Context: an optimization exercise on an open-source flow, tuned for small area. The choices shown serve that exercise and are no tape-out recipe.
Function was checked by simulation only, so behaviour that the tests miss may differ from the original.
Some runs may be left out. An edit can pass the tests and still lose a function that they never use.
Power figures rest on the tool's default switching activity, not on a simulated workload.

### A small window of the routed layout, run 1

Region (73, 36) to (113, 76) um. Cells in grey, sequential cells in the stronger grey; small squares are vias.
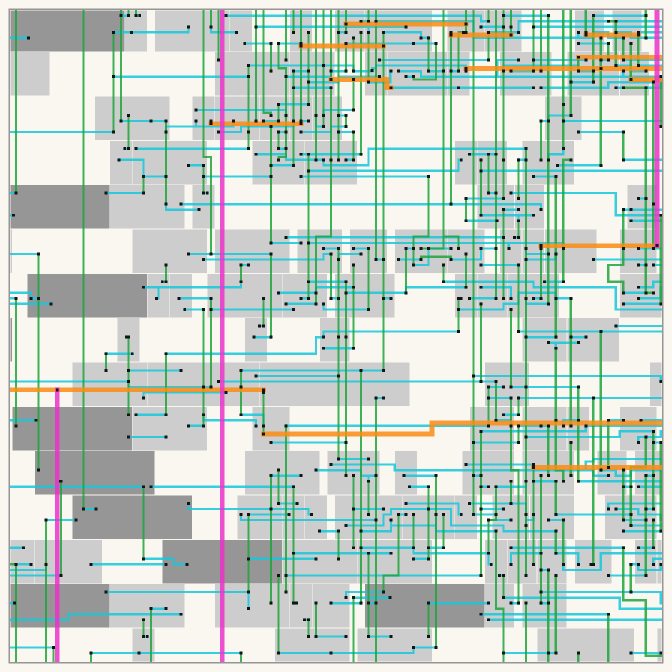
### Clock wiring as the flow saved it, run 1

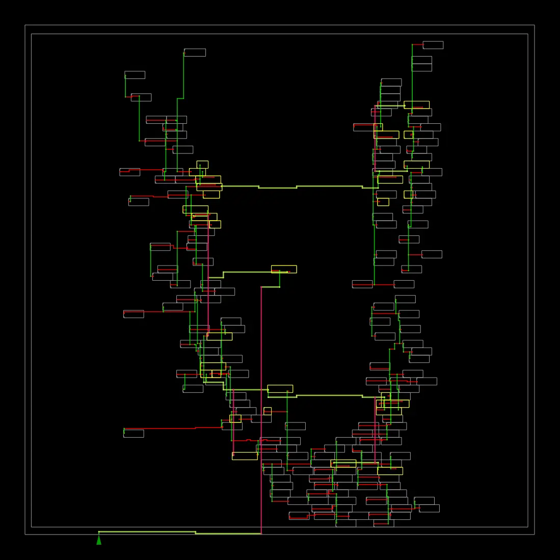
### Cell density map, run 1

(2 px per um) The die is cut into 19 by 19 equal tiles; white is low, dark blue is high, 0 to 100% covered.
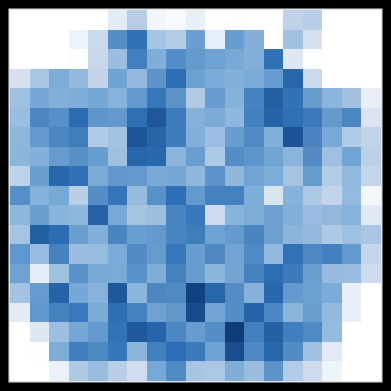
### Routed metal, one colour a layer, run 1

(4 px per um)
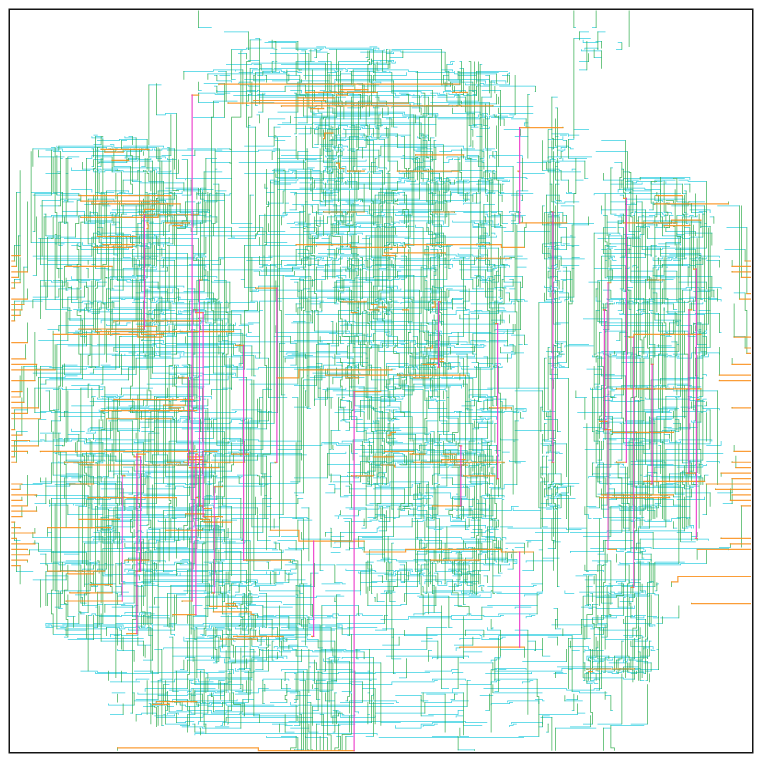
==> flow/design.v <==
`default_nettype none
module fp_add (
    input  var logic        clk,
    input  var logic        rst,
    input  var logic        valid_i,
    input  var logic [31:0] num_a_i,
    input  var logic [31:0] num_b_i,
    output var logic [31:0] num_o,
    output var logic        valid_o
);
localparam int unsigned W_MANT     = 23;
localparam int unsigned W_MANT_EXT = W_MANT + 1;
localparam int unsigned W_EXP      = 8;
localparam int unsigned W_MANT_IDX = $clog2(W_MANT_EXT + 1);
logic                  sign_a;
logic                  sign_b;
logic [W_EXP-1:0]      exponent_a;
logic [W_EXP-1:0]      exponent_b;
logic [W_MANT-1:0]     mantissa_a;
logic [W_MANT-1:0]     mantissa_b;
logic [W_MANT_EXT-1:0] mantissa_ext_a;
logic [W_MANT_EXT-1:0] mantissa_ext_b;
logic [W_MANT_EXT-1:0] mantissa_aligned_a;
logic [W_MANT_EXT-1:0] mantissa_aligned_b;
logic [W_EXP-1:0]      exponent_diff;
logic                  shift_align_num;
logic                  valid_p1;
logic                  sign_a_p1;
logic                  sign_b_p1;
logic                  overflow;
logic                  res_sign;
logic [W_MANT_EXT-1:0] add_result;
logic [W_EXP-1:0]      exponent_a_p1;
logic [W_EXP-1:0]      exponent_b_p1;
logic [W_MANT_EXT-1:0] mantissa_aligned_a_p1;
logic [W_MANT_EXT-1:0] mantissa_aligned_b_p1;
logic                  shift_align_num_p1;
logic                  valid_p2;
logic [W_MANT_EXT-1:0] add_result_p2;
logic                  overflow_p2;
logic                  res_sign_p2;
logic [W_EXP-1:0]      exponent_a_p2;
logic [W_EXP-1:0]      exponent_b_p2;
logic                  shift_align_num_p2;
logic [W_MANT_EXT-1:0] pri_onehot;
logic                  prev_ones;
logic [W_MANT_IDX-1:0] normalize_shamt;
logic [W_MANT_EXT-1:0] add_result_p3;
logic                  overflow_p3;
logic                  res_sign_p3;
logic [W_EXP-1:0]      exponent_a_p3;
logic [W_EXP-1:0]      exponent_b_p3;
logic [W_EXP-1:0]      res_exponent;
logic [W_EXP-1:0]      higher_exponent;
logic [W_MANT-1:0]     mantissa_normalized;
logic                  shift_align_num_p3;
logic [W_MANT_IDX-1:0] normalize_shamt_p3;
always_comb begin
    { sign_a, exponent_a, mantissa_a } = num_a_i;
    { sign_b, exponent_b, mantissa_b } = num_b_i;
    if (exponent_a != '0)
        mantissa_ext_a = { 1'b1, mantissa_a };
    else
        mantissa_ext_a = { 1'b0, mantissa_a };
    if (exponent_b != '0)
        mantissa_ext_b = { 1'b1, mantissa_b };
    else
        mantissa_ext_b = { 1'b0, mantissa_b };
    if (exponent_a == '0)
        exponent_a = 8'd1;
    if (exponent_b == '0)
        exponent_b = 8'd1;
    if (exponent_a > exponent_b) begin
        exponent_diff   = exponent_a - exponent_b;
        shift_align_num = '0;
    end else begin
        exponent_diff   = exponent_b - exponent_a;
        shift_align_num = '1;
    end
    if (shift_align_num) begin
        mantissa_aligned_a = mantissa_ext_a >> exponent_diff;
        mantissa_aligned_b = mantissa_ext_b;
    end else begin
        mantissa_aligned_a = mantissa_ext_a;
        mantissa_aligned_b = mantissa_ext_b >> exponent_diff;
    end
end
always_ff @(posedge clk) begin
    sign_a_p1             <= sign_a;
    sign_b_p1             <= sign_b;
    mantissa_aligned_a_p1 <= mantissa_aligned_a;
    mantissa_aligned_b_p1 <= mantissa_aligned_b;
    exponent_a_p1         <= exponent_a;
    exponent_b_p1         <= exponent_b;
    shift_align_num_p1    <= shift_align_num;
end
always_ff @(posedge clk)
    if (rst)
        valid_p1 <= '0;
    else
        valid_p1 <= valid_i;
always_comb begin
    if (sign_a_p1 != sign_b_p1) begin
        overflow = '0;
        if (sign_a_p1)
            { res_sign, add_result } = mantissa_aligned_b_p1 - mantissa_aligned_a_p1;
        else
            { res_sign, add_result } = mantissa_aligned_a_p1 - mantissa_aligned_b_p1;
        if (res_sign)
            add_result = -add_result;
    end else begin
        { overflow, add_result } = mantissa_aligned_a_p1 + mantissa_aligned_b_p1;
        res_sign = sign_a_p1;
    end
end
always_ff @(posedge clk) begin
    add_result_p2      <= add_result;
    overflow_p2        <= overflow;
    res_sign_p2        <= res_sign;
    exponent_a_p2      <= exponent_a_p1;
    exponent_b_p2      <= exponent_b_p1;
    shift_align_num_p2 <= shift_align_num_p1;
end
always_ff @(posedge clk)
    if (rst)
        valid_p2 <= '0;
    else
        valid_p2 <= valid_p1;
always_comb begin
    for (int i = W_MANT_EXT-1; i >= 0; i--) begin
        prev_ones = '0;
        for (int j = W_MANT_EXT-1; j > i; j--)
            prev_ones |= add_result_p2[j];
        pri_onehot[i] = add_result_p2[i] && !prev_ones;
    end
    normalize_shamt = '0;
    for (int unsigned i = 0; i < W_MANT_EXT; i++)
        if (pri_onehot[W_MANT_EXT-1-i])
            normalize_shamt |= W_MANT_IDX'(i);
end
always_ff @(posedge clk) begin
    add_result_p3      <= add_result_p2;
    overflow_p3        <= overflow_p2;
    res_sign_p3        <= res_sign_p2;
    exponent_a_p3      <= exponent_a_p2;
    exponent_b_p3      <= exponent_b_p2;
    shift_align_num_p3 <= shift_align_num_p2;
    normalize_shamt_p3 <= normalize_shamt;
end
always_ff @(posedge clk)
    if (rst)
        valid_o <= '0;
    else
        valid_o <= valid_p2;
always_comb begin
    if (shift_align_num_p3)
        higher_exponent = exponent_b_p3;
    else
        higher_exponent = exponent_a_p3;
    if (overflow_p3) begin
        if (higher_exponent != 8'b11111110) begin
            res_exponent        = higher_exponent + 1'b1;
            mantissa_normalized = W_MANT'(add_result_p3 >> 1);
        end else begin
            res_exponent        = higher_exponent;
            mantissa_normalized = '1;
        end
    end else begin
        if (add_result_p3 == '0)
            res_exponent = '0;
        else
            res_exponent = higher_exponent - 8'(normalize_shamt_p3);
        mantissa_normalized = W_MANT'(add_result_p3 << normalize_shamt_p3);
    end
    num_o = { res_sign_p3, res_exponent, mantissa_normalized };
end
endmodule
`resetall
==> flow/run.sh <==
#!/bin/bash
# synth_recipe.tcl (not shown) runs the flow's synth.tcl, then flattens the netlist and writes it again
# the make line also repeats each setting of config.mk as NAME=value (left out here)
make -C /OpenROAD-flow-scripts/flow DESIGN_CONFIG=/design/flow/config.mk WORK_HOME=/design/flow/orfs CLKGATE_MAP_FILE= SYNTH_SCRIPT=/design/flow/synth_recipe.tcl finish
==> flow/config.mk <==
export PLATFORM = sky130hd
export DESIGN_NAME = fp_add
export DESIGN_NICKNAME = fp_add
export VERILOG_FILES = /design/flow/design.v
export SDC_FILE = /design/flow/constraint.sdc
export NUM_CORES = 4
export LEC_CHECK = 0
export CAP_MARGIN = 20
export CORE_MARGIN = 2
export CORE_UTILIZATION = 40
export SLEW_MARGIN = 20
==> flow/constraint.sdc <==
create_clock -name core_clock -period 4.7 [get_ports {clk}]
set_input_delay 0.9400 -clock core_clock [delete_from_list [all_inputs] [get_ports {clk}]]
set_output_delay 0.9400 -clock core_clock [all_outputs]
set_load 0.01 [all_outputs]
==> impl_results.md, run 1 <==
* Setup Skew at 0.008716 ns
* Final std cells w/o fill at 2216
* Final clock-cell share at 0.03551
* Max_cap viols at 0
* Placed inst area at 0.01533 mm^2
* # setup viols final at 0
* Largest stage delay, worst path at 0.42 ns
* Yosys top cell area share at 0.2446
* Clock power share at 0.165
* Flop and latch count out of synthesis at 161
* Arrival time worst endpoint at 4.90 ns
* Die ar. at 0.03440 mm^2
* Top area cells in the synthesized netlist: dfxtp_1 24%, ha_1 9.0%, mux4_2 6.8%, mux2i_1 5.2%, a21oi_1 4.4%
* Die span in x at 185.5 um
* Pre-CTS setup slack at -0.3781 ns
* FFs & Latches at 161
* Filler cells at 3156
* Die Y at 185.5 um
* Vias in the first global route at 12013
* P_sw at 3.500 mW
* Max Slew Vio Count at 0
* #MultiIn Comb at 1241
* Pwr top: combinational cells
* GR Overflow Total at 0
* Non-clock inverters at 109
* Comb power frac at 0.589
* Internal at 4.546 mW
* Ys Warns at 1
* Hold WC Path Type: flip-flop to flip-flop
* Slew @ Worst Pin at 0.8462 ns
* Flop2flop setup slack at 0.62 ns
* DR iter-0 viols at 860
* Outcome: complete, no violations
* # diodes at 0
* Drt total wl at 40.89 mm
* Mean Syn Cell Area at 8.143 um^2
* Post-CTS Hold Fix Bufs at 0
* Cells on Worst Hold Path at 0
* IO Port Bufs at 99
Back to the opening pictures, 'A small window of the routed layout':
[magenta] M4
[cyan] M1
[orange] M3
[green] M2
most frequent: inv_1 (19), ha_1 (18), dfxtp_1 (9)
cells with their middle in the window: 116
sequential cells in the window: 9
netlist names of flops here include: mantissa_aligned_b_p1 (6), mantissa_aligned_a_p1 (2)

Back to the opening pictures, 'Clock wiring as the flow saved it':
Clock Sinks: 161
TritonCTS Buffers: 17
clk_buf instances: 17

Back to the opening pictures, 'Cell density map':
mean over tiles: 45%
nearly empty tiles: 12%
densest ninth of the die: south
fullest tile: 96%
tiles over 75% full: 8.0%

Back to the opening pictures, 'Routed metal, one colour a layer':
[green] M2 | wire length: 19400 um
[magenta] M4 | wire length: 1210 um
[orange] M3 | wire length: 1940 um
[cyan] M1 | wire length: 18300 um

## run 1: worst max path at each step
| stage | slack [ns] | start | endpoint |
|---|---|---|---|
| 4_1_cts | 0.07 | num_b_i[28] | mantissa_aligned_b_p1[0] |
| 5_1_grt | -0.03 | num_a_i[28] | mantissa_aligned_b_p1[18] |
| 6_report | 0.12 | num_b_i[30] | mantissa_aligned_a_p1[6] |
| 3_5_place_dp | -0.38 | num_b_i[28] | mantissa_aligned_b_p1[0] |
| 2_1_floorplan | 0.32 | num_a_i[23] | mantissa_aligned_a_p1[9] |
| 3_3_place_gp | -0.24 | num_b_i[28] | mantissa_aligned_a_p1[6] |
## run 1: cells by family (layout without fill, tap and decap cells)
family | Yosys count | count (layout) | synth area share
AND/OR/NAND/NOR | 497 | 497 | 0.1848
AO/OA/AOI/OAI | 454 | 454 | 0.2267
buffers and inverters | 216 | 372 | 0.06686
flip-flops | 161 | 161 | 0.2446
multiplexers | 128 | 128 | 0.1371
adder cells (fa/ha/maj) | 101 | 101 | 0.09934
XOR/XNOR | 61 | 61 | 0.04055
## run 1: layer usage
| metal | global-route usage | part of all wire | vias to the layer above | routed length (um) |
|---|---|---|---|---|
| met5 | 0 | 0 | - | 0 |
| met4 | 0.08127 | 0.030 | 0 | 1210 |
| li1 | - | - | 6184 | - |
| met3 | 0.03463 | 0.047 | 60 | 1940 |
| met2 | 0.4036 | 0.47 | 401 | 19410 |
| met1 | 0.3090 | 0.45 | 5947 | 18330 |
## run 1: synth_stat cells, drive strengths merged, types with 12 or more instances
cell type    n
o211ai      25
nand4       21
o31ai       17
o21ai      116
mux2i       68
o31a        12
ha          95
a21o        17
inv        108
mux2        20
and3        15
nand2b      19
nor2       131
dfxtp      161
nand3       38
xnor2       42
a211oi      18
or3         13
buf         32
nand2      153
nor3        31
o221ai      17
nor4        27
a21oi      119
xor2        19
mux4        40
clkbuf      75
## run 1: worst max-delay path, delay by kind of cell
family,cells,cell delay (ns)
AOI/OAI and AO/OA,7,1.44
and+or+nand+nor,5,1.10
buffers and inverters,4,0.74
adders and majority gates,2,0.55
xor gates and xnor gates,1,0.12
## run 1: repair_timing
| action | 4_1_cts | 5_1_grt |
|---|---|---|
| resized for setup | 0 | 21 |
| setup buffers | 0 | 5 |
| setup endpoints to repair | 0 | 46 |
==> inputs of run 2 (changes only) <==
==> flow/design.v (replaced) <==
`default_nettype none
module fp_add (
    input  var logic        clk,
    input  var logic        rst,
    input  var logic        valid_i,
    input  var logic [31:0] num_a_i,
    input  var logic [31:0] num_b_i,
    output var logic [31:0] num_o,
    output var logic        valid_o
);
logic        sa, sb;
logic [7:0]  ea, eb;
logic        a_gt_b;       
logic        sx;
logic [7:0]  ex, ey, xx, xy, d;
logic [22:0] fx, fy;
logic [23:0] mx, my, my_sh;
logic        sub;
logic [24:0] sum;
always_comb begin
    sa = num_a_i[31];
    sb = num_b_i[31];
    ea = num_a_i[30:23];
    eb = num_b_i[30:23];
    a_gt_b = { num_a_i[30:0], ~sa } > { num_b_i[30:0], ~sb };
    sx = a_gt_b ? sa : sb;
    ex = a_gt_b ? ea : eb;
    ey = a_gt_b ? eb : ea;
    fx = a_gt_b ? num_a_i[22:0] : num_b_i[22:0];
    fy = a_gt_b ? num_b_i[22:0] : num_a_i[22:0];
    xx = (ex == '0) ? 8'd1 : ex;
    xy = (ey == '0) ? 8'd1 : ey;
    d  = xx - xy;
    mx = { ex != '0, fx };
    my = { ey != '0, fy };
    my_sh = my >> d;
    sub = sa ^ sb;
    if (sub)
        sum = { 1'b0, mx - my_sh };
    else
        sum = { 1'b0, mx } + { 1'b0, my_sh };
end
logic [23:0] r_q;
logic        c_q;
logic        s_q;
logic [7:0]  h_q;
always_ff @(posedge clk) begin
    r_q <= sum[23:0];
    c_q <= sum[24];
    s_q <= sx;
    h_q <= xx;
end
always_ff @(posedge clk)
    if (rst)
        valid_o <= '0;
    else
        valid_o <= valid_i;
logic [4:0]  lz;
logic [23:0] r_n;
logic [7:0]  e_o;
logic [22:0] m_o;
always_comb begin
    lz = '0;
    for (int i = 0; i < 24; i++)
        if (r_q[i])
            lz = 5'(23 - i);
    r_n = r_q << lz;
    if (c_q) begin
        if (h_q != 8'd254) begin
            e_o = h_q + 8'd1;
            m_o = r_q[23:1];
        end else begin
            e_o = h_q;
            m_o = '1;
        end
    end else begin
        e_o = (r_q == '0) ? 8'd0 : h_q - 8'(lz);
        m_o = r_n[22:0];
    end
    num_o = { s_q, e_o, m_o };
end
endmodule
`resetall
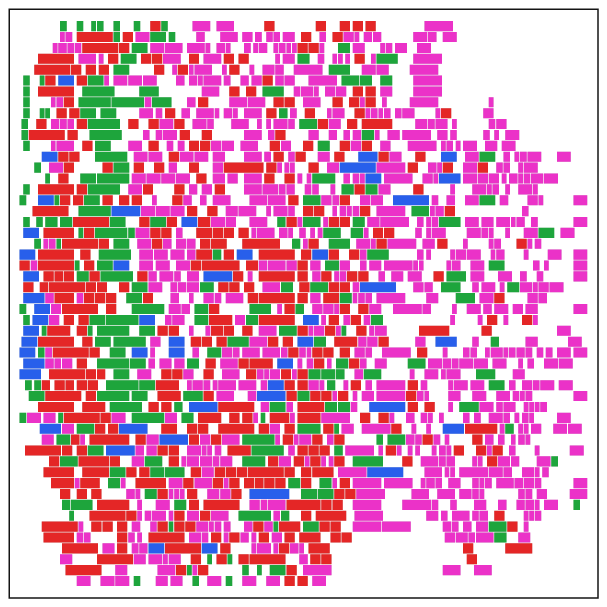
*Sizing map, run 2*
(4 px per um)
[green] x2 | cells: 209 | share: 14%
[magenta] x1 and smaller | cells: 792 | share: 54%
[blue] x6 and larger | cells: 48 | share: 3.3%
[red] x3 and x4 | cells: 419 | share: 29%

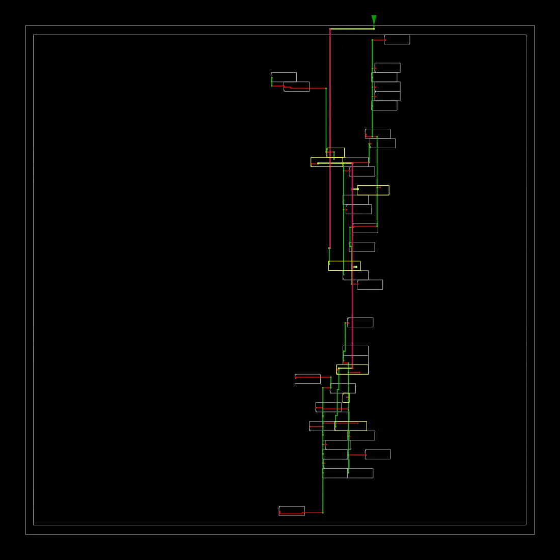
*Clock wiring as the flow saved it, run 2*
Clock Sinks: 35
P_clk: 0.322 mW
TritonCTS Buffers: 5

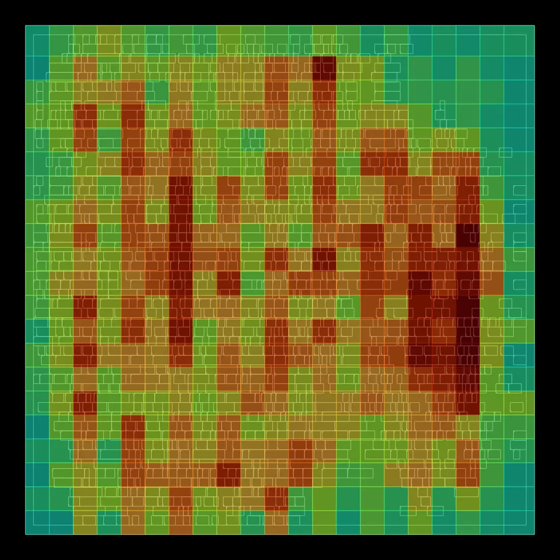
*Track usage over the die, run 2*
Util after Layout: 0.6609
gr usage total: 0.2632
met3 usage: 0.01460

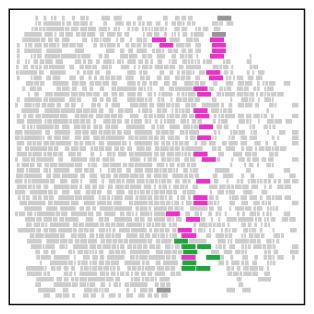
*Sequential cells coloured by netlist name, run 2*
(2 px per um)
[magenta] r_q | placed flops: 24
[green] h_q | placed flops: 8 | where: south

==> run 2 against run 1 <==
  * Now fails the layout checks on negative setup slack
  * Critical path type unchanged
  * Synthesized cell count is 34% lower
  * Critical path depth rose by 20
  * Count of clock-buffer cells in the layout fell by 11
  * Global-route usage up 2.5 points
  * Sequential share of layout area fell by 15 points
  * Flip-flop and latch count is 126 lower
  * Hold slack gained 0.60 ns
  * Combinational power down about 10%
  * Utilization grew 17 points
==> impl_results.md, run 2 <==
* Final worst slack at -3.240 ns (was 0.1189 ns)
* Pre-CTS setup slack at -4.223 ns (was -0.3781 ns)
* DR pass1 iterations at 5 (unchanged)
* Largest net degree at the start of global routing at 53 (was 56)
* CP Class: input pin to flip-flop (unchanged)
* GR Overflow Total at 0 (unchanged)
* Max_cap viols at 0 (unchanged)
* Core Area at 0.02010 mm^2 (was 0.03245 mm^2)
* Min-delay src: num_b_i[31] (was exponent_b_p1[3])
* # diodes at 0 (unchanged)
* Regs by FF count: r_q (24), h_q (8)
* GRT met2 Usage at 0.4554 (was 0.4036)
* # setup viols final at 26 (was 0)
* Failed Checks: negative setup slack
* Mean Syn Cell Area at 7.671 um^2 (was 8.143 um^2)
* Crit path from: num_b_i[2] (was num_b_i[30])
* Min Tclk post-route at 7.940 ns (was 4.581 ns)
* Synth cell count leaders: 91 x ha_1, 83 x a21oi_1, 83 x inv_1, 82 x nand2_1, 79 x mux2i_1 (was 161 x dfxtp_1, 153 x nand2_1, 130 x nor2_1, 116 x a21oi_1, 109 x o21ai_0)
* Die Y at 146.8 um (was 185.5 um)
* Ys async rst share at 0 (unchanged)
* DR iter-0 viols at 440 (was 860)
* Arrival time worst endpoint at 8.15 ns (was 4.90 ns)
* Hold WC Path Type: input pin to flip-flop (was flip-flop to flip-flop)
* Crit-path leading delay family: compound AO/OA/AOI/OAI gates (unchanged)
* Comb power frac at 0.831 (was 0.589)
* IO Port Bufs at 99 (unchanged)
* Clock power share at 0.063 (was 0.165)
* Die span in x at 146.8 um (was 185.5 um)
* Outcome: complete, but fails checks (was complete, no violations)
* Buf+Inv Stages, Crit Path at 6 (was 4)
* Top area cells in the synthesized netlist: ha_1 14%, mux2i_1 9.7%, dfxtp_1 8.6%, mux4_2 5.8%, mux2_2 5.4% (was dfxtp_1 24%, ha_1 9.0%, mux4_2 6.8%, mux2i_1 5.2%, a21oi_1 4.4%)
* Yosys top cell area share at 0.1395 (was 0.2446)
* Drt total wl at 29.63 mm (was 40.89 mm)
* Clk buf depth at 2 (unchanged)
* Ys Warns at 1 (unchanged)
* CP Capture Type: flip-flop (unchanged)
* Worst setup SP type: input pin (unchanged)
* Largest stage delay, worst path at 0.52 ns (was 0.42 ns)
* Die ar. at 0.02156 mm^2 (was 0.03440 mm^2)
* Top-count cell post-synth: ha_1 (was dfxtp_1)
* Area Overhead vs Synth at 62.79% (was 21.95%)
* Max Slew Vio Count at 0 (unchanged)
* M1 GR Usage at 0.3446 (was 0.3090)
* Part of the cycle the worst path needs at 1.689 (was 0.9747)
* P_sw at 2.320 mW (was 3.500 mW)
* Most used routing layer: met2 (unchanged)
* Slew @ Worst Pin at 0.6720 ns (was 0.8462 ns)
* Peak supply drop at 187.5 uV (was 285.4 uV)
* Fin. Hold Viols at 0 (unchanged)
* Flop and latch count out of synthesis at 35 (was 161)
* Vias in the first global route at 9453 (was 12013)
* Internal at 2.814 mW (was 4.546 mW)
* Post-CTS Hold Fix Bufs at 0 (unchanged)
-- run 2: layer usage --
metal	routed length, um	vias up	part of all wire
met1	13280	4491	0.45
met5	0	-	0
met3	934	64	0.032
met2	14350	276	0.48
met4	1065	0	0.036
li1	-	4741	-
-- run 2: cell families after synthesis --
family | share of synthesized area
AO/OA/AOI/OAI | 0.2522
XOR/XNOR | 0.04308
adder cells (fa/ha/maj) | 0.1505
buffers and inverters | 0.07267
flip-flops | 0.08585
multiplexers | 0.2114
AND/OR/NAND/NOR | 0.1843
-- run 2: path summary, 6_finish.rpt --
kind | end | slack, ns | cells after the start
max | r_q[21] | -3.24 | 39
min | s_q | 0.92 | 2
-- run 2: repair_timing --
item | CTS | global route
gates resized for setup | 370 | 99
gates cloned | 1 | 0
setup endpoints to repair | 29 | 36
buffers inserted | 49 | 17
pin swaps | 107 | 61
-- run 2: per-stage QoR --
step | std cells | setup TNS [ns] | cell area, um^2 | hold slack [ns]
detailed placement | 1665 | -85.64 | 11580 | 1.479
floorplan | 1064 | -63.41 | 8361 | 1.012
global route | 1738 | -70.85 | 13290 | 0.9482
CTS | 1722 | -58.28 | 12830 | 1.025
finish | 1738 | -62.61 | 13290 | 0.9247
global placement | 1665 | -82.43 | 11580 | 1.465
-- run 2: power groups by stage --
stage / sequential, mW / combinational [mW] / clock [mW]
after floorplan: 0.507 / 2.07 / 0
after global placement: 0.526 / 3.64 / 0
after detailed placement: 0.530 / 3.67 / 0
after CTS: 0.530 / 3.99 / 0.332
after global routing: 0.561 / 4.57 / 0.341
final: 0.547 / 4.26 / 0.322
-- run 2: layout make-up --
| cell class | instances | area [um^2] |
|---|---|---|
| tap | 270 | 337.8 |
| fill | 1633 | 6818 |
| inverter | 84 | 341.6 |
| timing repair buffer | 456 | 3714 |
| clock buffer | 6 | 138.9 |
| clock inverter | 1 | 5.005 |
| multi-input combinational | 886 | 8048 |
| sequential | 35 | 701.9 |
==> inputs of run 3 (changes only) <==
==> flow/design.v (replaced) <==
`default_nettype none
module fp_add (
    input  var logic        clk,
    input  var logic        rst,
    input  var logic        valid_i,
    input  var logic [31:0] num_a_i,
    input  var logic [31:0] num_b_i,
    output var logic [31:0] num_o,
    output var logic        valid_o
);
logic        sa, sb;
logic [7:0]  ea, eb, xa, xb;
logic        a_gt_b;       
logic [8:0]  dab, dba;
logic [7:0]  d;
logic [23:0] ma, mb, my, my_sh;
always_comb begin
    sa = num_a_i[31];
    sb = num_b_i[31];
    ea = num_a_i[30:23];
    eb = num_b_i[30:23];
    xa = (ea == '0) ? 8'd1 : ea;
    xb = (eb == '0) ? 8'd1 : eb;
    ma = { ea != '0, num_a_i[22:0] };
    mb = { eb != '0, num_b_i[22:0] };
    a_gt_b = { num_a_i[30:0], ~sa } > { num_b_i[30:0], ~sb };
    dab = { 1'b0, xa } - { 1'b0, xb };
    dba = { 1'b0, xb } - { 1'b0, xa };
    d   = dab[8] ? dba[7:0] : dab[7:0];
    my    = a_gt_b ? mb : ma;
    my_sh = my >> d;
end
logic        valid_p1;
logic        sx_p1;
logic        sub_p1;
logic [7:0]  h_p1;
logic [23:0] mx_p1;
logic [23:0] my_p1;
always_ff @(posedge clk) begin
    sx_p1  <= a_gt_b ? sa : sb;
    sub_p1 <= sa ^ sb;
    h_p1   <= a_gt_b ? xa : xb;
    mx_p1  <= a_gt_b ? ma : mb;
    my_p1  <= my_sh;
end
always_ff @(posedge clk)
    if (rst)
        valid_p1 <= '0;
    else
        valid_p1 <= valid_i;
logic [24:0] sum;
always_comb begin
    if (sub_p1)
        sum = { 1'b0, mx_p1 - my_p1 };
    else
        sum = { 1'b0, mx_p1 } + { 1'b0, my_p1 };
end
logic [23:0] r_p2;
logic        c_p2;
logic        s_p2;
logic [7:0]  h_p2;
always_ff @(posedge clk) begin
    r_p2 <= sum[23:0];
    c_p2 <= sum[24];
    s_p2 <= sx_p1;
    h_p2 <= h_p1;
end
always_ff @(posedge clk)
    if (rst)
        valid_o <= '0;
    else
        valid_o <= valid_p1;
logic [4:0]  lz;
logic [23:0] r_n;
logic [7:0]  e_o;
logic [22:0] m_o;
always_comb begin
    lz = '0;
    for (int i = 0; i < 24; i++)
        if (r_p2[i])
            lz = 5'(23 - i);
    r_n = r_p2 << lz;
    if (c_p2) begin
        if (h_p2 != 8'd254) begin
            e_o = h_p2 + 8'd1;
            m_o = r_p2[23:1];
        end else begin
            e_o = h_p2;
            m_o = '1;
        end
    end else begin
        e_o = (r_p2 == '0) ? 8'd0 : h_p2 - 8'(lz);
        m_o = r_n[22:0];
    end
    num_o = { s_p2, e_o, m_o };
end
endmodule
`resetall
--- a/flow/config.mk
+++ b/flow/config.mk
@@ -5,6 +5,7 @@
 export SDC_FILE = /design/flow/constraint.sdc
 export NUM_CORES = 4
 export LEC_CHECK = 0
+export ABC_AREA = 1
 export CAP_MARGIN = 20
 export CORE_MARGIN = 2
 export CORE_UTILIZATION = 40
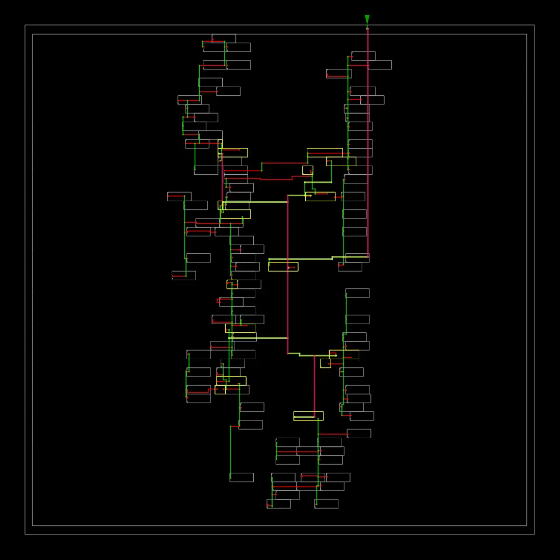
*Clock wiring as the flow saved it, run 3*
clk_buf instances: 11
TritonCTS Buffers: 9
insertion delay to the later sink of the worst-skew pair: 0.34 ns
Setup Skew: 0.007253 ns

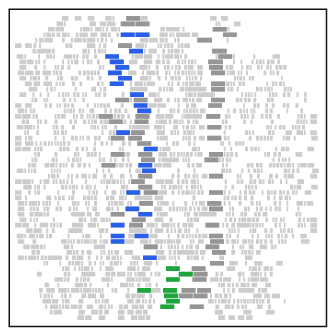
*Sequential cells coloured by netlist name, run 3*
(2 px per um)
[blue] mx_p1 | placed flops: 24
[green] h_p1 | placed flops: 8 | where: south
not coloured: 62

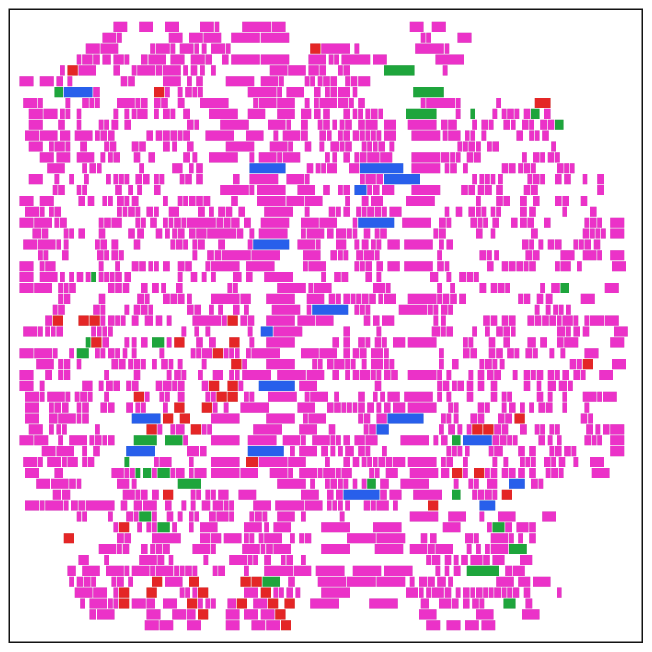
*Sizing map, run 3*
(4 px per um)
final worst slack: 0.2891 ns
post-route cell area: 0.01133 mm^2
Area Overhead vs Synth: 19.63%

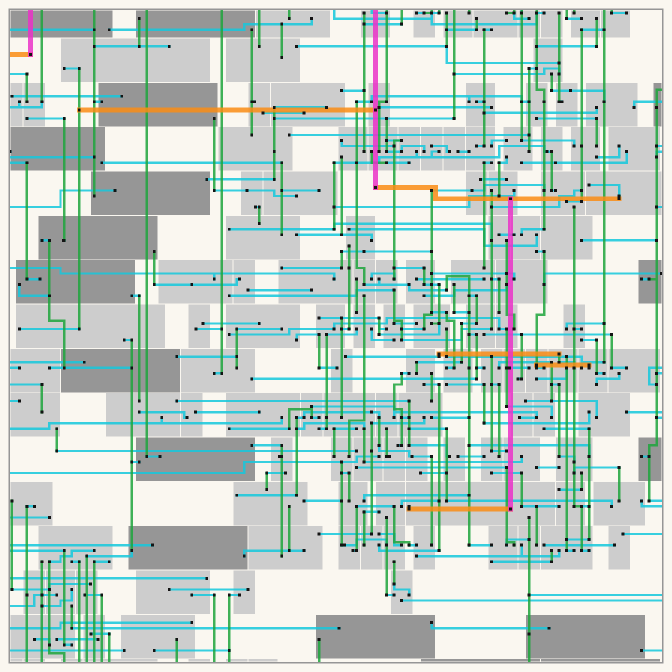
*A small window of the routed layout, run 3*
Region (59, 27) to (99, 67) um. Cells in grey, sequential cells in the stronger grey; small squares are vias.

==> run 3 against run 2 <==
  * The run now finishes clean
  * Die area rose by 16%
  * Critical endpoint is now num_o[6]
  * Clock power rose by 120%
  * Highest routed layer unchanged
  * Global-route usage fell by 4.5 points
  * Design area fell by 15%
  * Synthesized area rose by 16%
  * Critical path type is now flip-flop to output port
  * Flip-flop and latch count rose by 59
  * Largest cell class unchanged
  * Synthesized cell count rose by 45%
==> impl_results.md, run 3 <==
* Filler cells at 2450 (was 1633)
* CP Capture Type: output port (was flip-flop)
* Synth cell count leaders: 392 x nand2_1, 203 x nand3_1, 193 x inv_1, 139 x o21ai_0, 103 x ha_1 (was 91 x ha_1, 83 x a21oi_1, 83 x inv_1, 82 x nand2_1, 79 x mux2i_1)
* Post-CTS Hold Fix Bufs at 0 (unchanged)
* Regs by FF count: mx_p1 (24), my_p1 (24), r_p2 (24) (was r_q (24), h_q (8))
* Comb power frac at 0.643 (was 0.831)
* Min-delay src: h_p1[1] (was num_b_i[31])
* Fin. Hold Viols at 0 (unchanged)
* Drt total wl at 26.80 mm (was 29.63 mm)
* Die span in x at 157.9 um (was 146.8 um)
* Hold EP: h_p2[1] (was s_q)
* Pwr top: combinational cells (unchanged)
* Util after Layout at 0.4857 (was 0.6609)
* Internal at 2.886 mW (was 2.814 mW)
* Flop2flop setup slack at 1.25 ns
* Outcome: complete, no violations (was complete, but fails checks)
* Max Slew Vio Count at 0 (unchanged)
* DR iter-0 viols at 520 (was 440)
* Vias in the first global route at 9257 (was 9453)
* # diodes at 0 (unchanged)
* Multi-input gate area at 0.006536 mm^2 (was 0.008048 mm^2)
* Ys async rst share at 0 (unchanged)
* Core Area at 0.02333 mm^2 (was 0.02010 mm^2)
* # setup viols final at 0 (was 26)
* Mean Syn Cell Area at 6.151 um^2 (was 7.671 um^2)
* Part of the cycle the worst path needs at 0.9385 (was 1.689)
* Die ar. at 0.02493 mm^2 (was 0.02156 mm^2)
* Clk buf depth at 2 (unchanged)
* Peak supply drop at 205.7 uV (was 187.5 uV)
* Largest stage delay, worst path at 0.57 ns (was 0.52 ns)
* P_clk at 0.713 mW (was 0.322 mW)
* Arrival time worst endpoint at 3.47 ns (was 8.15 ns)
* Clock power share at 0.131 (was 0.063)
* Die Y at 157.9 um (was 146.8 um)
* FF+latch area at 0.001886 mm^2 (was 701.9 um^2)
* Hold WC Path Type: flip-flop to flip-flop (was input pin to flip-flop)
* P_seq at 1.23 mW (was 0.547 mW)
* Worst setup SP type: flip-flop (was input pin)
* Yosys top cell area share at 0.1987 (was 0.1395)
* Max_cap viols at 0 (unchanged)
* DR pass1 iterations at 5 (unchanged)
==> run 3: cell types whose count changed after synthesis, sizes merged, moves of 15 or more <==
cell / change
mux2: -39
xnor2: -22
mux4: -21
xor2: +21
mux2i: -78
o21ai: +87
nand3: +182
nand2: +314
and3: -15
a21o: -16
inv: +115
dfxtp: +59
clkbuf: +24
==> run 3: how the worst max path moves through the flow <==
stage	slack, ns	from	end	cells after the start
finish	0.29	r_p2[1]	num_o[6]	30
global placement	0.07	num_a_i[23]	my_p1[4]	27
CTS	0.07	r_p2[1]	num_o[27]	30
global route	-0.02	r_p2[1]	num_o[19]	32
detailed placement	0.02	num_b_i[28]	my_p1[4]	27
floorplan	0.86	r_p2[1]	num_o[29]	31
==> run 3: area by class of cell <==
type	instances	area share
multi-input cells	1166	0.5768
clock buffers	11	0.02054
well taps	319	0.03522
inverters	201	0.06658
repair buffers	154	0.1287
clock inverters	5	0.005741
flip-flops and latches	94	0.1664
==> run 3: what timing repair did <==
item                       4_1_cts  5_1_grt
gates cloned                     0        0
setup endpoints to repair        3       25
hold endpoints to repair         0        0
gates resized for setup          7       20
==> run 3: critical path, delay by kind of cell, from the launching register on <==
family	cells	cell delay [ns]
flops	1	0.37
compound gates	1	0.22
simple gates	26	1.65
buf+inv	3	0.90
==> run 3: metal layers <==
layer	up-vias	part of all wire	track usage	routed length (um)
met4	0	0.026	0.07143	695
met2	233	0.46	0.3677	12320
met3	44	0.034	0.01916	921
li1	5254	-	-	-
met5	-	0	0	0
met1	4380	0.48	0.2934	12860
==> run 3: per-stage QoR <==
| step | power [mW] | setup WS [ns] | TNS [ns] | cells | cell area [um^2] |
|---|---|---|---|---|---|
| 2_1_floorplan | 3.454 | 0.8633 | 0 | 1540 | 9473 |
| 3_3_place_gp | 4.668 | 0.07005 | 0 | 1934 | 10960 |
| 3_5_place_dp | 4.692 | 0.02448 | 0 | 1934 | 10960 |
| 4_1_cts | 5.422 | 0.06728 | 0 | 1950 | 11270 |
| 5_1_grt | 5.962 | -0.02160 | -0.05580 | 1950 | 11330 |
| 6_report | 5.445 | 0.2891 | 0 | 1950 | 11330 |
==> run 3: logic make-up (layout without fill, tap and decap cells) <==
logic type,Yosys count,in the layout,synth area share
flops,94,94,0.1987
compound gates,316,316,0.1843
buf+inv,280,371,0.1161
simple gates,703,703,0.3173
mux,2,2,0.002113
fa+ha+maj,108,108,0.1466
xor+xnor,37,37,0.03500
==> inputs of run 4 (changes only) <==
--- a/flow/config.mk
+++ b/flow/config.mk
@@ -5,7 +5,6 @@
 export SDC_FILE = /design/flow/constraint.sdc
 export NUM_CORES = 4
 export LEC_CHECK = 0
-export ABC_AREA = 1
 export CAP_MARGIN = 20
 export CORE_MARGIN = 2
 export CORE_UTILIZATION = 40
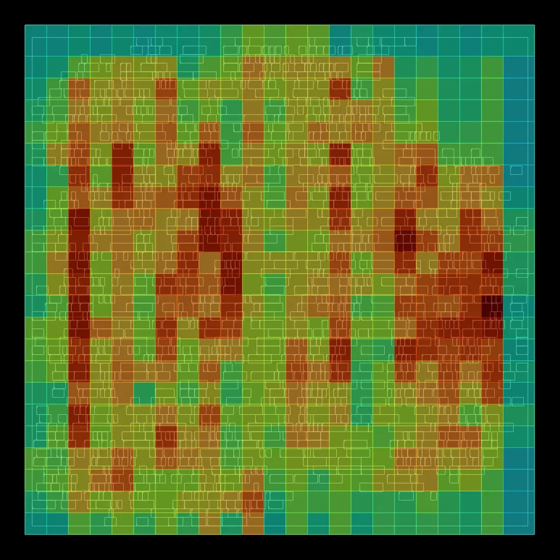
*Track usage over the die, run 4*
met3 usage: 0.02298
most used routing layer: met2
Routed WL per cell: 17.85 um
GRT met2 Usage: 0.4040
Util after Layout: 0.5192

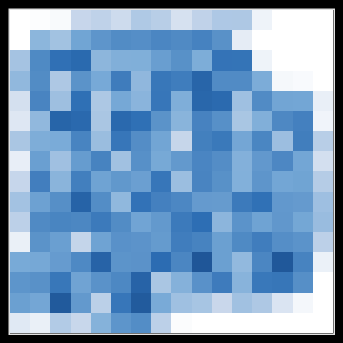
*Cell density map, run 4*
(2 px per um) The die is cut into 16 by 16 equal tiles; white is low, dark blue is high, 0 to 100% covered.
tiles over 75% full: 6.2%
nearly empty tiles: 9.4%
mean over tiles: 47%
emptiest ninth of the die: north-east
fullest tile: 85%

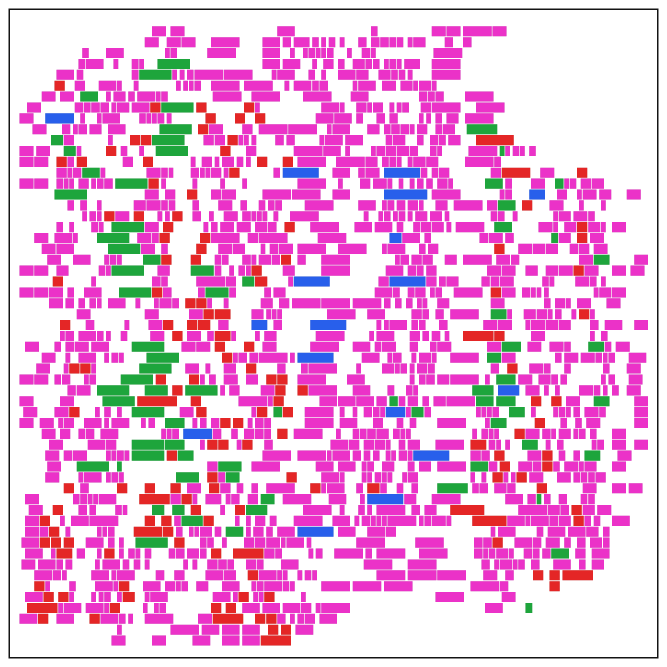
*Sizing map, run 4*
(4 px per um)
[blue] x6 and larger | cells: 17 | share: 1.2%
[magenta] x1 and smaller | cells: 1199 | share: 83%
[red] x3 and x4 | cells: 156 | share: 11%
[green] x2 | cells: 76 | share: 5.2%

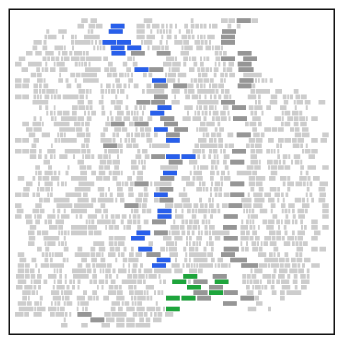
*Sequential cells coloured by netlist name, run 4*
(2 px per um)
[blue] mx_p1 | placed flops: 24
[green] h_p1 | placed flops: 8 | where: south
not coloured: 62

==> run 4 against run 3 <==
  * Still clean on timing, DRC and antenna
  * First-iteration DRC count grew 72%
  * Count of clock-buffer cells in the layout shrank 1
  * Sequential power shrank 3%
  * Setup slack lost 0.21 ns
  * Fmax shrank 4.5%
  * Die area grew 4.9%
  * Hold slack gained 0.0012 ns
  * Clock skew shrank 0.0011 ns
  * Register-to-register slack gained 0.38 ns
  * Flip-flop and latch count is the same
  * Largest cell class unchanged
==> impl_results.md, run 4 <==
* CP Class: flip-flop to output port (unchanged)
* Slew @ Worst Pin at 0.7822 ns (was 0.7139 ns)
* GR Overflow Total at 0 (unchanged)
* # diodes at 0 (unchanged)
* Min Tclk post-route at 4.618 ns (was 4.411 ns)
* Worst path required time at 3.76 ns (about the same)
* CP Capture Type: output port (unchanged)
* # setup viols final at 0 (unchanged)
* Top-count cell post-synth: nand2_1 (unchanged)
* Hold WC Path Type: flip-flop to flip-flop (unchanged)
* Outcome: complete, no violations (unchanged)
* Ys async rst share at 0 (unchanged)
* Regs by FF count: mx_p1 (24), my_p1 (24), r_p2 (24) (unchanged)
* Wire length on met3 at 1.351 mm (was 921 um)
* Insertion delay to the later sink of the worst-skew pair at 0.34 ns (about the same)
* Hold slack at 0.3275 ns (was 0.3263 ns)
* Met1 wire length at 14.20 mm (was 12.86 mm)
* Setup Skew at 0.006196 ns (was 0.007253 ns)
* Setup TNS at 0 ns (unchanged)
* Yosys top cell area share at 0.1891 (was 0.1987)
* Final std cells w/o fill at 1772 (was 1950)
* DR pass1 iterations at 8 (was 5)
* Arrival time worst endpoint at 3.68 ns (was 3.47 ns)
* Buf+Inv Stages, Crit Path at 2 (was 3)
* Part of the cycle the worst path needs at 0.9825 (was 0.9385)
* TritonCTS Buffers at 9 (unchanged)
* IO Port Bufs at 99 (unchanged)
* Post-CTS Hold Fix Bufs at 0 (unchanged)
* Dpl cells at 1736 (was 1934)
* Top area cells in the synthesized netlist: dfxtp_1 19%, ha_1 13%, mux2i_1 7.0%, o21ai_0 5.7%, mux4_2 5.4% (was dfxtp_1 20%, nand2_1 16%, ha_1 14%, nand3_1 11%, inv_1 7.6%)
* Die Y at 161.7 um (was 157.9 um)
* Peak supply drop at 236.9 uV (was 205.7 uV)
* Final worst slack at 0.08206 ns (was 0.2891 ns)
* Max Slew Vio Count at 0 (unchanged)
* Flop and latch count out of synthesis at 94 (unchanged)
* Fin. Hold Viols at 0 (unchanged)
* Mean Syn Cell Area at 7.860 um^2 (was 6.151 um^2)
* Clk buf depth at 2 (unchanged)
* Pre-CTS setup slack at -0.5948 ns (was 0.02448 ns)
* Crit-path leading delay family: compound AO/OA/AOI/OAI gates (was simple AND/OR/NAND/NOR gates)
* Worst setup SP type: flip-flop (unchanged)
* Met2 Routed Length at 14.70 mm (was 12.32 mm)
* Largest net degree at the start of global routing at 49 (was 40)
* Max_cap viols at 0 (unchanged)
* Gr usage total at 0.2376 (was 0.2182)
* FF+latch area at 0.001892 mm^2 (was 0.001886 mm^2)
* Largest stage delay, worst path at 0.60 ns (was 0.57 ns)
* Drt total wl at 31.64 mm (was 26.80 mm)
* Die ar. at 0.02616 mm^2 (was 0.02493 mm^2)
* RSZ-0062 raised after global routing: yes (unchanged)
* Area Overhead vs Synth at 27.26% (was 19.63%)
* DR iter-0 viols at 893 (was 520)
* Post-route cell area at 0.01266 mm^2 (was 0.01133 mm^2)
* Placed inst area at 0.01195 mm^2 (was 0.01096 mm^2)
* Die span in x at 161.7 um (was 157.9 um)
* Synth cell count leaders: 117 x nand2_1, 115 x inv_1, 113 x o21ai_0, 103 x ha_1, 94 x dfxtp_1 (was 392 x nand2_1, 203 x nand3_1, 193 x inv_1, 139 x o21ai_0, 103 x ha_1)
[run 4: changes by cell type after synthesis, sizes merged, moves of 23 or more]
cell | previous run | this run
xor2 | 32 | 9
mux4 | 0 | 24
o21ai | 164 | 120
nand2 | 397 | 117
inv | 198 | 118
mux2i | 2 | 70
nand3 | 203 | 27
[run 4: final timing paths]
path         slack, ns  cells after the start        end  startpoint
min reg2reg       0.33                      0    h_p2[4]     h_p1[4]
max reg2reg       1.63                     12   r_p2[22]    my_p1[0]
min               0.33                      0    h_p2[4]     h_p1[4]
max               0.08                     10  num_o[21]    r_p2[11]
[run 4: routing by layer]
metal / global-route usage / vias to the layer above
met2: 0.4040 / 354
met5: 0 / -
li1: - / 4953
met4: 0.1010 / 0
met3: 0.02298 / 68
met1: 0.3087 / 4744
[run 4: where the power goes]
group          internal [mW]  total (mW)  leakage (nW)  switching (mW)
Clock                  0.429       0.744         0.141           0.314
Sequential             0.958        1.19         0.784           0.230
Combinational           1.43        2.93          4.66            1.51
[run 4: cell type report]
| type | instances | share of cell area |
|---|---|---|
| multi-input combinational | 981 | 0.5928 |
| timing repair buffer | 237 | 0.1658 |
| tap | 324 | 0.03201 |
| clock inverter | 6 | 0.005533 |
| clock buffer | 10 | 0.01887 |
| inverter | 120 | 0.03557 |
| sequential | 94 | 0.1494 |
[run 4: per-stage QoR]
step,total power [mW],utilization
finish,4.865,0.5192
global placement,3.944,0.4900
CTS,4.740,0.5073
floorplan,2.824,-
detailed placement,3.955,0.4900
global route,5.198,0.5192
[run 4: cell families after synthesis]
kind of cell | share of synthesized area
multiplexers | 0.1338
adder cells (fa/ha/maj) | 0.1396
buffers and inverters | 0.07720
flip-flops | 0.1891
AND/OR/NAND/NOR | 0.1703
XOR/XNOR | 0.03508
AO/OA/AOI/OAI | 0.2550
[run 4: timing repair]
action | in CTS | in global routing
pin swaps | 7 | 16
setup buffers | 5 | 14
gates cloned | 0 | 1
endpoints found under the setup margin | 25 | 40
resized for setup | 16 | 55
==> inputs of run 5 (changes only) <==
--- a/flow/design.v
+++ b/flow/design.v
@@ -8,10 +8,37 @@
     output var logic [31:0] num_o,
     output var logic        valid_o
 );
+function automatic logic [24:0] add24(input logic [23:0] a, input logic [23:0] b, input logic ci);
+    logic [24:0] c;
+    logic [23:0] s;
+    c[0] = ci;
+    for (int i = 0; i < 24; i++) begin
+        s[i]   = a[i] ^ b[i] ^ c[i];
+        c[i+1] = (a[i] & b[i]) | ((a[i] ^ b[i]) & c[i]);
+    end
+    add24 = { c[24], s };
+endfunction
+function automatic logic [8:0] add8(input logic [7:0] a, input logic [7:0] b, input logic ci);
+    logic [8:0] c;
+    logic [7:0] s;
+    c[0] = ci;
+    for (int i = 0; i < 8; i++) begin
+        s[i]   = a[i] ^ b[i] ^ c[i];
+        c[i+1] = (a[i] & b[i]) | ((a[i] ^ b[i]) & c[i]);
+    end
+    add8 = { c[8], s };
+endfunction
+function automatic logic gt32(input logic [31:0] a, input logic [31:0] b);
+    logic g;
+    g = 1'b0;
+    for (int i = 0; i < 32; i++)
+        g = (a[i] & ~b[i]) | (~(a[i] ^ b[i]) & g);
+    gt32 = g;
+endfunction
 logic        sa, sb;
-logic [7:0]  ea, eb, xa, xb;
+logic [7:0]  ea, eb, xa, xb, xx, xy;
 logic        a_gt_b;       
-logic [8:0]  dab, dba;
+logic [8:0]  dd;
 logic [7:0]  d;
 logic [23:0] ma, mb, my, my_sh;
 always_comb begin
@@ -23,10 +50,11 @@
     xb = (eb == '0) ? 8'd1 : eb;
     ma = { ea != '0, num_a_i[22:0] };
     mb = { eb != '0, num_b_i[22:0] };
-    a_gt_b = { num_a_i[30:0], ~sa } > { num_b_i[30:0], ~sb };
-    dab = { 1'b0, xa } - { 1'b0, xb };
-    dba = { 1'b0, xb } - { 1'b0, xa };
-    d   = dab[8] ? dba[7:0] : dab[7:0];
+    a_gt_b = gt32({ num_a_i[30:0], ~sa }, { num_b_i[30:0], ~sb });
+    xx = a_gt_b ? xa : xb;
+    xy = a_gt_b ? xb : xa;
+    dd = add8(xx, ~xy, 1'b1);
+    d  = dd[7:0];
     my    = a_gt_b ? mb : ma;
     my_sh = my >> d;
 end
@@ -39,7 +67,7 @@
 always_ff @(posedge clk) begin
     sx_p1  <= a_gt_b ? sa : sb;
     sub_p1 <= sa ^ sb;
-    h_p1   <= a_gt_b ? xa : xb;
+    h_p1   <= xx;
     mx_p1  <= a_gt_b ? ma : mb;
     my_p1  <= my_sh;
 end
@@ -50,10 +78,8 @@
         valid_p1 <= valid_i;
 logic [24:0] sum;
 always_comb begin
-    if (sub_p1)
-        sum = { 1'b0, mx_p1 - my_p1 };
-    else
-        sum = { 1'b0, mx_p1 } + { 1'b0, my_p1 };
+    sum = add24(mx_p1, my_p1 ^ {24{sub_p1}}, sub_p1);
+    sum[24] = sum[24] & ~sub_p1;
 end
 logic [23:0] r_p2;
 logic        c_p2;
@@ -72,6 +98,7 @@
         valid_o <= valid_p1;
 logic [4:0]  lz;
 logic [23:0] r_n;
+logic [8:0]  hm;
 logic [7:0]  e_o;
 logic [22:0] m_o;
 always_comb begin
@@ -80,16 +107,17 @@
         if (r_p2[i])
             lz = 5'(23 - i);
     r_n = r_p2 << lz;
+    hm  = add8(h_p2, ~{3'b000, lz}, 1'b1);
     if (c_p2) begin
         if (h_p2 != 8'd254) begin
-            e_o = h_p2 + 8'd1;
+            e_o = add8(h_p2, 8'd0, 1'b1);
             m_o = r_p2[23:1];
         end else begin
             e_o = h_p2;
             m_o = '1;
         end
     end else begin
-        e_o = (r_p2 == '0) ? 8'd0 : h_p2 - 8'(lz);
+        e_o = (r_p2 == '0) ? 8'd0 : hm[7:0];
         m_o = r_n[22:0];
     end
     num_o = { s_p2, e_o, m_o };
--- a/flow/config.mk
+++ b/flow/config.mk
@@ -5,6 +5,7 @@
 export SDC_FILE = /design/flow/constraint.sdc
 export NUM_CORES = 4
 export LEC_CHECK = 0
+export ABC_AREA = 1
 export CAP_MARGIN = 20
 export CORE_MARGIN = 2
 export CORE_UTILIZATION = 40
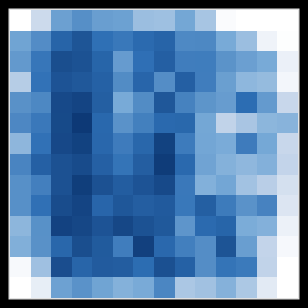
*Cell density map, run 5*
(2 px per um) The die is cut into 14 by 14 equal tiles; white is low, dark blue is high, 0 to 100% covered.
fullest tile: 96%
tiles over 75% full: 35%
mean over tiles: 60%

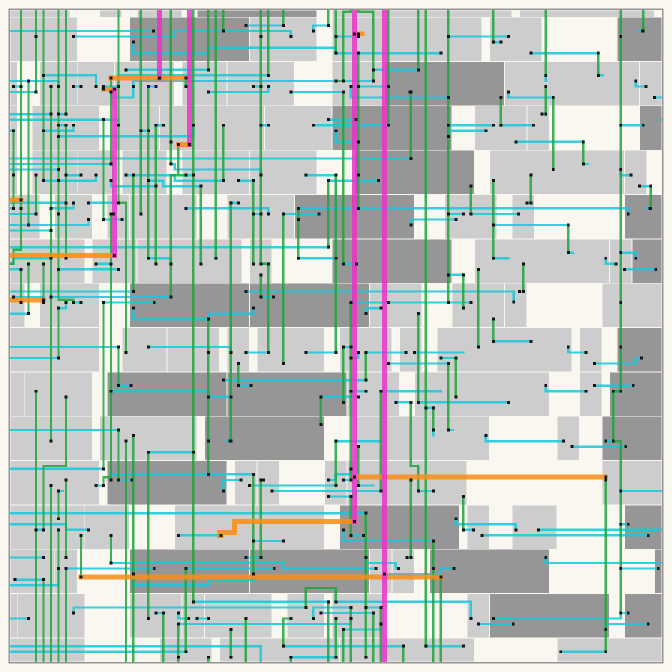
*A small window of the routed layout, run 5*
Region (52, 23) to (92, 63) um. Cells in grey, sequential cells in the stronger grey; small squares are vias.
[green] M2
[orange] M3
[magenta] M4
[cyan] M1
cells with their middle in the window: 102
sequential cells in the window: 17
netlist names of flops here include: mx_p1 (8), my_p1 (6), h_p1 (2)
most frequent: inv_1 (17), dfxtp_1 (17), buf_4 (9)

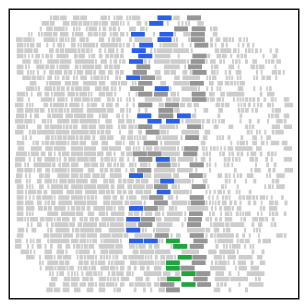
*Sequential cells coloured by netlist name, run 5*
(2 px per um)
[green] h_p1 | placed flops: 8 | where: south
[blue] mx_p1 | placed flops: 24
not coloured: 62

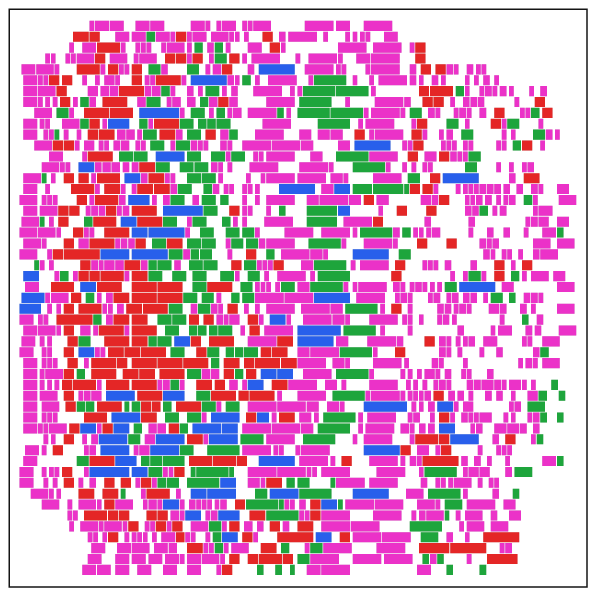
*Sizing map, run 5*
(4 px per um)
[green] x2 | cells: 222 | share: 15%
[blue] x6 and larger | cells: 68 | share: 4.6%
[red] x3 and x4 | cells: 245 | share: 17%
[magenta] x1 and smaller | cells: 931 | share: 64%

==> run 5 against run 4 <==
  * The layout now fails its checks (negative setup slack)
  * Synthesized cell count fell by 3.6%
  * Cell count down 2.3%
  * Die area decreased by 21%
  * Sequential share of layout area is 0.20 points lower
  * Synthesized area shrank 21%
  * Power increased by 56%
  * Setup slack worse by 4.8 ns
  * Wire length is 17% lower
  * Count of clock-buffer cells in the layout down 1
  * Critical path depth is 15 higher
  * Clock skew decreased by 0.00075 ns
  * First-iteration DRC count down 47%
  * Largest power group unchanged
  * Highest routed layer unchanged
==> impl_results.md, run 5 <==
* Outcome: complete, but fails checks (was complete, no violations)
* Failed Checks: negative setup slack
* Ys Warns at 1 (unchanged)
* GR Overflow Total at 0 (unchanged)
* IO Port Bufs at 99 (unchanged)
* Arrival time worst endpoint at 9.63 ns (was 3.68 ns)
* Final worst slack at -4.693 ns (was 0.08206 ns)
* Buf+Inv Stages, Crit Path at 1 (was 2)
* Dpl cells at 1674 (was 1736)
* Min-delay src: h_p1[7] (was h_p1[4])
* Top-count cell post-synth: nand2_1 (unchanged)
* Filler cells at 1653 (was 2395)
* # diodes at 0 (unchanged)
* Peak supply drop at 245.0 uV (was 236.9 uV)
* CP Depth at 25 (was 10)
* Part of the cycle the worst path needs at 1.999 (was 0.9825)
* Largest stage delay, worst path at 0.50 ns (was 0.60 ns)
* Die span in x at 144.0 um (was 161.7 um)
* Final std cells w/o fill at 1731 (was 1772)
* FF-to-FF End: r_p2[23] (was r_p2[22])
* RSZ-0062 raised after global routing: yes (unchanged)
* Cells on Worst Hold Path at 0 (unchanged)
* # setup viols final at 75 (was 0)
* Post-CTS Hold Fix Bufs at 0 (unchanged)
* Die ar. at 0.02075 mm^2 (was 0.02616 mm^2)
* FF+latch area at 0.001886 mm^2 (was 0.001892 mm^2)
* Hold WC Path Type: flip-flop to flip-flop (unchanged)
* CP Capture Type: flip-flop (was output port)
[run 5: metrics by stage]
stage	power (mW)	util	cell area [um^2]	TNS, ns	setup WS, ns
4_1_cts	6.738	0.5854	11320	-147.94	-4.761
3_5_place_dp	5.607	0.5363	10370	-186.94	-4.752
2_1_floorplan	3.824	-	8183	-111.73	-4.723
6_report	7.585	0.6616	12790	-137.90	-4.693
3_3_place_gp	5.581	0.5363	10370	-182.85	-4.686
5_1_grt	8.199	0.6616	12790	-175.83	-4.974
[run 5: layer usage]
layer / wire (um) / vias to the layer above / track usage / share of wire
met4: 1125 / 0 / 0.08204 / 0.043
met1: 10870 / 4052 / 0.2852 / 0.41
met5: 0 / - / 0 / 0
met2: 13260 / 291 / 0.3970 / 0.50
li1: - / 4389 / - / -
met3: 1051 / 98 / 0.01457 / 0.040
[run 5: how the worst max path moves through the flow]
stage | from | to | slack [ns]
after floorplan | sub_p1 | r_p2[23] | -4.72
after global placement | sub_p1 | r_p2[23] | -4.69
after detailed placement | sub_p1 | r_p2[23] | -4.75
after CTS | my_p1[0] | r_p2[23] | -4.76
after global routing | my_p1[0] | r_p2[23] | -4.97
final | my_p1[0] | r_p2[23] | -4.69
[run 5: power breakdown]
part	internal, mW	switching (mW)	total (mW)	leakage, nW
logic	2.45	3.23	5.68	5.20
registers	1.04	0.113	1.15	0.787
clock network	0.467	0.286	0.753	0.156
total	3.95	3.63	7.58	6.14
[run 5: timing repair]
item | CTS | global route
gates cloned | 3 | 8
buffers inserted | 6 | 29
gates resized for setup | 171 | 357
setup endpoints to repair | 99 | 99
pin swaps | 55 | 121
[run 5: cell families after synthesis]
| kind of cell | count (synthesis) | synth area share |
|---|---|---|
| AND/OR/NAND/NOR | 575 | 0.3185 |
| buffers and inverters | 267 | 0.1316 |
| XOR/XNOR | 28 | 0.03126 |
| multiplexers | 1 | 0.001276 |
| adder cells (fa/ha/maj) | 76 | 0.1528 |
| AO/OA/AOI/OAI | 180 | 0.1247 |
| flip-flops | 94 | 0.2399 |
[run 5: cell type report]
cell class / count / share of cell area
multi-input combinational: 860 / 0.5182
timing repair buffer: 290 / 0.2213
sequential: 94 / 0.1474
inverter: 206 / 0.06211
tap: 265 / 0.02592
clock buffer: 9 / 0.01761
clock inverter: 7 / 0.007433
==> inputs of run 6 (changes only) <==
==> flow/design.v (replaced) <==
`default_nettype none
module fp_add (
    input  var logic        clk,
    input  var logic        rst,
    input  var logic        valid_i,
    input  var logic [31:0] num_a_i,
    input  var logic [31:0] num_b_i,
    output var logic [31:0] num_o,
    output var logic        valid_o
);
function automatic logic [24:0] add24(input logic [23:0] a, input logic [23:0] b, input logic ci);
    logic [23:0] g, p, gg, pp;
    logic [24:0] c;
    g  = a & b;
    p  = a ^ b;
    gg = g;
    pp = p;
    gg[0] = g[0] | (p[0] & ci);
    for (int d = 1; d < 24; d = d * 2)
        for (int i = 2 * d - 1; i < 24; i = i + 2 * d) begin
            gg[i] = gg[i] | (pp[i] & gg[i-d]);
            pp[i] = pp[i] & pp[i-d];
        end
    for (int d = 8; d >= 1; d = d / 2)
        for (int i = 3 * d - 1; i < 24; i = i + 2 * d) begin
            gg[i] = gg[i] | (pp[i] & gg[i-d]);
            pp[i] = pp[i] & pp[i-d];
        end
    c[0] = ci;
    for (int i = 0; i < 24; i++)
        c[i+1] = gg[i];
    add24 = { c[24], p ^ c[23:0] };
endfunction
logic        sa, sb;
logic [7:0]  ea, eb, xa, xb;
logic        za, zb;
logic        a_big;        
logic [8:0]  dab;
logic [7:0]  dba, d;
logic        sat;
logic [23:0] ma, mb, my, my_sh;
always_comb begin
    sa = num_a_i[31];
    sb = num_b_i[31];
    ea = num_a_i[30:23];
    eb = num_b_i[30:23];
    za = ea == '0;
    zb = eb == '0;
    xa = { ea[7:1], ea[0] | za };
    xb = { eb[7:1], eb[0] | zb };
    ma = { ~za, num_a_i[22:0] };
    mb = { ~zb, num_b_i[22:0] };
    a_big = { xa, sb } > { xb, 1'b0 };
    dab = { 1'b0, xa } - { 1'b0, xb };
    dba = xb - xa;
    d   = dab[8] ? dba : dab[7:0];
    sat = (d[7:5] != '0) || (d[4:3] == 2'b11);
    my    = a_big ? mb : ma;
    my_sh = sat ? '0 : my >> d[4:0];
end
logic        valid_p1;
logic        sx_p1;
logic        sub_p1;
logic [7:0]  h_p1;
logic [23:0] mx_p1;
logic [23:0] my_p1;
always_ff @(posedge clk) begin
    sx_p1  <= a_big ? sa : sb;
    sub_p1 <= sa ^ sb;
    h_p1   <= a_big ? xa : xb;
    mx_p1  <= a_big ? ma : mb;
    my_p1  <= my_sh;
end
always_ff @(posedge clk)
    if (rst)
        valid_p1 <= '0;
    else
        valid_p1 <= valid_i;
logic [24:0] sum;
logic        neg;          
logic [23:0] below;        
logic [23:0] r;
always_comb begin
    sum = add24(mx_p1, my_p1 ^ {24{sub_p1}}, sub_p1);
    neg = sub_p1 & ~sum[24];
    below[0] = 1'b0;
    for (int i = 1; i < 24; i++)
        below[i] = below[i-1] | sum[i-1];
    r = sum[23:0] ^ (below & {24{neg}});
end
logic [23:0] r_p2;
logic        c_p2;
logic        s_p2;
logic [7:0]  h_p2;
always_ff @(posedge clk) begin
    r_p2 <= r;
    c_p2 <= sum[24] & ~sub_p1;
    s_p2 <= sx_p1 ^ neg;
    h_p2 <= h_p1;
end
always_ff @(posedge clk)
    if (rst)
        valid_o <= '0;
    else
        valid_o <= valid_p1;
logic [4:0]  lz;
logic [23:0] r_n;
logic [7:0]  e_o;
logic [22:0] m_o;
always_comb begin
    lz = '0;
    for (int i = 0; i < 24; i++)
        if (r_p2[i])
            lz = 5'(23 - i);
    r_n = r_p2 << lz;
    if (c_p2) begin
        if (h_p2 != 8'd254) begin
            e_o = h_p2 + 8'd1;
            m_o = r_p2[23:1];
        end else begin
            e_o = h_p2;
            m_o = '1;
        end
    end else begin
        e_o = (r_p2 == '0) ? 8'd0 : h_p2 - 8'(lz);
        m_o = r_n[22:0];
    end
    num_o = { s_p2, e_o, m_o };
end
endmodule
`resetall
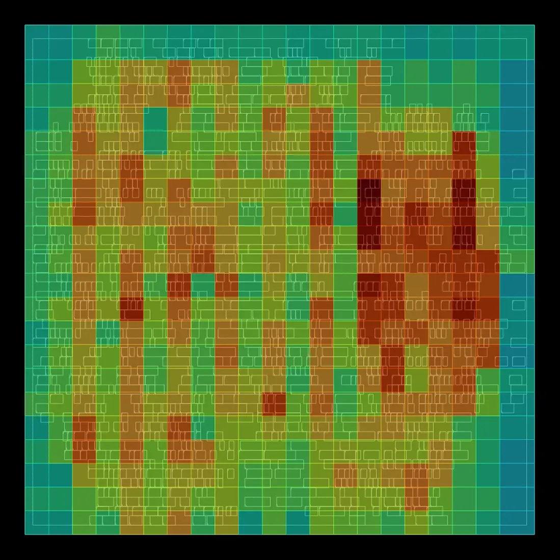
*Track usage over the die, run 6*
GRT met2 Usage: 0.3769
gr usage total: 0.2144
Util after Layout: 0.5123
Routed WL per cell: 14.10 um
M1 GR Usage: 0.2781

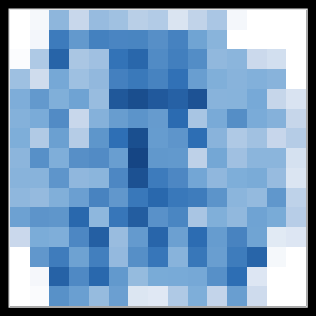
*Cell density map, run 6*
(2 px per um) The die is cut into 15 by 15 equal tiles; white is low, dark blue is high, 0 to 100% covered.
Core Area: 0.02030 mm^2
initial core utilization: 0.4091

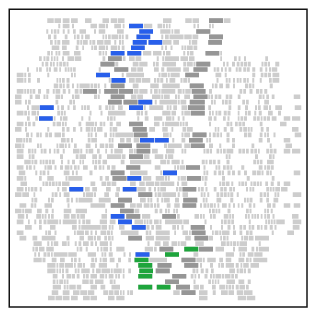
*Sequential cells coloured by netlist name, run 6*
(2 px per um)
[blue] mx_p1 | placed flops: 24
[green] h_p1 | placed flops: 8 | where: south

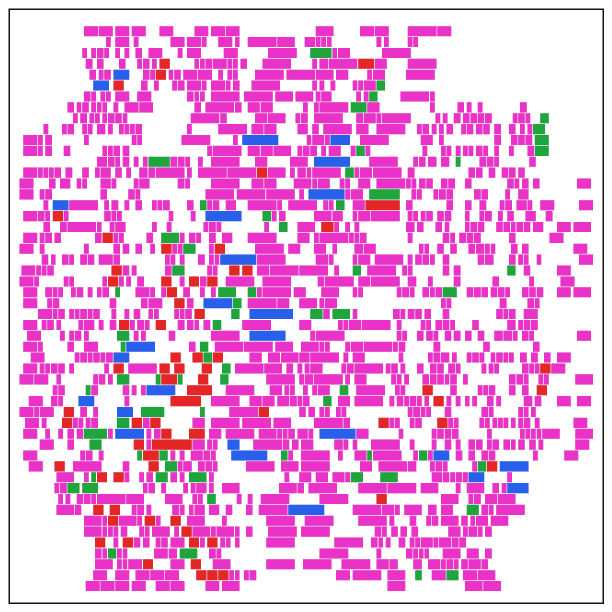
*Sizing map, run 6*
(4 px per um)
[magenta] x1 and smaller | cells: 1237 | share: 88%
[red] x3 and x4 | cells: 71 | share: 5.1%
[blue] x6 and larger | cells: 26 | share: 1.9%
[green] x2 | cells: 68 | share: 4.9%

==> run 6 against run 5 <==
  * The run now finishes clean
  * Power down 23%
  * Combinational power is about 30% lower
  * Cell count down 3.4%
  * Synthesized cell count is 4.0% higher
  * Die area increased by 5.7%
  * Fmax grew 110%
  * Largest power group unchanged
  * Highest routed layer unchanged
==> impl_results.md, run 6 <==
* Outcome: complete, no violations (was complete, but fails checks)
* Hold WC Path Type: flip-flop to flip-flop (unchanged)
* CP Capture Type: flip-flop (unchanged)
* Clock Sinks at 94 (unchanged)
* Drt total wl at 23.58 mm (was 26.31 mm)
* # diodes at 0 (unchanged)
* Die span in x at 148.1 um (was 144.0 um)
* Die Y at 148.1 um (was 144.0 um)
* Area Overhead vs Synth at 25.20% (was 63.06%)
* Regs by FF count: mx_p1 (24), my_p1 (24), r_p2 (24) (unchanged)
* Pre-CTS setup slack at -0.08729 ns (was -4.752 ns)
* Top-count cell post-synth: nand2_1 (unchanged)
* Worst setup SP type: input pin (was flip-flop)
* IO Port Bufs at 99 (unchanged)
* Max_cap viols at 0 (unchanged)
* Vias in the first global route at 7892 (was 7743)
* Die ar. at 0.02193 mm^2 (was 0.02075 mm^2)
* Largest net degree at the start of global routing at 32 (was 70)
* # setup viols final at 0 (was 75)
* Setup Skew at 0.01137 ns (was 0.005445 ns)
* TritonCTS Buffers at 9 (unchanged)
* Flop and latch count out of synthesis at 94 (unchanged)
* DR iter-0 viols at 518 (was 475)
* DR pass1 iterations at 5 (was 7)
* Part of the cycle the worst path needs at 0.9447 (was 1.999)
* Yosys top cell area share at 0.2266 (was 0.2399)
* Filler cells at 2068 (was 1653)
* Largest stage delay, worst path at 0.44 ns (was 0.50 ns)
* Arrival time worst endpoint at 4.72 ns (was 9.63 ns)
* Hold slack at 0.3268 ns (was 0.3265 ns)
* Fin. Hold Viols at 0 (unchanged)
* Setup TNS at 0 ns (was -137.90 ns)
* Synth cell count leaders: 308 x nand2_1, 151 x inv_1, 148 x nand3_1, 119 x o21ai_0, 94 x dfxtp_1 (was 326 x nand2_1, 200 x inv_1, 144 x nand3_1, 131 x o21ai_0, 94 x dfxtp_1)
* RSZ-0062 raised after global routing: no (was yes)
==> run 6: final timing paths <==
check / slack (ns) / cells past startpoint / end / start
hold / removal: 0.33 / 0 / h_p2[1] / h_p1[1]
setup reg to reg: 0.85 / 21 / r_p2[23] / sub_p1
setup / recovery: 0.26 / 26 / my_p1[4] / num_b_i[29]
hold reg to reg: 0.33 / 0 / h_p2[1] / h_p1[1]
==> run 6: routing by layer <==
layer / GRT usage / wire length [um] / vias to the layer above
met5: 0 / 0 / -
met4: 0.07381 / 687 / 0
met3: 0.01595 / 792 / 42
met2: 0.3769 / 11310 / 219
met1: 0.2781 / 10790 / 3758
li1: - / - / 4390
==> run 6: worst max-delay path: cells and delay by family <==
family          cells  cell delay (ns)
fa+ha+maj           2             0.49
compound gates      5             0.77
buf+inv             9             1.33
xor+xnor            1             0.22
simple gates        9             0.96
==> run 6: per-stage QoR <==
step | std cells | power, mW | cell area (um^2) | util
after global placement | 1656 | 5.059 | 9967 | 0.4910
final | 1672 | 5.859 | 10400 | 0.5123
after detailed placement | 1656 | 5.069 | 9967 | 0.4910
after floorplan | 1270 | 3.683 | 8305 | -
after CTS | 1672 | 5.804 | 10270 | 0.5058
after global routing | 1672 | 6.381 | 10400 | 0.5123
==> run 6: cell type report <==
type	instances	area share
Timing Repair Buffer	174	0.1595
Clock buffer	11	0.02334
Tap cell	270	0.03249
Sequential cell	94	0.1814
Inverter	163	0.05884
Clock inverter	5	0.005535
Multi-Input combinational cell	955	0.5388
==> run 6: repair_timing <==
action,in CTS,in global routing
gates resized for setup,5,46
endpoints found under the setup margin,4,50
buffers inserted,0,0
pin swaps,0,5
hold endpoints to repair,0,0
hold buffers,0,0
==> run 6: power by group <==
part           switching [mW]  total [mW]  leakage (nW)  internal (mW)
clock                   0.291       0.719         0.150          0.428
combinational            2.28        3.95          4.09           1.67
sequential              0.196        1.19         0.784          0.990
total                    2.77        5.86          5.03           3.09
==> run 6: cells by family after synthesis <==
kind of cell | Yosys count | synth area share
buffers and inverters | 221 | 0.1067
and+or+nand+nor | 567 | 0.3025
xor gates and xnor gates | 75 | 0.08316
AOI/OAI and AO/OA | 244 | 0.1660
DFF | 94 | 0.2266
adders and majority gates | 61 | 0.1055
muxes | 8 | 0.009642
==> inputs of run 7 (changes only) <==
==> flow/flow/run.sh (new file) <==
#!/bin/bash
# Standard ORFS layout, with plain buf_1 cells as the port buffers.
set -euo pipefail
export BUFFER_PORTS_ARGS="-buffer_cell sky130_fd_sc_hd__buf_1"
bash standard.sh > standard.log 2>&1
==> flow/standard.sh (new file) <==
#!/bin/bash
# synth_recipe.tcl (not shown) runs the flow's synth.tcl, then flattens the netlist and writes it again
# the make line also repeats each setting of config.mk as NAME=value (left out here)
make -C /OpenROAD-flow-scripts/flow DESIGN_CONFIG=/design/flow/config.mk WORK_HOME=/design/flow/orfs CLKGATE_MAP_FILE= SYNTH_SCRIPT=/design/flow/synth_recipe.tcl "${@:-finish}"
removed: flow/run.sh
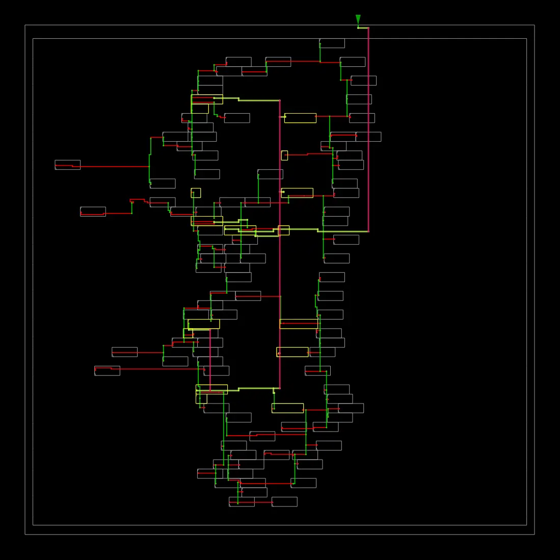
*Clock wiring as the flow saved it, run 7*
FFs & Latches: 94
P_clk: 0.741 mW
Clock Sinks: 94

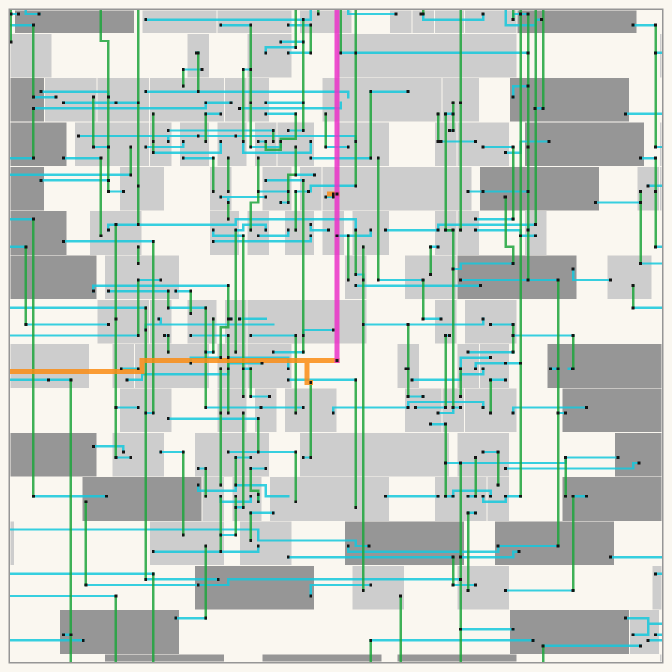
*A small window of the routed layout, run 7*
Region (54, 24) to (94, 64) um. Cells in grey, sequential cells in the stronger grey; small squares are vias.
[orange] M3
[magenta] M4
[green] M2
[cyan] M1
netlist names of flops here include: r_p2 (7), mx_p1 (4), h_p2 (2)
sequential cells in the window: 17
cells with their middle in the window: 98
most frequent: dfxtp_1 (17), inv_1 (13), xor2_1 (11)

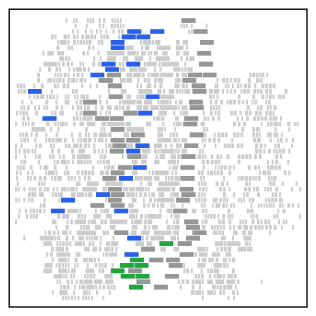
*Sequential cells coloured by netlist name, run 7*
(2 px per um)
[green] h_p1 | placed flops: 8 | where: south
[blue] mx_p1 | placed flops: 24
not coloured: 62

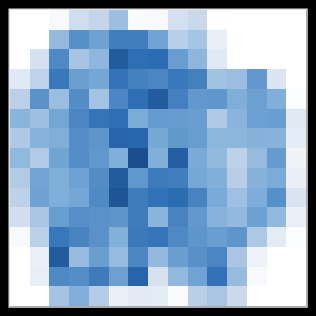
*Cell density map, run 7*
(2 px per um) The die is cut into 15 by 15 equal tiles; white is low, dark blue is high, 0 to 100% covered.
Util after Layout: 0.4582

==> run 7 against run 6 <==
  * Register-to-register slack barely moved
  * Combinational power fell by 14%
  * Cell count fell by 2.8%
  * Global-route usage fell by 1.1 points
  * Synthesized cell count did not move
  * Sequential share of layout area rose by 2.1 points
  * Clock power rose by 3.1%
  * Sequential power barely moved
  * Design area fell by 11%
  * Wire length fell by 5.4%
  * Non-clock buffer count fell by 47
==> impl_results.md, run 7 <==
* Outcome: complete, no violations (unchanged)
* Buf+Inv Stages, Crit Path at 3 (was 9)
* Top area cells in the synthesized netlist: dfxtp_1 23%, nand2_1 14%, nand3_1 8.9%, o21ai_0 7.2%, ha_1 6.9% (unchanged)
* Min-delay src: h_p1[2] (was h_p1[1])
* Yosys top cell area share at 0.2266 (unchanged)
* CP Class: flip-flop to output port (was input pin to flip-flop)
* Crit path from: r_p2[1] (was num_b_i[29])
* Slew @ Worst Pin at 0.7581 ns (was 0.6225 ns)
* # setup viols final at 0 (unchanged)
* Regs by FF count: mx_p1 (24), my_p1 (24), r_p2 (24) (unchanged)
* TritonCTS Buffers at 9 (unchanged)
* Mean Syn Cell Area at 6.540 um^2 (unchanged)
* Part of the cycle the worst path needs at 0.9319 (was 0.9447)
* Max Slew Vio Count at 0 (unchanged)
* GR Overflow Total at 0 (unchanged)
* Setup Skew at 0.006447 ns (was 0.01137 ns)
* Peak supply drop at 261.9 uV (was 242.5 uV)
* Cells on Worst Hold Path at 0 (unchanged)
* RSZ-0062 raised after global routing: no (unchanged)
* Total chip power at 5.326 mW (was 5.859 mW)
* Fin. Hold Viols at 0 (unchanged)
* Flop and latch count out of synthesis at 94 (unchanged)
* Die span in x at 148.1 um (unchanged)
* Final std cells w/o fill at 1625 (was 1672)
* DR pass1 iterations at 5 (unchanged)
* Synth cell count leaders: 308 x nand2_1, 151 x inv_1, 148 x nand3_1, 119 x o21ai_0, 94 x dfxtp_1 (unchanged)
* Min Tclk post-route at 4.380 ns (was 4.440 ns)
* Max_cap viols at 0 (unchanged)
* Die ar. at 0.02193 mm^2 (unchanged)
* Flop pwr share at 0.223 (was 0.202)
* Clk buf depth at 2 (unchanged)
* Area Overhead vs Synth at 11.99% (was 25.20%)
* Core Area at 0.02030 mm^2 (unchanged)
* Routed WL per cell at 13.72 um (was 14.10 um)
* Worst path required time at 3.76 ns (was 4.98 ns)
* DR iter-0 viols at 582 (was 518)
* IO Port Bufs at 99 (unchanged)
* Comb power frac at 0.638 (was 0.675)
* P_sw at 2.718 mW (was 2.770 mW)
* # diodes at 0 (unchanged)
* Worst flop-to-flop path startpoint: sub_p1 (unchanged)
run 7: cell count changes in the layout (fill, tap and decap cells not counted), sizes merged:
cell           change
clkbuf             -2
inv                +1
buf               +52
clkinv             -2
clkdlybuf4s50     -89
dlymetal6s2s       -9
clkinvlp           +2
run 7: final cells by class:
class,count,area [um^2]
Inverter,163,611.8
Multi-Input combinational cell,955,5544
Clock buffer,10,239.0
Clock inverter,6,67.56
Tap cell,270,337.8
Timing Repair Buffer,127,619.3
Fill cell,2193,11000
Sequential cell,94,1882
run 7: logic make-up (layout without fill, tap and decap cells):
| kind of cell | Yosys count | after routing | share of synthesized area |
|---|---|---|---|
| AO/OA/AOI/OAI | 244 | 244 | 0.1660 |
| XOR/XNOR | 75 | 75 | 0.08316 |
| adder cells (fa/ha/maj) | 61 | 61 | 0.1055 |
| buffers and inverters | 221 | 306 | 0.1067 |
| flip-flops | 94 | 94 | 0.2266 |
| multiplexers | 8 | 8 | 0.009642 |
| AND/OR/NAND/NOR | 567 | 567 | 0.3025 |
run 7: final timing paths:
kind	slack, ns	end
worst max register to register	0.84	r_p2[23]
worst min-delay path	0.32	h_p2[2]
worst min register to register	0.32	h_p2[2]
worst max-delay path	0.32	num_o[29]
run 7: repair_timing:
action                     CTS  global route
gates resized for setup      0             3
setup buffers                0             0
setup endpoints to repair    0             2
run 7: metrics by stage:
| stage | hold WS (ns) | cell area, um^2 | util |
|---|---|---|---|
| after floorplan | 0.3096 | 8305 | - |
| after global placement | 0.3113 | 8995 | 0.4431 |
| after detailed placement | 0.3143 | 8995 | 0.4431 |
| after CTS | 0.3213 | 9301 | 0.4582 |
| after global routing | 0.3214 | 9301 | 0.4582 |
| final | 0.3209 | 9301 | 0.4582 |
run 7: metal layers:
metal | up-vias | GRT usage | wire (um)
met5 | - | 0 | 0
met4 | 0 | 0.06619 | 573
li1 | 4311 | - | -
met3 | 37 | 0.02086 | 1130
met2 | 242 | 0.3470 | 10490
met1 | 3690 | 0.2703 | 10100
run 7: power by group through the flow:
| stage | Sequential, mW | Combinational (mW) | Clock [mW] |
|---|---|---|---|
| after floorplan | 1.11 | 2.57 | 0 |
| after global placement | 1.20 | 3.36 | 0 |
| after detailed placement | 1.20 | 3.38 | 0 |
| after CTS | 1.18 | 3.39 | 0.764 |
| after global routing | 1.21 | 3.85 | 0.798 |
| final | 1.19 | 3.40 | 0.741 |
==> inputs of run 8 (changes only) <==
--- a/flow/config.mk
+++ b/flow/config.mk
@@ -9,4 +9,5 @@
 export CAP_MARGIN = 20
 export CORE_MARGIN = 2
 export CORE_UTILIZATION = 40
+export CTS_BUF_LIST = sky130_fd_sc_hd__clkbuf_8
 export SLEW_MARGIN = 20
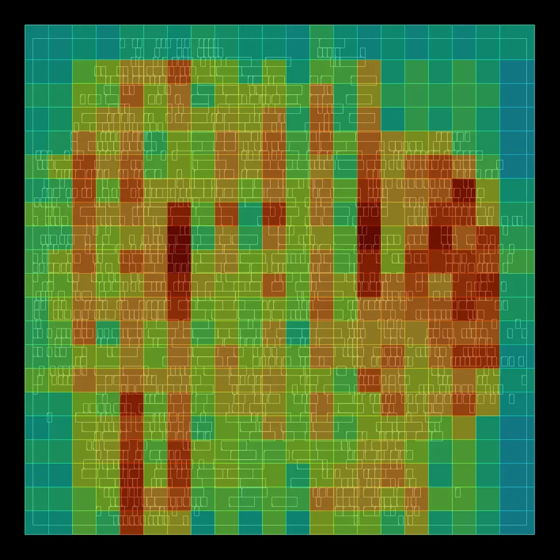
*Track usage over the die, run 8*
M1 GR Usage: 0.2724
met3 usage: 0.01933
GRT met2 Usage: 0.3470
Util after Layout: 0.4533
gr usage total: 0.2036

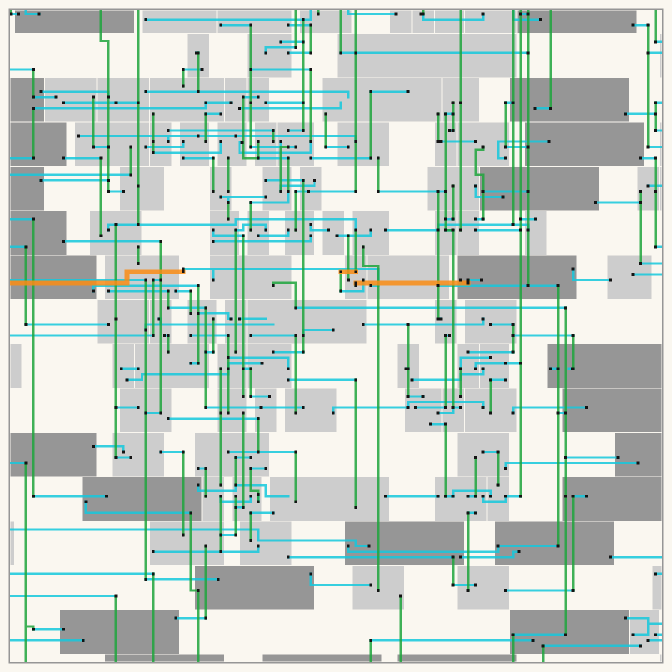
*A small window of the routed layout, run 8*
Region (54, 24) to (94, 64) um. Cells in grey, sequential cells in the stronger grey; small squares are vias.

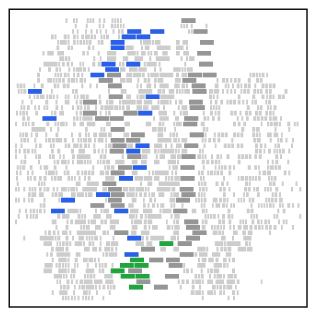
*Sequential cells coloured by netlist name, run 8*
(2 px per um)
[blue] mx_p1 | placed flops: 24
[green] h_p1 | placed flops: 8 | where: south
not coloured: 62

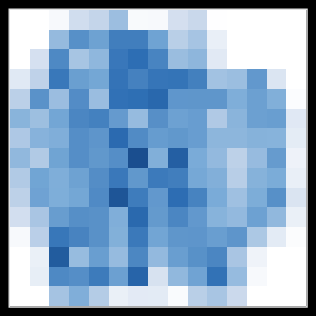
*Cell density map, run 8*
(2 px per um) The die is cut into 15 by 15 equal tiles; white is low, dark blue is high, 0 to 100% covered.

==> run 8 against run 7 <==
  * Count of clock-buffer cells in the layout unchanged
  * Synthesized cell count unchanged
  * Largest cell class unchanged
  * Wire length increased by 0.10%
  * Still clean
  * Via count decreased by 0.22%
  * Fmax decreased by 0.83%
  * Cell count unchanged
  * Critical path depth decreased by 1
  * Flip-flop and latch count unchanged
  * First-iteration DRC count decreased by 17%
  * Critical path type unchanged
  * Synthesized area unchanged
==> impl_results.md, run 8 <==
* Outcome: complete, no violations (unchanged)
* Arrival time worst endpoint at 3.48 ns (was 3.44 ns)
* Xor/xnor share of the synthesized area at 0.08316 (unchanged)
* DR pass1 iterations at 5 (unchanged)
* Yosys top cell area share at 0.2266 (unchanged)
* RSZ-0062 raised after global routing: no (unchanged)
* Fin. Hold Viols at 0 (unchanged)
* GR Overflow Total at 0 (unchanged)
* Die ar. at 0.02193 mm^2 (unchanged)
* Setup Skew at 0.01410 ns (was 0.006447 ns)
* Min-delay src: h_p1[4] (was h_p1[2])
* TritonCTS Buffers at 9 (unchanged)
* Pre-CTS setup slack at 0.08116 ns (unchanged)
* Setup TNS at 0 ns (unchanged)
* Area Overhead vs Synth at 10.79% (was 11.99%)
* Main combinational cell family by area after synthesis: simple AND/OR/NAND/NOR gates (unchanged)
* Reg2Reg Depth at 17 (unchanged)
* Ys async rst share at 0 (unchanged)
* Top area cells in the synthesized netlist: dfxtp_1 23%, nand2_1 14%, nand3_1 8.9%, o21ai_0 7.2%, ha_1 6.9% (unchanged)
* Insertion delay to the later sink of the worst-skew pair at 0.37 ns (was 0.34 ns)
* Part of the cycle the worst path needs at 0.9397 (was 0.9319)
* Peak supply drop at 257.2 uV (was 261.9 uV)
* Filler cells at 2203 (was 2193)
* Top-count cell post-synth: nand2_1 (unchanged)
* Flop and latch count out of synthesis at 94 (unchanged)
* Synth cell count leaders: 308 x nand2_1, 151 x inv_1, 148 x nand3_1, 119 x o21ai_0, 94 x dfxtp_1 (unchanged)
* DR iter-0 viols at 482 (was 582)
* # setup viols final at 0 (unchanged)
* # diodes at 0 (unchanged)
* Die span in x at 148.1 um (unchanged)
* Setup repair bufs after CTS at 0 (unchanged)
* Post-Synth Simple-Gate Area at 0.3025 (unchanged)
* Final worst slack at 0.2836 ns (was 0.3203 ns)
* Largest net degree at the start of global routing at 33 (unchanged)
* Core Area at 0.02030 mm^2 (unchanged)
* CP Capture Type: output port (unchanged)
* Worst flop-to-flop path startpoint: sub_p1 (unchanged)
* Worst path required time at 3.76 ns (about the same)
* IO Port Bufs at 99 (unchanged)
* Max Slew Vio Count at 0 (unchanged)
* Ys Warns at 1 (unchanged)
* CP Class: flip-flop to output port (unchanged)
* Post-route cell area at 0.009201 mm^2 (was 0.009301 mm^2)
* Crit path from: r_p2[2] (was r_p2[1])
* Cells on Worst Hold Path at 0 (unchanged)
* Drt total wl at 22.32 mm (was 22.30 mm)
* Min Tclk post-route at 4.416 ns (was 4.380 ns)
==> run 8: cell types whose count changed in the layout (fill, tap and decap cells not counted) <==
cell       previous run  this run
dfxtp_2               0         1
clkbuf_8              1        10
dfxtp_1              94        93
clkbuf_16             9         0
==> run 8: how the worst max path moves through the flow <==
stage / end / depth (start not counted) / slack (ns)
global route: num_o[29] / 30 / 0.001
floorplan: my_p1[12] / 27 / 0.76
detailed placement: my_p1[1] / 26 / 0.08
CTS: num_o[30] / 32 / 0.21
finish: num_o[29] / 30 / 0.28
global placement: my_p1[1] / 28 / 0.05
==> run 8: worst max-delay path: cells and delay by family, from the launching register on <==
family	cells	cell delay, ns
and+or+nand+nor	21	1.16
DFF	1	0.35
adders and majority gates	2	0.65
AOI/OAI and AO/OA	3	0.41
xor gates and xnor gates	1	0.16
buffers and inverters	3	0.38
==> run 8: layer usage <==
layer / GRT usage / up-vias / share of wire
met4: 0.06571 / 0 / 0.025
li1: - / 4307 / -
met5: 0 / - / 0
met2: 0.3470 / 238 / 0.47
met3: 0.01933 / 37 / 0.047
met1: 0.2724 / 3680 / 0.46
==> run 8: cell families after synthesis <==
| group | count (synthesis) |
|---|---|
| flops | 94 |
| simple gates | 567 |
| buf+inv | 221 |
| fa+ha+maj | 61 |
| compound gates | 244 |
| mux | 8 |
| xor+xnor | 75 |
==> run 8: power breakdown <==
group | internal, mW | leakage [nW] | switching, mW
clock | 0.263 | 0.0993 | 0.289
sequential | 0.985 | 0.784 | 0.203
combinational | 1.19 | 3.47 | 2.20
==> run 8: final cells by class <==
cell class,count,area [um^2],area share
repair buffers,127,619.3,0.06731
well taps,270,337.8,0.03671
flip-flops and latches,94,1883,0.2047
multi-input cells,955,5544,0.6025
clock inverters,6,67.56,0.007343
clock buffers,10,137.6,0.01496
inverters,163,611.8,0.06649
==> run 8: metrics by stage <==
stage	cells	power, mW	hold WS, ns
floorplan	1270	3.683	0.3096
global placement	1609	4.567	0.3113
detailed placement	1609	4.581	0.3143
CTS	1625	5.142	0.3198
global route	1625	5.666	0.3171
finish	1625	5.135	0.3192
==> run 8: what timing repair did <==
action / 4_1_cts / 5_1_grt
resized for setup: 0 / 4
hold buffers: 0 / 0
endpoints found under the setup margin: 0 / 2
==> inputs of run 9 (changes only) <==
--- a/flow/design.v
+++ b/flow/design.v
@@ -30,6 +30,17 @@
     for (int i = 0; i < 24; i++)
         c[i+1] = gg[i];
     add24 = { c[24], p ^ c[23:0] };
+endfunction
+function automatic logic [23:0] or_below(input logic [23:0] v);
+    logic [23:0] o;
+    o = v;
+    for (int d = 1; d < 24; d = d * 2)
+        for (int i = 2 * d - 1; i < 24; i = i + 2 * d)
+            o[i] = o[i] | o[i-d];
+    for (int d = 8; d >= 1; d = d / 2)
+        for (int i = 3 * d - 1; i < 24; i = i + 2 * d)
+            o[i] = o[i] | o[i-d];
+    or_below = { o[22:0], 1'b0 };
 endfunction
 logic        sa, sb;
 logic [7:0]  ea, eb, xa, xb;
@@ -80,52 +91,45 @@
 logic        neg;          
 logic [23:0] below;        
 logic [23:0] r;
+logic        cout;
+logic        top;          
 always_comb begin
-    sum = add24(mx_p1, my_p1 ^ {24{sub_p1}}, sub_p1);
-    neg = sub_p1 & ~sum[24];
-    below[0] = 1'b0;
-    for (int i = 1; i < 24; i++)
-        below[i] = below[i-1] | sum[i-1];
+    sum  = add24(mx_p1, my_p1 ^ {24{sub_p1}}, sub_p1);
+    neg  = sub_p1 & ~sum[24];
+    cout = sum[24] & ~sub_p1;
+    top  = cout & (h_p1 == 8'd254);
+    below = or_below(mx_p1 ^ my_p1);
     r = sum[23:0] ^ (below & {24{neg}});
 end
 logic [23:0] r_p2;
 logic        c_p2;
 logic        s_p2;
-logic [7:0]  h_p2;
+logic [7:0]  h1_p2;        
 always_ff @(posedge clk) begin
-    r_p2 <= r;
-    c_p2 <= sum[24] & ~sub_p1;
-    s_p2 <= sx_p1 ^ neg;
-    h_p2 <= h_p1;
+    r_p2  <= r | {24{top}};
+    c_p2  <= cout & ~top;
+    s_p2  <= sx_p1 ^ neg;
+    h1_p2 <= h_p1 + 8'd1;
 end
 always_ff @(posedge clk)
     if (rst)
         valid_o <= '0;
     else
         valid_o <= valid_p1;
+logic [24:0] w, w_n;
 logic [4:0]  lz;
-logic [23:0] r_n;
+logic        zero;
 logic [7:0]  e_o;
-logic [22:0] m_o;
 always_comb begin
+    w = { c_p2, r_p2 };
     lz = '0;
-    for (int i = 0; i < 24; i++)
-        if (r_p2[i])
-            lz = 5'(23 - i);
-    r_n = r_p2 << lz;
-    if (c_p2) begin
-        if (h_p2 != 8'd254) begin
-            e_o = h_p2 + 8'd1;
-            m_o = r_p2[23:1];
-        end else begin
-            e_o = h_p2;
-            m_o = '1;
-        end
-    end else begin
-        e_o = (r_p2 == '0) ? 8'd0 : h_p2 - 8'(lz);
-        m_o = r_n[22:0];
-    end
-    num_o = { s_p2, e_o, m_o };
+    for (int i = 0; i < 25; i++)
+        if (w[i])
+            lz = 5'(24 - i);
+    zero = w == '0;
+    w_n  = w << lz;
+    e_o  = zero ? 8'd0 : h1_p2 - 8'(lz);
+    num_o = { s_p2, e_o, w_n[23:1] };
 end
 endmodule
 `resetall
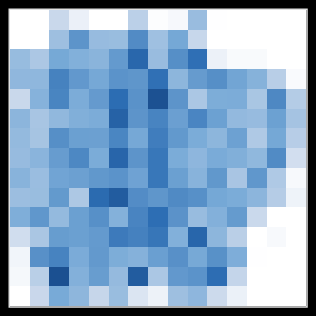
*Cell density map, run 9*
(2 px per um) The die is cut into 15 by 15 equal tiles; white is low, dark blue is high, 0 to 100% covered.
mean over tiles: 41%
tiles over 75% full: 4.9%
nearly empty tiles: 15%
fullest tile: 87%
densest ninth of the die: centre

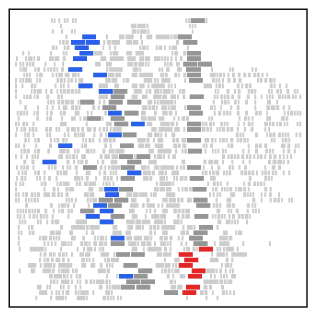
*Sequential cells coloured by netlist name, run 9*
(2 px per um)
[blue] mx_p1 | placed flops: 24
[red] h1_p2 | placed flops: 8 | where: south
not coloured: 62

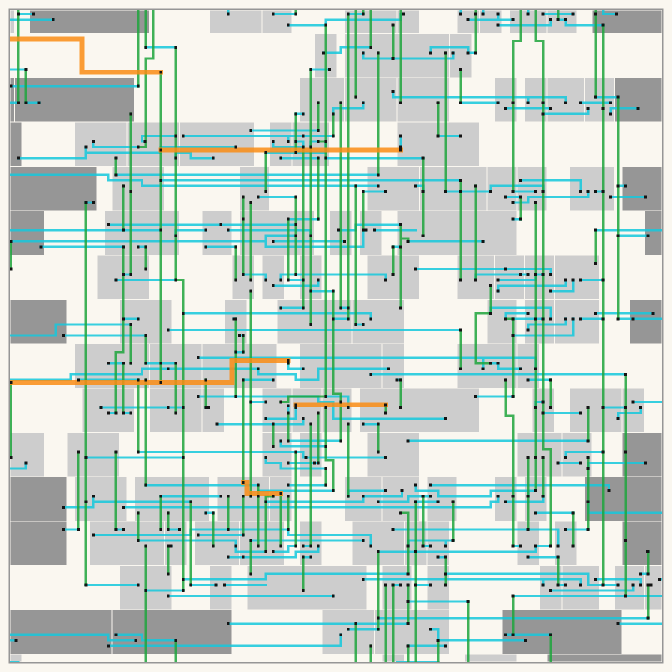
*A small window of the routed layout, run 9*
Region (54, 24) to (94, 64) um. Cells in grey, sequential cells in the stronger grey; small squares are vias.

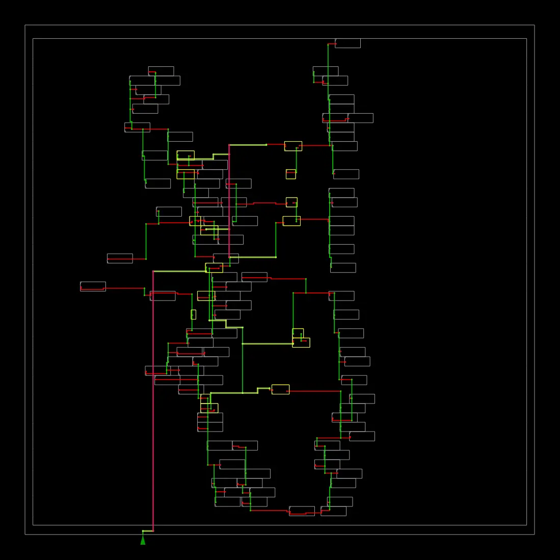
*Clock wiring as the flow saved it, run 9*
insertion delay to the later sink of the worst-skew pair: 0.37 ns
P_clk: 0.493 mW
Setup Skew: 0.01468 ns

==> run 9 against run 8 <==
  * Via count shrank 2.9%
  * Hold slack better by 0.087 ns
  * Synthesized cell count is 2.5% higher
  * Non-clock buffer count grew 1
  * Highest routed layer unchanged
  * Largest cell class unchanged
  * Design area up 0.42%
  * Still clean
==> impl_results.md, run 9 <==
* Synth cell count leaders: 343 x nand2_1, 169 x inv_1, 137 x nand3_1, 116 x o21ai_0, 94 x dfxtp_1 (was 308 x nand2_1, 151 x inv_1, 148 x nand3_1, 119 x o21ai_0, 94 x dfxtp_1)
* Buf+Inv Stages, Crit Path at 2 (was 3)
* Routed WL per cell at 12.31 um (was 13.73 um)
* CP Class: flip-flop to output port (unchanged)
* Fin. Hold Viols at 0 (unchanged)
* Die span in x at 148.1 um (unchanged)
* Top area cells in the synthesized netlist: dfxtp_1 23%, nand2_1 16%, nand3_1 8.3%, inv_1 7.6%, o21ai_0 7.0% (was dfxtp_1 23%, nand2_1 14%, nand3_1 8.9%, o21ai_0 7.2%, ha_1 6.9%)
* Internal at 2.472 mW (was 2.442 mW)
* Setup TNS at 0 ns (unchanged)
* DR pass1 iterations at 5 (unchanged)
* Core Area at 0.02030 mm^2 (unchanged)
* Top-count cell post-synth: nand2_1 (unchanged)
* Slew @ Worst Pin at 0.7260 ns (was 0.7528 ns)
* Crit-path leading delay family: simple AND/OR/NAND/NOR gates (unchanged)
* Regs by FF count: mx_p1 (24), my_p1 (24), r_p2 (24) (unchanged)
* DR iter-0 viols at 390 (was 482)
* Area Overhead vs Synth at 11.25% (was 10.79%)
* Die Y at 148.1 um (unchanged)
* Outcome: complete, no violations (unchanged)
* # diodes at 0 (unchanged)
* Gr usage total at 0.1896 (was 0.2036)
* Hold WC Path Type: flip-flop to flip-flop (unchanged)
* Util after Layout at 0.4552 (was 0.4533)
* Largest net degree at the start of global routing at 73 (was 33)
* Sw Share at 0.5185 (was 0.5245)
* IO Port Bufs at 99 (unchanged)
* Dpl cells at 1645 (was 1609)
* Largest stage delay, worst path at 0.37 ns (was 0.42 ns)
* CP Capture Type: output port (unchanged)
* Max Slew Vio Count at 0 (unchanged)
* Arrival time worst endpoint at 3.34 ns (was 3.48 ns)
* # setup viols final at 0 (unchanged)
* Max_cap viols at 0 (unchanged)
## run 9: power by group through the flow
stage | clock, mW | combinational [mW] | sequential, mW
final | 0.493 | 3.46 | 1.18
after global placement | 0 | 3.43 | 1.19
after detailed placement | 0 | 3.45 | 1.19
after global routing | 0.544 | 3.99 | 1.21
after floorplan | 0 | 2.59 | 1.13
after CTS | 0.511 | 3.46 | 1.18
## run 9: metal layers
layer	track usage	share of wire
met5	0	0
met2	0.3220	0.46
met3	0.01779	0.037
met4	0.05190	0.017
met1	0.2583	0.49
## run 9: final cells by class
cell class,instances,area (um^2)
inverters,175,656.9
fillers,2225,11060
flip-flops and latches,94,1883
clock buffers,10,137.6
clock inverters,6,45.04
multi-input cells,978,5577
well taps,270,337.8
repair buffers,128,603.1
## run 9: cell families after synthesis
logic type      count (synthesis)  share of synthesized area
buf+inv                       230                     0.1061
compound gates                210                     0.1431
fa+ha+maj                      59                     0.1024
simple gates                  629                     0.3355
mux                             7                   0.008437
flops                          94                     0.2266
xor+xnor                       73                    0.07789
## run 9: worst paths after layout
check / start / cells after the start / slack [ns] / to
hold / removal: valid_p1 / 2 / 0.41 / valid_o
hold reg to reg: valid_p1 / 2 / 0.41 / valid_o
setup reg to reg: sub_p1 / 15 / 0.84 / r_p2[14]
setup / recovery: r_p2[2] / 32 / 0.42 / num_o[29]
## run 9: stage by stage
stage | worst slack (ns) | hold slack (ns)
6_report | 0.4238 | 0.4065
5_1_grt | 0.007616 | 0.4340
4_1_cts | 0.09548 | 0.4118
3_5_place_dp | 0.2179 | 0.3996
3_3_place_gp | 0.2308 | 0.3894
2_1_floorplan | 0.6339 | 0.3883
## run 9: worst register-to-register path: stages (launching register included)
cell and delay (ns):
dfxtp_1 0.52, xor2_1 0.19, ha_1 0.28, nand2_1 0.08, nand2_1 0.05, a31oi_1 0.29
inv_1 0.11, a221o_1 0.35, a21oi_1 0.26, o21a_1 0.21, o21ai_0 0.19, nand3_1 0.13
and3_1 0.53, o21ai_0 0.21, or2_2 0.31, nand3_1 0.06
## run 9: repair_timing
item,in CTS,in global routing
endpoints found under the setup margin,1,3
gates resized for setup,1,10
buffers inserted,0,0
pin swaps,0,1
hold endpoints to repair,0,0
hold buffers,0,0
==> inputs of run 10 (changes only) <==
==> flow/flow/run.sh (replaced) <==
#!/bin/bash
# Layout flow: the standard synthesis, then the combinational logic is
# re-mapped by ABC with an area-recovering script (flip-flops are kept as
# blackboxes, so every register keeps its name and cell), then the standard
# ORFS layout with plain buf_1 cells as the port buffers.
set -euo pipefail
here=$(pwd)
res=$here/orfs/results/$FLOW_PLATFORM/fp_add/base
log=$here/orfs/logs/$FLOW_PLATFORM/fp_add/base
lib=$FLOW_HOME/platforms/$FLOW_PLATFORM/lib/sky130_fd_sc_hd__tt_025C_1v80.lib

bash standard.sh synth > standard_synth.log 2>&1

# the same don't-use list the standard synthesis gave abc
dont_use=$(grep -o -- '-dont_use [A-Za-z0-9_]*' $log/1_2_yosys.log | sort -u | tr '\n' ' ')
cp $res/1_2_yosys.v $here/standard_1_2_yosys.v
cat > $here/remap.ys <<EOT
read_liberty -ignore_miss_func $lib
read_verilog $here/standard_1_2_yosys.v
hierarchy -top $FLOW_TOP
blackbox sky130_fd_sc_hd__df* sky130_fd_sc_hd__dl* sky130_fd_sc_hd__sdf* sky130_fd_sc_hd__edf*
flatten
opt_clean
techmap
opt -fast
abc -script $here/flow/remap.abc -liberty $lib $dont_use
opt_clean -purge
stat -liberty $lib
write_verilog -noattr -noexpr -nohex -nodec $res/1_2_yosys.v
EOT
yosys -l $here/remap.log -q $here/remap.ys > /dev/null 2>&1
rm -f $res/1_synth.odb $res/1_synth.sdc

export BUFFER_PORTS_ARGS="-buffer_cell sky130_fd_sc_hd__buf_1"
bash standard.sh > standard_finish.log 2>&1
==> flow/flow/remap.abc (new file) <==
&get -n
&st
&dch
&nf -p {D}
&put
buffer -c
topo
upsize -c
dnsize -c
--- a/flow/config.mk
+++ b/flow/config.mk
@@ -8,6 +8,6 @@
 export ABC_AREA = 1
 export CAP_MARGIN = 20
 export CORE_MARGIN = 2
-export CORE_UTILIZATION = 40
+export CORE_UTILIZATION = 60
 export CTS_BUF_LIST = sky130_fd_sc_hd__clkbuf_8
 export SLEW_MARGIN = 20
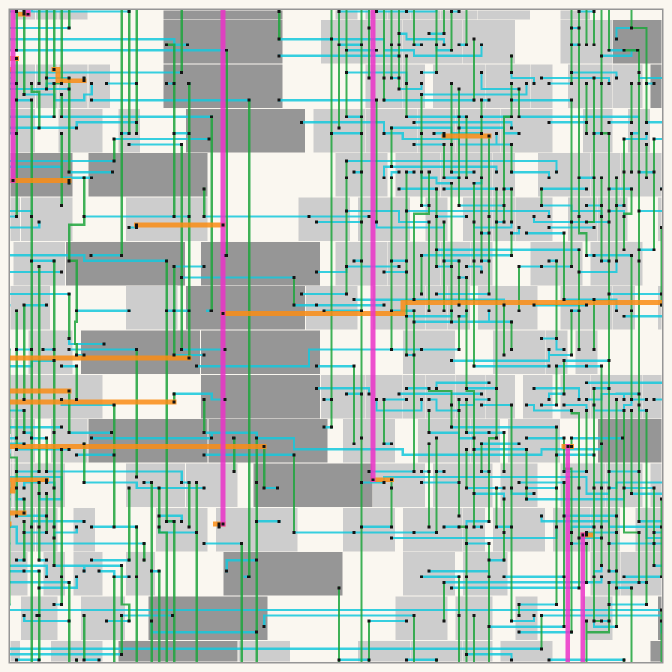
*A small window of the routed layout, run 10*
Region (38, 15) to (78, 55) um. Cells in grey, sequential cells in the stronger grey; small squares are vias.
[magenta] M4
[green] M2
[cyan] M1
[orange] M3
sequential cells in the window: 17
netlist names of flops here include: mx_p1 (8), my_p1 (7)
most frequent: xor2_1 (18), dfxtp_1 (17), nor2_1 (13)
cells with their middle in the window: 133

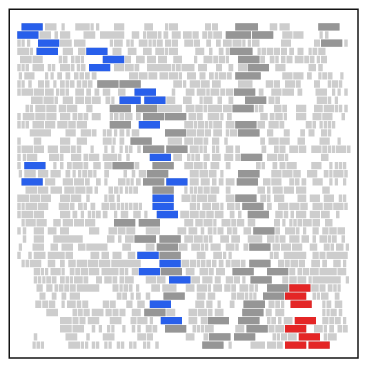
*Sequential cells coloured by netlist name, run 10*
(3 px per um)
fraction of area in registers: 0.2233
Util after Layout: 0.6994
P_seq: 1.21 mW
FF+latch area: 0.001892 mm^2

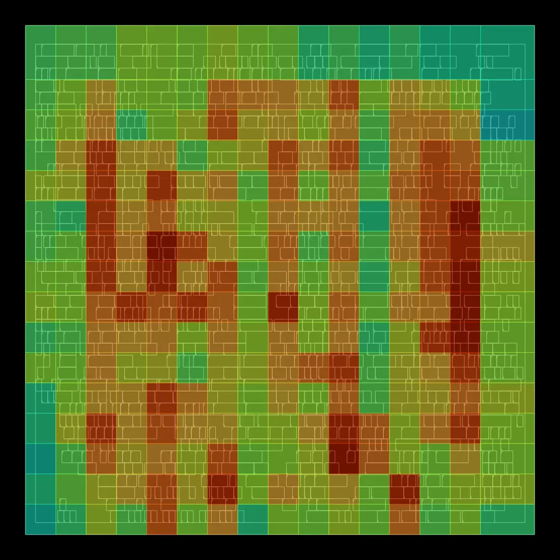
*Track usage over the die, run 10*
M1 GR Usage: 0.3365
Routed WL per cell: 15.31 um
gr usage total: 0.2801

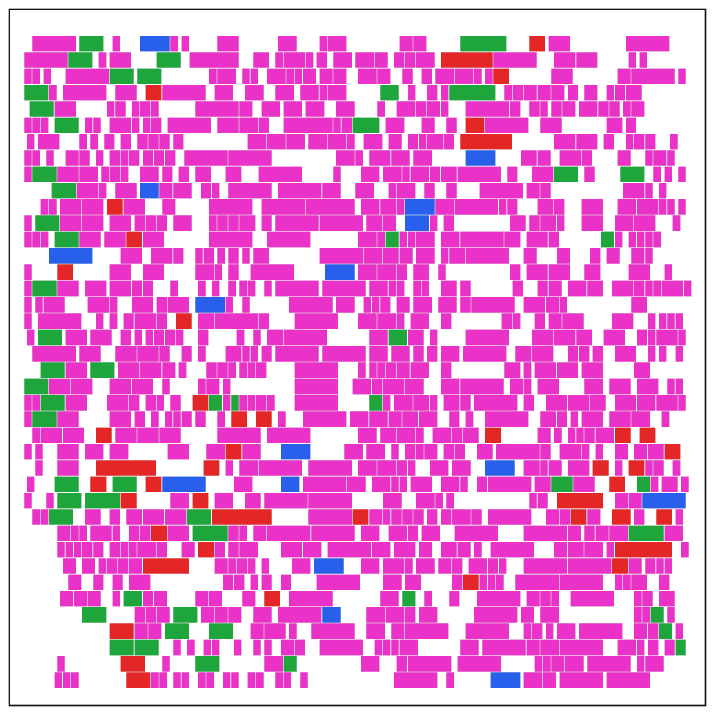
*Sizing map, run 10*
(6 px per um)
Non-CTS buffers: 133
final worst slack: 0.1781 ns
Area Overhead vs Synth: 12.98%

==> run 10 against run 9 <==
  * Still clean on timing, DRC and antenna
  * Setup slack worse by 0.25 ns
  * Power shrank 5.0%
  * Clock skew increased by 0.0011 ns
  * Hold slack gained 0.041 ns
  * Count of clock-buffer cells in the layout is 1 lower
  * Highest routed layer unchanged
==> impl_results.md, run 10 <==
* Post-CTS Hold Fix Bufs at 0 (unchanged)
* Drt total wl at 18.56 mm (was 20.45 mm)
* Initial core utilization at 0.6190 (was 0.4091)
* Die ar. at 0.01341 mm^2 (was 0.02193 mm^2)
* Die Y at 115.8 um (was 148.1 um)
* Setup TNS at 0 ns (unchanged)
* IO Port Bufs at 99 (unchanged)
* # H-tree levels at 3 (unchanged)
* Clk buf depth at 2 (unchanged)
* Worst flop-to-flop path startpoint: sub_p1 (unchanged)
* Max_cap viols at 0 (unchanged)
* Fin. Hold Viols at 0 (unchanged)
* Slew @ Worst Pin at 0.7217 ns (was 0.7260 ns)
* Critical Path End: num_o[30] (was num_o[29])
* Core Area at 0.01211 mm^2 (was 0.02030 mm^2)
* Pre-CTS setup slack at 0.1364 ns (was 0.2179 ns)
* Insertion delay to the later sink of the worst-skew pair at 0.39 ns (was 0.37 ns)
* DR pass1 iterations at 5 (unchanged)
* Arrival time worst endpoint at 3.58 ns (was 3.34 ns)
* Largest net degree at the start of global routing at 35 (was 73)
* Max Slew Vio Count at 0 (unchanged)
* GR Overflow Total at 0 (unchanged)
* CP Class: flip-flop to output port (unchanged)
* Hold WC Path Type: flip-flop to flip-flop (unchanged)
* Filler cells at 1051 (was 2225)
* Outcome: complete, no violations (unchanged)
* Setup Skew at 0.01577 ns (was 0.01468 ns)
* # diodes at 0 (unchanged)
* First-pass GRT wire length at 30.01 mm (was 34.65 mm)
* Die span in x at 115.8 um (was 148.1 um)
* Placed inst area at 0.008189 mm^2 (was 0.009021 mm^2)
* Clock Sinks at 94 (unchanged)
* Min Tclk post-route at 4.522 ns (was 4.276 ns)
* Total chip power at 4.877 mW (was 5.135 mW)
* P_leak at 3.521 nW (was 4.468 nW)
* Flop2flop setup slack at 0.31 ns (was 0.84 ns)
* Peak supply drop at 237.3 uV (was 152.7 uV)
* Part of the cycle the worst path needs at 0.9621 (was 0.9098)
* Root Buffer: clkbuf_8 (unchanged)
* Worst setup SP type: flip-flop (unchanged)
* Regs by FF count: mx_p1 (24), my_p1 (24), r_p2 (24) (unchanged)
* Clk slew on worst S/H paths at 0.09 ns (was 0.08 ns)
* Final net count at 1106 (was 1512)
* DR iter-0 viols at 344 (was 390)
* Post-route cell area at 0.008471 mm^2 (was 0.009240 mm^2)
* Mean Syn Cell Area at 8.027 um^2 (was 6.379 um^2)
* Crit path from: r_p2[4] (was r_p2[2])
* Relative slew margins at 0.5189 (was 0.5149)
* Ys Warns at 1 (unchanged)
* TritonCTS Buffers at 9 (unchanged)
* Most frequent cells in the layout: 103 x mux2i_1, 98 x buf_1, 97 x nand2_1 (was 343 x nand2_1, 170 x inv_1, 137 x nand3_1)
* Most common cell after layout, fill and taps aside: mux2i_1 (was nand2_1)
* Vias in the first global route at 6426 (was 7424)
* FF-to-FF End: r_p2[23] (was r_p2[14])
* Worst path required time at 3.76 ns (about the same)
* CP Capture Type: output port (unchanged)
* # setup viols final at 0 (unchanged)
## run 10: worst max-delay path, stage by stage (launching register included)
cell and delay (ns):
dfxtp_2 0.35, nor3_1 0.18, nor3_1 0.07, nor3_1 0.18
nor3_1 0.07, nor3_1 0.20, o31ai_1 0.10, a211oi_1 0.25
nor3_1 0.09, or3_1 0.38, and2_4 0.18, o311ai_2 0.22
buf_4 0.18, a311oi_4 0.12, o31a_1 0.26, a311oi_1 0.19
buf_2 0.17
## run 10: cell type report
type	instances	area [um^2]	share of cell area
clock buffer	9	123.9	0.01462
clock inverter	7	57.56	0.006795
inverter	14	52.55	0.006204
multi-input combinational	787	5469	0.6456
sequential	94	1892	0.2233
tap	168	210.2	0.02482
timing repair buffer	133	665.6	0.07858
## run 10: metrics by stage
step | instances | hold slack (ns)
after CTS | 1208 | 0.4347
after global placement | 1191 | 0.4204
after floorplan | 934 | 0.4138
after global routing | 1212 | 0.4393
after detailed placement | 1191 | 0.4293
final | 1212 | 0.4480
## run 10: worst min-delay path by stage
stage / start / end / slack [ns] / depth (start not counted)
CTS: sx_p1 / s_p2 / 0.43 / 1
detailed placement: sx_p1 / s_p2 / 0.43 / 1
floorplan: valid_p1 / valid_o / 0.41 / 1
global route: sx_p1 / s_p2 / 0.44 / 1
finish: sx_p1 / s_p2 / 0.45 / 1
global placement: sx_p1 / s_p2 / 0.42 / 1
## run 10: report_power, final
group | leakage (nW) | internal, mW | switching (mW)
Sequential | 0.785 | 0.996 | 0.214
Clock | 0.0939 | 0.200 | 0.300
Combinational | 2.64 | 1.35 | 1.82
Total | 3.52 | 2.55 | 2.33
## run 10: timing repair
| item | in CTS | in global routing |
|---|---|---|
| gates cloned | 0 | 0 |
| hold endpoints to repair | 0 | 0 |
| setup buffers | 1 | 4 |
| setup endpoints to repair | 2 | 15 |
| gates resized for setup | 5 | 12 |
| pin swaps | 2 | 8 |
## run 10: layer usage
metal / up-vias / global-route usage / part of all wire
met5: - / 0 / 0
met4: 0 / 0.1071 / 0.029
met3: 45 / 0.05439 / 0.057
met2: 231 / 0.4951 / 0.48
met1: 3221 / 0.3365 / 0.43
li1: 3598 / - / -
==> inputs of run 11 (changes only) <==
==> flow/flow/remap.abc (replaced) <==
&get -n
&st
&dch -f
&nf -p {D}
&put
buffer -c
topo
upsize -c
dnsize -c
--- a/flow/config.mk
+++ b/flow/config.mk
@@ -8,6 +8,6 @@
 export ABC_AREA = 1
 export CAP_MARGIN = 20
 export CORE_MARGIN = 2
-export CORE_UTILIZATION = 60
+export CORE_UTILIZATION = 40
 export CTS_BUF_LIST = sky130_fd_sc_hd__clkbuf_8
 export SLEW_MARGIN = 20
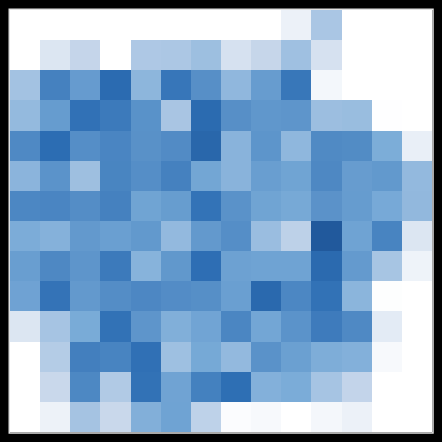
*Cell density map, run 11*
(3 px per um) The die is cut into 14 by 14 equal tiles; white is low, dark blue is high, 0 to 100% covered.
tiles over 75% full: 3.6%
fullest tile: 83%
nearly empty tiles: 18%
mean over tiles: 42%

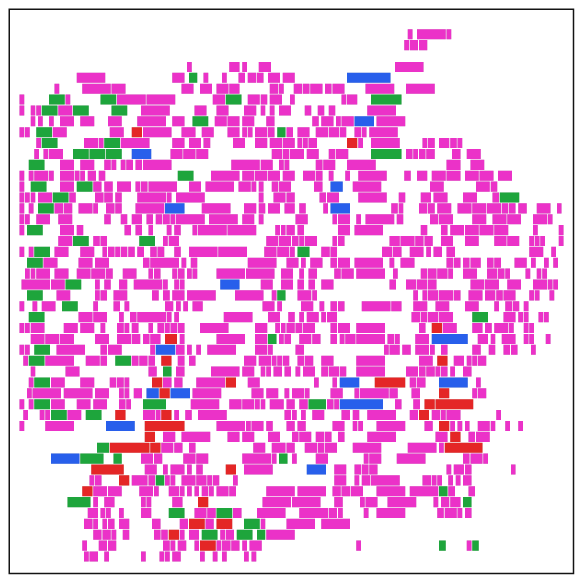
*Sizing map, run 11*
(4 px per um)
[red] x3 and x4 | cells: 32 | share: 3.1%
[green] x2 | cells: 63 | share: 6.1%
[blue] x6 and larger | cells: 17 | share: 1.7%
[magenta] x1 and smaller | cells: 914 | share: 89%

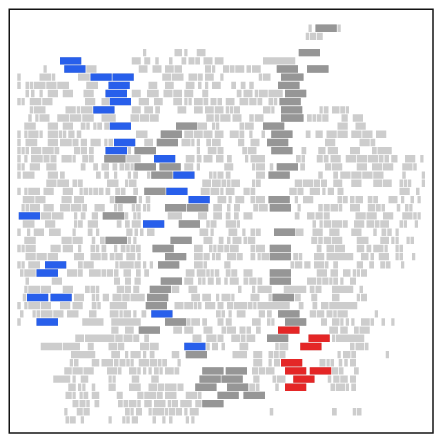
*Sequential cells coloured by netlist name, run 11*
(3 px per um)
[blue] mx_p1 | placed flops: 24
[red] h1_p2 | placed flops: 8

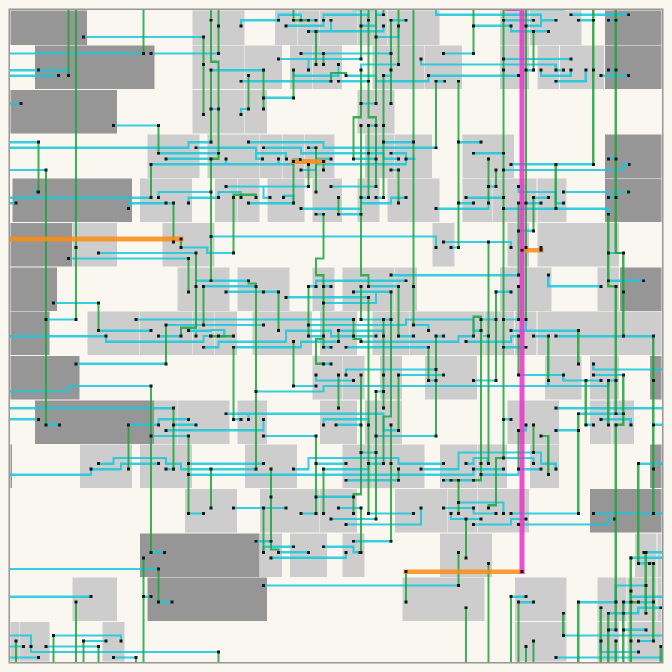
*A small window of the routed layout, run 11*
Region (50, 22) to (90, 62) um. Cells in grey, sequential cells in the stronger grey; small squares are vias.

==> run 11 against run 10 <==
  * Still clean on timing, DRC and antenna
  * Flip-flop and latch count unchanged
  * Sequential power about the same
  * Combinational power down 3%
  * Count of clock-buffer cells in the layout unchanged
==> impl_results.md, run 11 <==
* Clock Sinks at 94 (unchanged)
* FF-to-FF End: r_p2[4] (was r_p2[23])
* Die span in x at 140.7 um (was 115.8 um)
* Outcome: complete, no violations (unchanged)
* Max_cap viols at 0 (unchanged)
* Filler cells at 1828 (was 1051)
* Arrival time worst endpoint at 3.50 ns (was 3.58 ns)
* Internal at 2.603 mW (was 2.546 mW)
* Largest net degree at the start of global routing at 50 (was 35)
* # setup viols final at 0 (unchanged)
* Fin. Hold Viols at 0 (unchanged)
* Critical Path End: num_o[30] (unchanged)
* Setup Skew at 0.01711 ns (was 0.01577 ns)
* Die Y at 140.7 um (was 115.8 um)
* CP Class: flip-flop to output port (unchanged)
* Mean Syn Cell Area at 8.073 um^2 (was 8.027 um^2)
* Relative slew margins at 0.5260 (was 0.5189)
* P_leak at 3.475 nW (was 3.521 nW)
* DR iter-0 viols at 314 (was 344)
* DR pass1 iterations at 5 (unchanged)
* Comb power frac at 0.631 (was 0.649)
* Final worst slack at 0.2598 ns (was 0.1781 ns)
* Clk slew on worst S/H paths at 0.09 ns (about the same)
* Flop2flop setup slack at 0.48 ns (was 0.31 ns)
* Worst flop-to-flop path startpoint: my_p1[0] (was sub_p1)
* Sw Share at 0.4633 (was 0.4779)
* # diodes at 0 (unchanged)
* Drt total wl at 17.52 mm (was 18.56 mm)
* Worst path required time at 3.76 ns (about the same)
* P_sw at 2.247 mW (was 2.331 mW)
* Final net count at 1088 (was 1106)
* Routed WL per cell at 13.96 um (was 15.31 um)
* Most frequent cells in the layout: 106 x mux2i_1, 97 x buf_1, 92 x dfxtp_1 (was 103 x mux2i_1, 98 x buf_1, 97 x nand2_1)
* Core Area at 0.01815 mm^2 (was 0.01211 mm^2)
* GR Overflow Total at 0 (unchanged)
## run 11: timing repair
action	in CTS	in global routing
buffers inserted	0	2
resized for setup	0	10
hold buffers	0	0
endpoints found under the setup margin	0	21
endpoints found under the hold margin	0	0
## run 11: worst min-delay path by stage
stage	start	to	slack (ns)	depth (start not counted)
6_report	valid_p1	valid_o	0.45	1
5_1_grt	valid_p1	valid_o	0.49	1
4_1_cts	valid_p1	valid_o	0.46	1
3_5_place_dp	valid_p1	valid_o	0.43	1
3_3_place_gp	valid_p1	valid_o	0.42	1
2_1_floorplan	valid_p1	valid_o	0.41	1
## run 11: final cells by class
cell class,count,area [um^2],share of cell area
clock buffers,9,123.9,0.01457
repair buffers,124,616.8,0.07255
well taps,229,286.5,0.03370
clock inverters,7,97.59,0.01148
flip-flops and latches,94,1884,0.2216
multi-input cells,781,5451,0.6412
inverters,11,41.29,0.004857
## run 11: per-stage QoR
step	TNS, ns	area, um^2
final	0	8502
after global routing	-0.05990	8502
after CTS	0	8418
after detailed placement	0	8197
after global placement	0	8197
after floorplan	0	7476
## run 11: power by group through the flow
stage | combinational (mW) | clock, mW | sequential, mW
2_1_floorplan | 2.22 | 0 | 1.16
3_3_place_gp | 2.94 | 0 | 1.21
3_5_place_dp | 2.94 | 0 | 1.22
4_1_cts | 2.95 | 0.608 | 1.20
5_1_grt | 3.41 | 0.637 | 1.23
6_report | 3.06 | 0.591 | 1.20
## run 11: worst max-delay path, cell delays in order, from the launching register on
cell and delay (ns):
dfxtp_2 0.35, nand2b_1 0.14, a21oi_1 0.13, o21bai_1 0.07, a21oi_1 0.17, o21bai_1 0.08
a21oi_1 0.15, o21bai_1 0.08, a21oi_1 0.16, o21bai_1 0.08, a21oi_1 0.25, o31ai_4 0.13
buf_4 0.19, o311ai_4 0.32, a311oi_4 0.16, or3_1 0.36, a21oi_1 0.15, clkbuf_2 0.15
## run 11: per-layer routing
layer	wire, um	part of all wire	global-route usage
met4	296	0.017	0.05684
met2	7406	0.42	0.2739
met5	0	0	0
met1	9144	0.52	0.2547
met3	668	0.038	0.02276
==> inputs of run 12 (changes only) <==
==> flow/flow/remap.abc (replaced) <==
&get -n
&st
&dch
&nf -p -R 50 {D}
&put
buffer -c
topo
upsize -c
dnsize -c
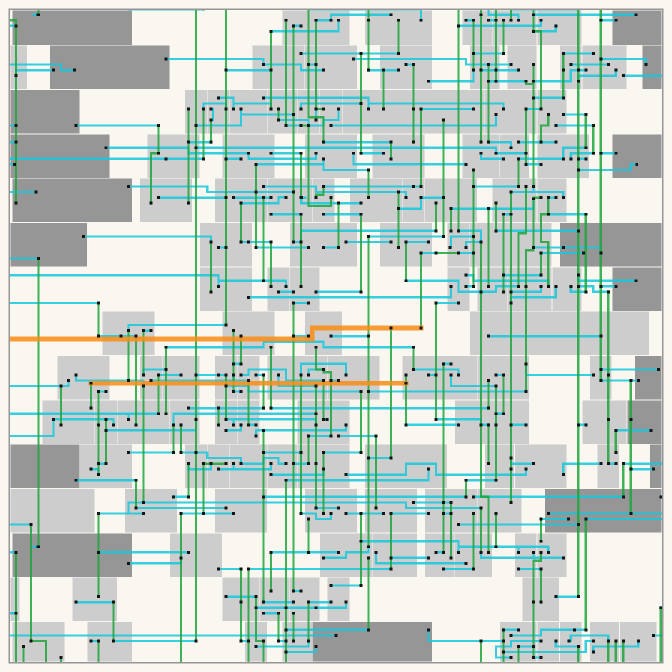
*A small window of the routed layout, run 12*
Region (50, 22) to (90, 62) um. Cells in grey, sequential cells in the stronger grey; small squares are vias.

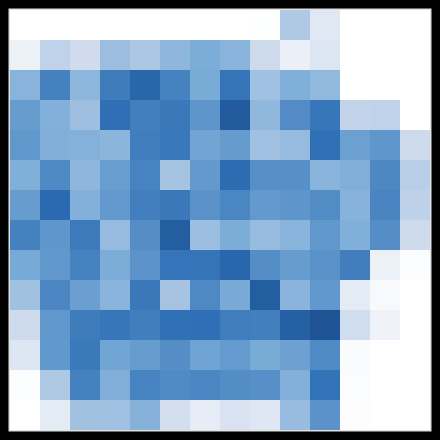
*Cell density map, run 12*
(3 px per um) The die is cut into 14 by 14 equal tiles; white is low, dark blue is high, 0 to 100% covered.
fullest tile: 85%
mean over tiles: 43%
emptiest ninth of the die: north-east
nearly empty tiles: 16%
tiles over 75% full: 4.6%

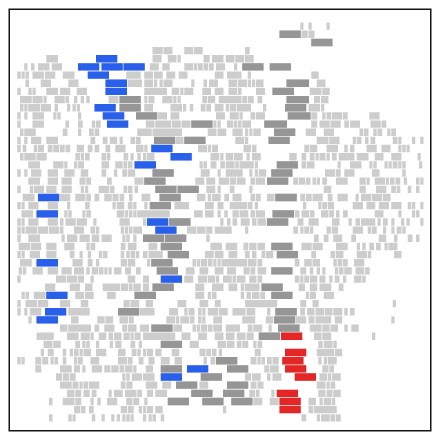
*Sequential cells coloured by netlist name, run 12*
(3 px per um)
[blue] mx_p1 | placed flops: 24
[red] h1_p2 | placed flops: 8
not coloured: 62

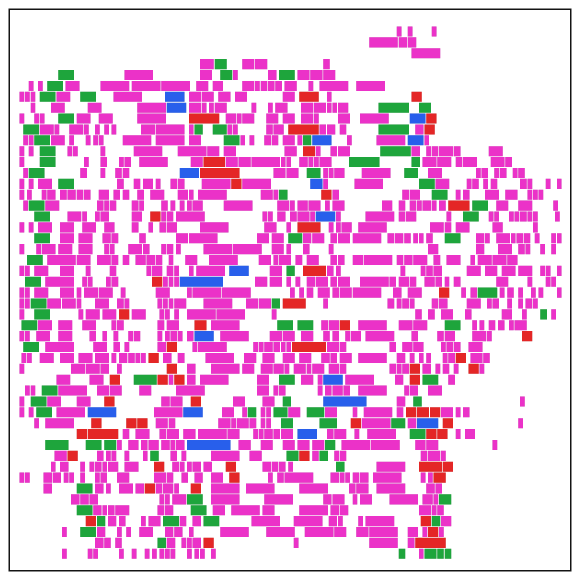
*Sizing map, run 12*
(4 px per um)
[blue] x6 and larger | cells: 18 | share: 1.7%
[red] x3 and x4 | cells: 62 | share: 5.8%
[magenta] x1 and smaller | cells: 900 | share: 84%
[green] x2 | cells: 87 | share: 8.2%

==> run 12 against run 11 <==
  * The layout now fails its checks (negative setup slack)
  * Cell count increased by 3.3%
  * Non-clock buffer count is 24 higher
  * Setup slack got worse by 0.42 ns
  * Wire length grew 2.5%
  * Critical path depth increased by 5
  * Design area increased by 1.9%
  * Utilization increased by 1.1 points
  * Via count up 2.2%
  * Sequential share of layout area shrank 0.39 points
  * Hold slack lost 0.022 ns
==> impl_results.md, run 12 <==
* Placed inst area at 0.008254 mm^2 (was 0.008197 mm^2)
* Hold WC Path Type: flip-flop to flip-flop (unchanged)
* Fin. Hold Viols at 0 (unchanged)
* Die Y at 140.0 um (was 140.7 um)
* CP Capture Type: output port (unchanged)
* Setup Skew at 0.01689 ns (was 0.01711 ns)
* Ys Warns at 1 (unchanged)
* # H-tree levels at 3 (unchanged)
* Critical Path, Cell by Cell: nand2b_1 -> a21oi_2 -> o21bai_1 -> a21oi_1 -> o21bai_1 -> a21oi_1 -> o21bai_1 -> a21oi_1 -> o21bai_1 -> a21oi_1 -> o21a_1 -> nor2_2 -> or2_4 -> maj3_2 -> a22o_1 -> and2_4 -> o21ai_2 -> nand2_2 -> nor3_4 -> nor2_1 -> a211oi_1 -> buf_2 (was nand2b_1 -> a21oi_1 -> o21bai_1 -> a21oi_1 -> o21bai_1 -> a21oi_1 -> o21bai_1 -> a21oi_1 -> o21bai_1 -> a21oi_1 -> o31ai_4 -> buf_4 -> o311ai_4 -> a311oi_4 -> or3_1 -> a21oi_1 -> clkbuf_2)
* FF+latch area at 0.001887 mm^2 (was 0.001884 mm^2)
* Clock Sinks at 94 (unchanged)
* Most frequent cells in the layout: 132 x nand2_1, 95 x buf_1, 90 x dfxtp_1 (was 106 x mux2i_1, 97 x buf_1, 92 x dfxtp_1)
* Filler cells at 1828 (unchanged)
* Util after Layout at 0.4792 (was 0.4685)
* Min Tclk post-route at 4.860 ns (was 4.440 ns)
* Vias in the first global route at 6161 (was 5958)
* TritonCTS Buffers at 9 (unchanged)
* Root Buffer: clkbuf_8 (unchanged)
* Regs by FF count: mx_p1 (24), my_p1 (24), r_p2 (24) (unchanged)
* Core Area at 0.01809 mm^2 (was 0.01815 mm^2)
* Layout cells sized above 1 at 0.1565 (was 0.1092)
* Slew @ Worst Pin at 0.6787 ns (was 0.7093 ns)
* Drt total wl at 17.96 mm (was 17.52 mm)
* Worst setup SP type: flip-flop (unchanged)
* Max Slew Vio Count at 0 (unchanged)
* Most common cell after layout, fill and taps aside: nand2_1 (was mux2i_1)
* P_leak at 3.534 nW (was 3.475 nW)
* DR pass1 iterations at 21 (was 5)
* Final worst slack at -0.1602 ns (was 0.2598 ns)
* Arrival time worst endpoint at 3.92 ns (was 3.50 ns)
* GR Overflow Total at 0 (unchanged)
* Failed Checks: negative setup slack
* Vias at 6685 (was 6543)
* Die span in x at 140.0 um (was 140.7 um)
* # setup viols final at 3 (was 0)
* Crit-path leading delay family: compound AO/OA/AOI/OAI gates (unchanged)
* Clk buf depth at 2 (unchanged)
* Part of the cycle the worst path needs at 1.034 (was 0.9447)
* Routed WL per cell at 13.86 um (was 13.96 um)
* Peak supply drop at 210.8 uV (was 179.4 uV)
* Worst path required time at 3.76 ns (about the same)
* CP Class: flip-flop to output port (unchanged)
* DR iter-0 viols at 288 (was 314)
* IO Port Bufs at 99 (unchanged)
* Post-route cell area at 0.008667 mm^2 (was 0.008502 mm^2)
* Clk slew on worst S/H paths at 0.10 ns (was 0.09 ns)
* Mean Syn Cell Area at 7.857 um^2 (was 8.073 um^2)
* First-pass GRT wire length at 29.53 mm (was 29.00 mm)
* Outcome: complete, but fails checks (was complete, no violations)
* Gr usage total at 0.1821 (was 0.1767)
* Total chip power at 4.985 mW (was 4.851 mW)
* Area Overhead vs Synth at 17.11% (was 13.72%)
* Largest stage delay, worst path at 0.33 ns (was 0.36 ns)
* # diodes at 0 (unchanged)
* Relative slew margins at 0.5475 (was 0.5260)
* Max_cap viols at 0 (unchanged)
* Insertion delay to the later sink of the worst-skew pair at 0.37 ns (was 0.38 ns)
* Die ar. at 0.01961 mm^2 (was 0.01980 mm^2)
==> run 12: timing repair <==
action,4_1_cts,5_1_grt
gates resized for setup,19,14
buffers inserted,7,3
pin swaps,11,2
setup endpoints to repair,4,30
==> run 12: worst reg2reg max path, delay by kind of cell, from the launching register on <==
family / cells / cell delay [ns]
AO/OA/AOI/OAI: 8 / 1.18
adder cells (fa/ha/maj): 3 / 1.03
AND/OR/NAND/NOR: 8 / 0.89
buffers and inverters: 2 / 0.40
flip-flops: 1 / 0.31
multiplexers: 1 / 0.30
==> run 12: report_power, final <==
part | leakage [nW] | switching, mW | internal, mW
clock | 0.127 | 0.286 | 0.371
sequential | 0.784 | 0.207 | 0.990
combinational | 2.62 | 1.77 | 1.36
total | 3.53 | 2.26 | 2.72
==> run 12: per-layer routing <==
metal  up-vias  routed length, um  track usage
met5         -                  0            0
met4         0                353      0.06805
met3        22                584      0.01744
met2       133               7874       0.2958
met1      2943               9145       0.2517
li1       3587                  -            -
==> run 12: stage by stage <==
step           std cells  hold slack, ns  setup TNS [ns]  setup WS [ns]
4_1_cts             1295          0.4360         -0.1971       -0.08355
2_1_floorplan        942          0.4138               0        0.08202
3_5_place_dp        1272          0.4241               0        0.02048
5_1_grt             1296          0.4512          -1.052        -0.3778
3_3_place_gp        1272          0.4153               0        0.05797
6_report            1296          0.4261         -0.3665        -0.1602
==> run 12: area by class of cell <==
class	count	area share
clock inverter	6	0.01343
timing repair buffer	148	0.08907
tap	229	0.03306
multi-input combinational	802	0.6278
clock buffer	10	0.01588
sequential	94	0.2177
inverter	7	0.003032
==> run 12: final timing paths <==
kind / depth (start not counted) / startpoint / slack, ns / to
hold / removal: 1 / sx_p1 / 0.43 / s_p2
hold reg to reg: 1 / sx_p1 / 0.43 / s_p2
setup / recovery: 22 / r_p2[2] / -0.16 / num_o[29]
setup reg to reg: 22 / sub_p1 / 0.45 / r_p2[10]

Setup slack of run 12, layout unchanged: -0.160 ns with ideal ports, -0.198 ns with driving cells assumed (clock clkbuf_16, inputs buf_2), 0.123 ns with port delays also shifted by the 0.401 ns mid clock arrival.
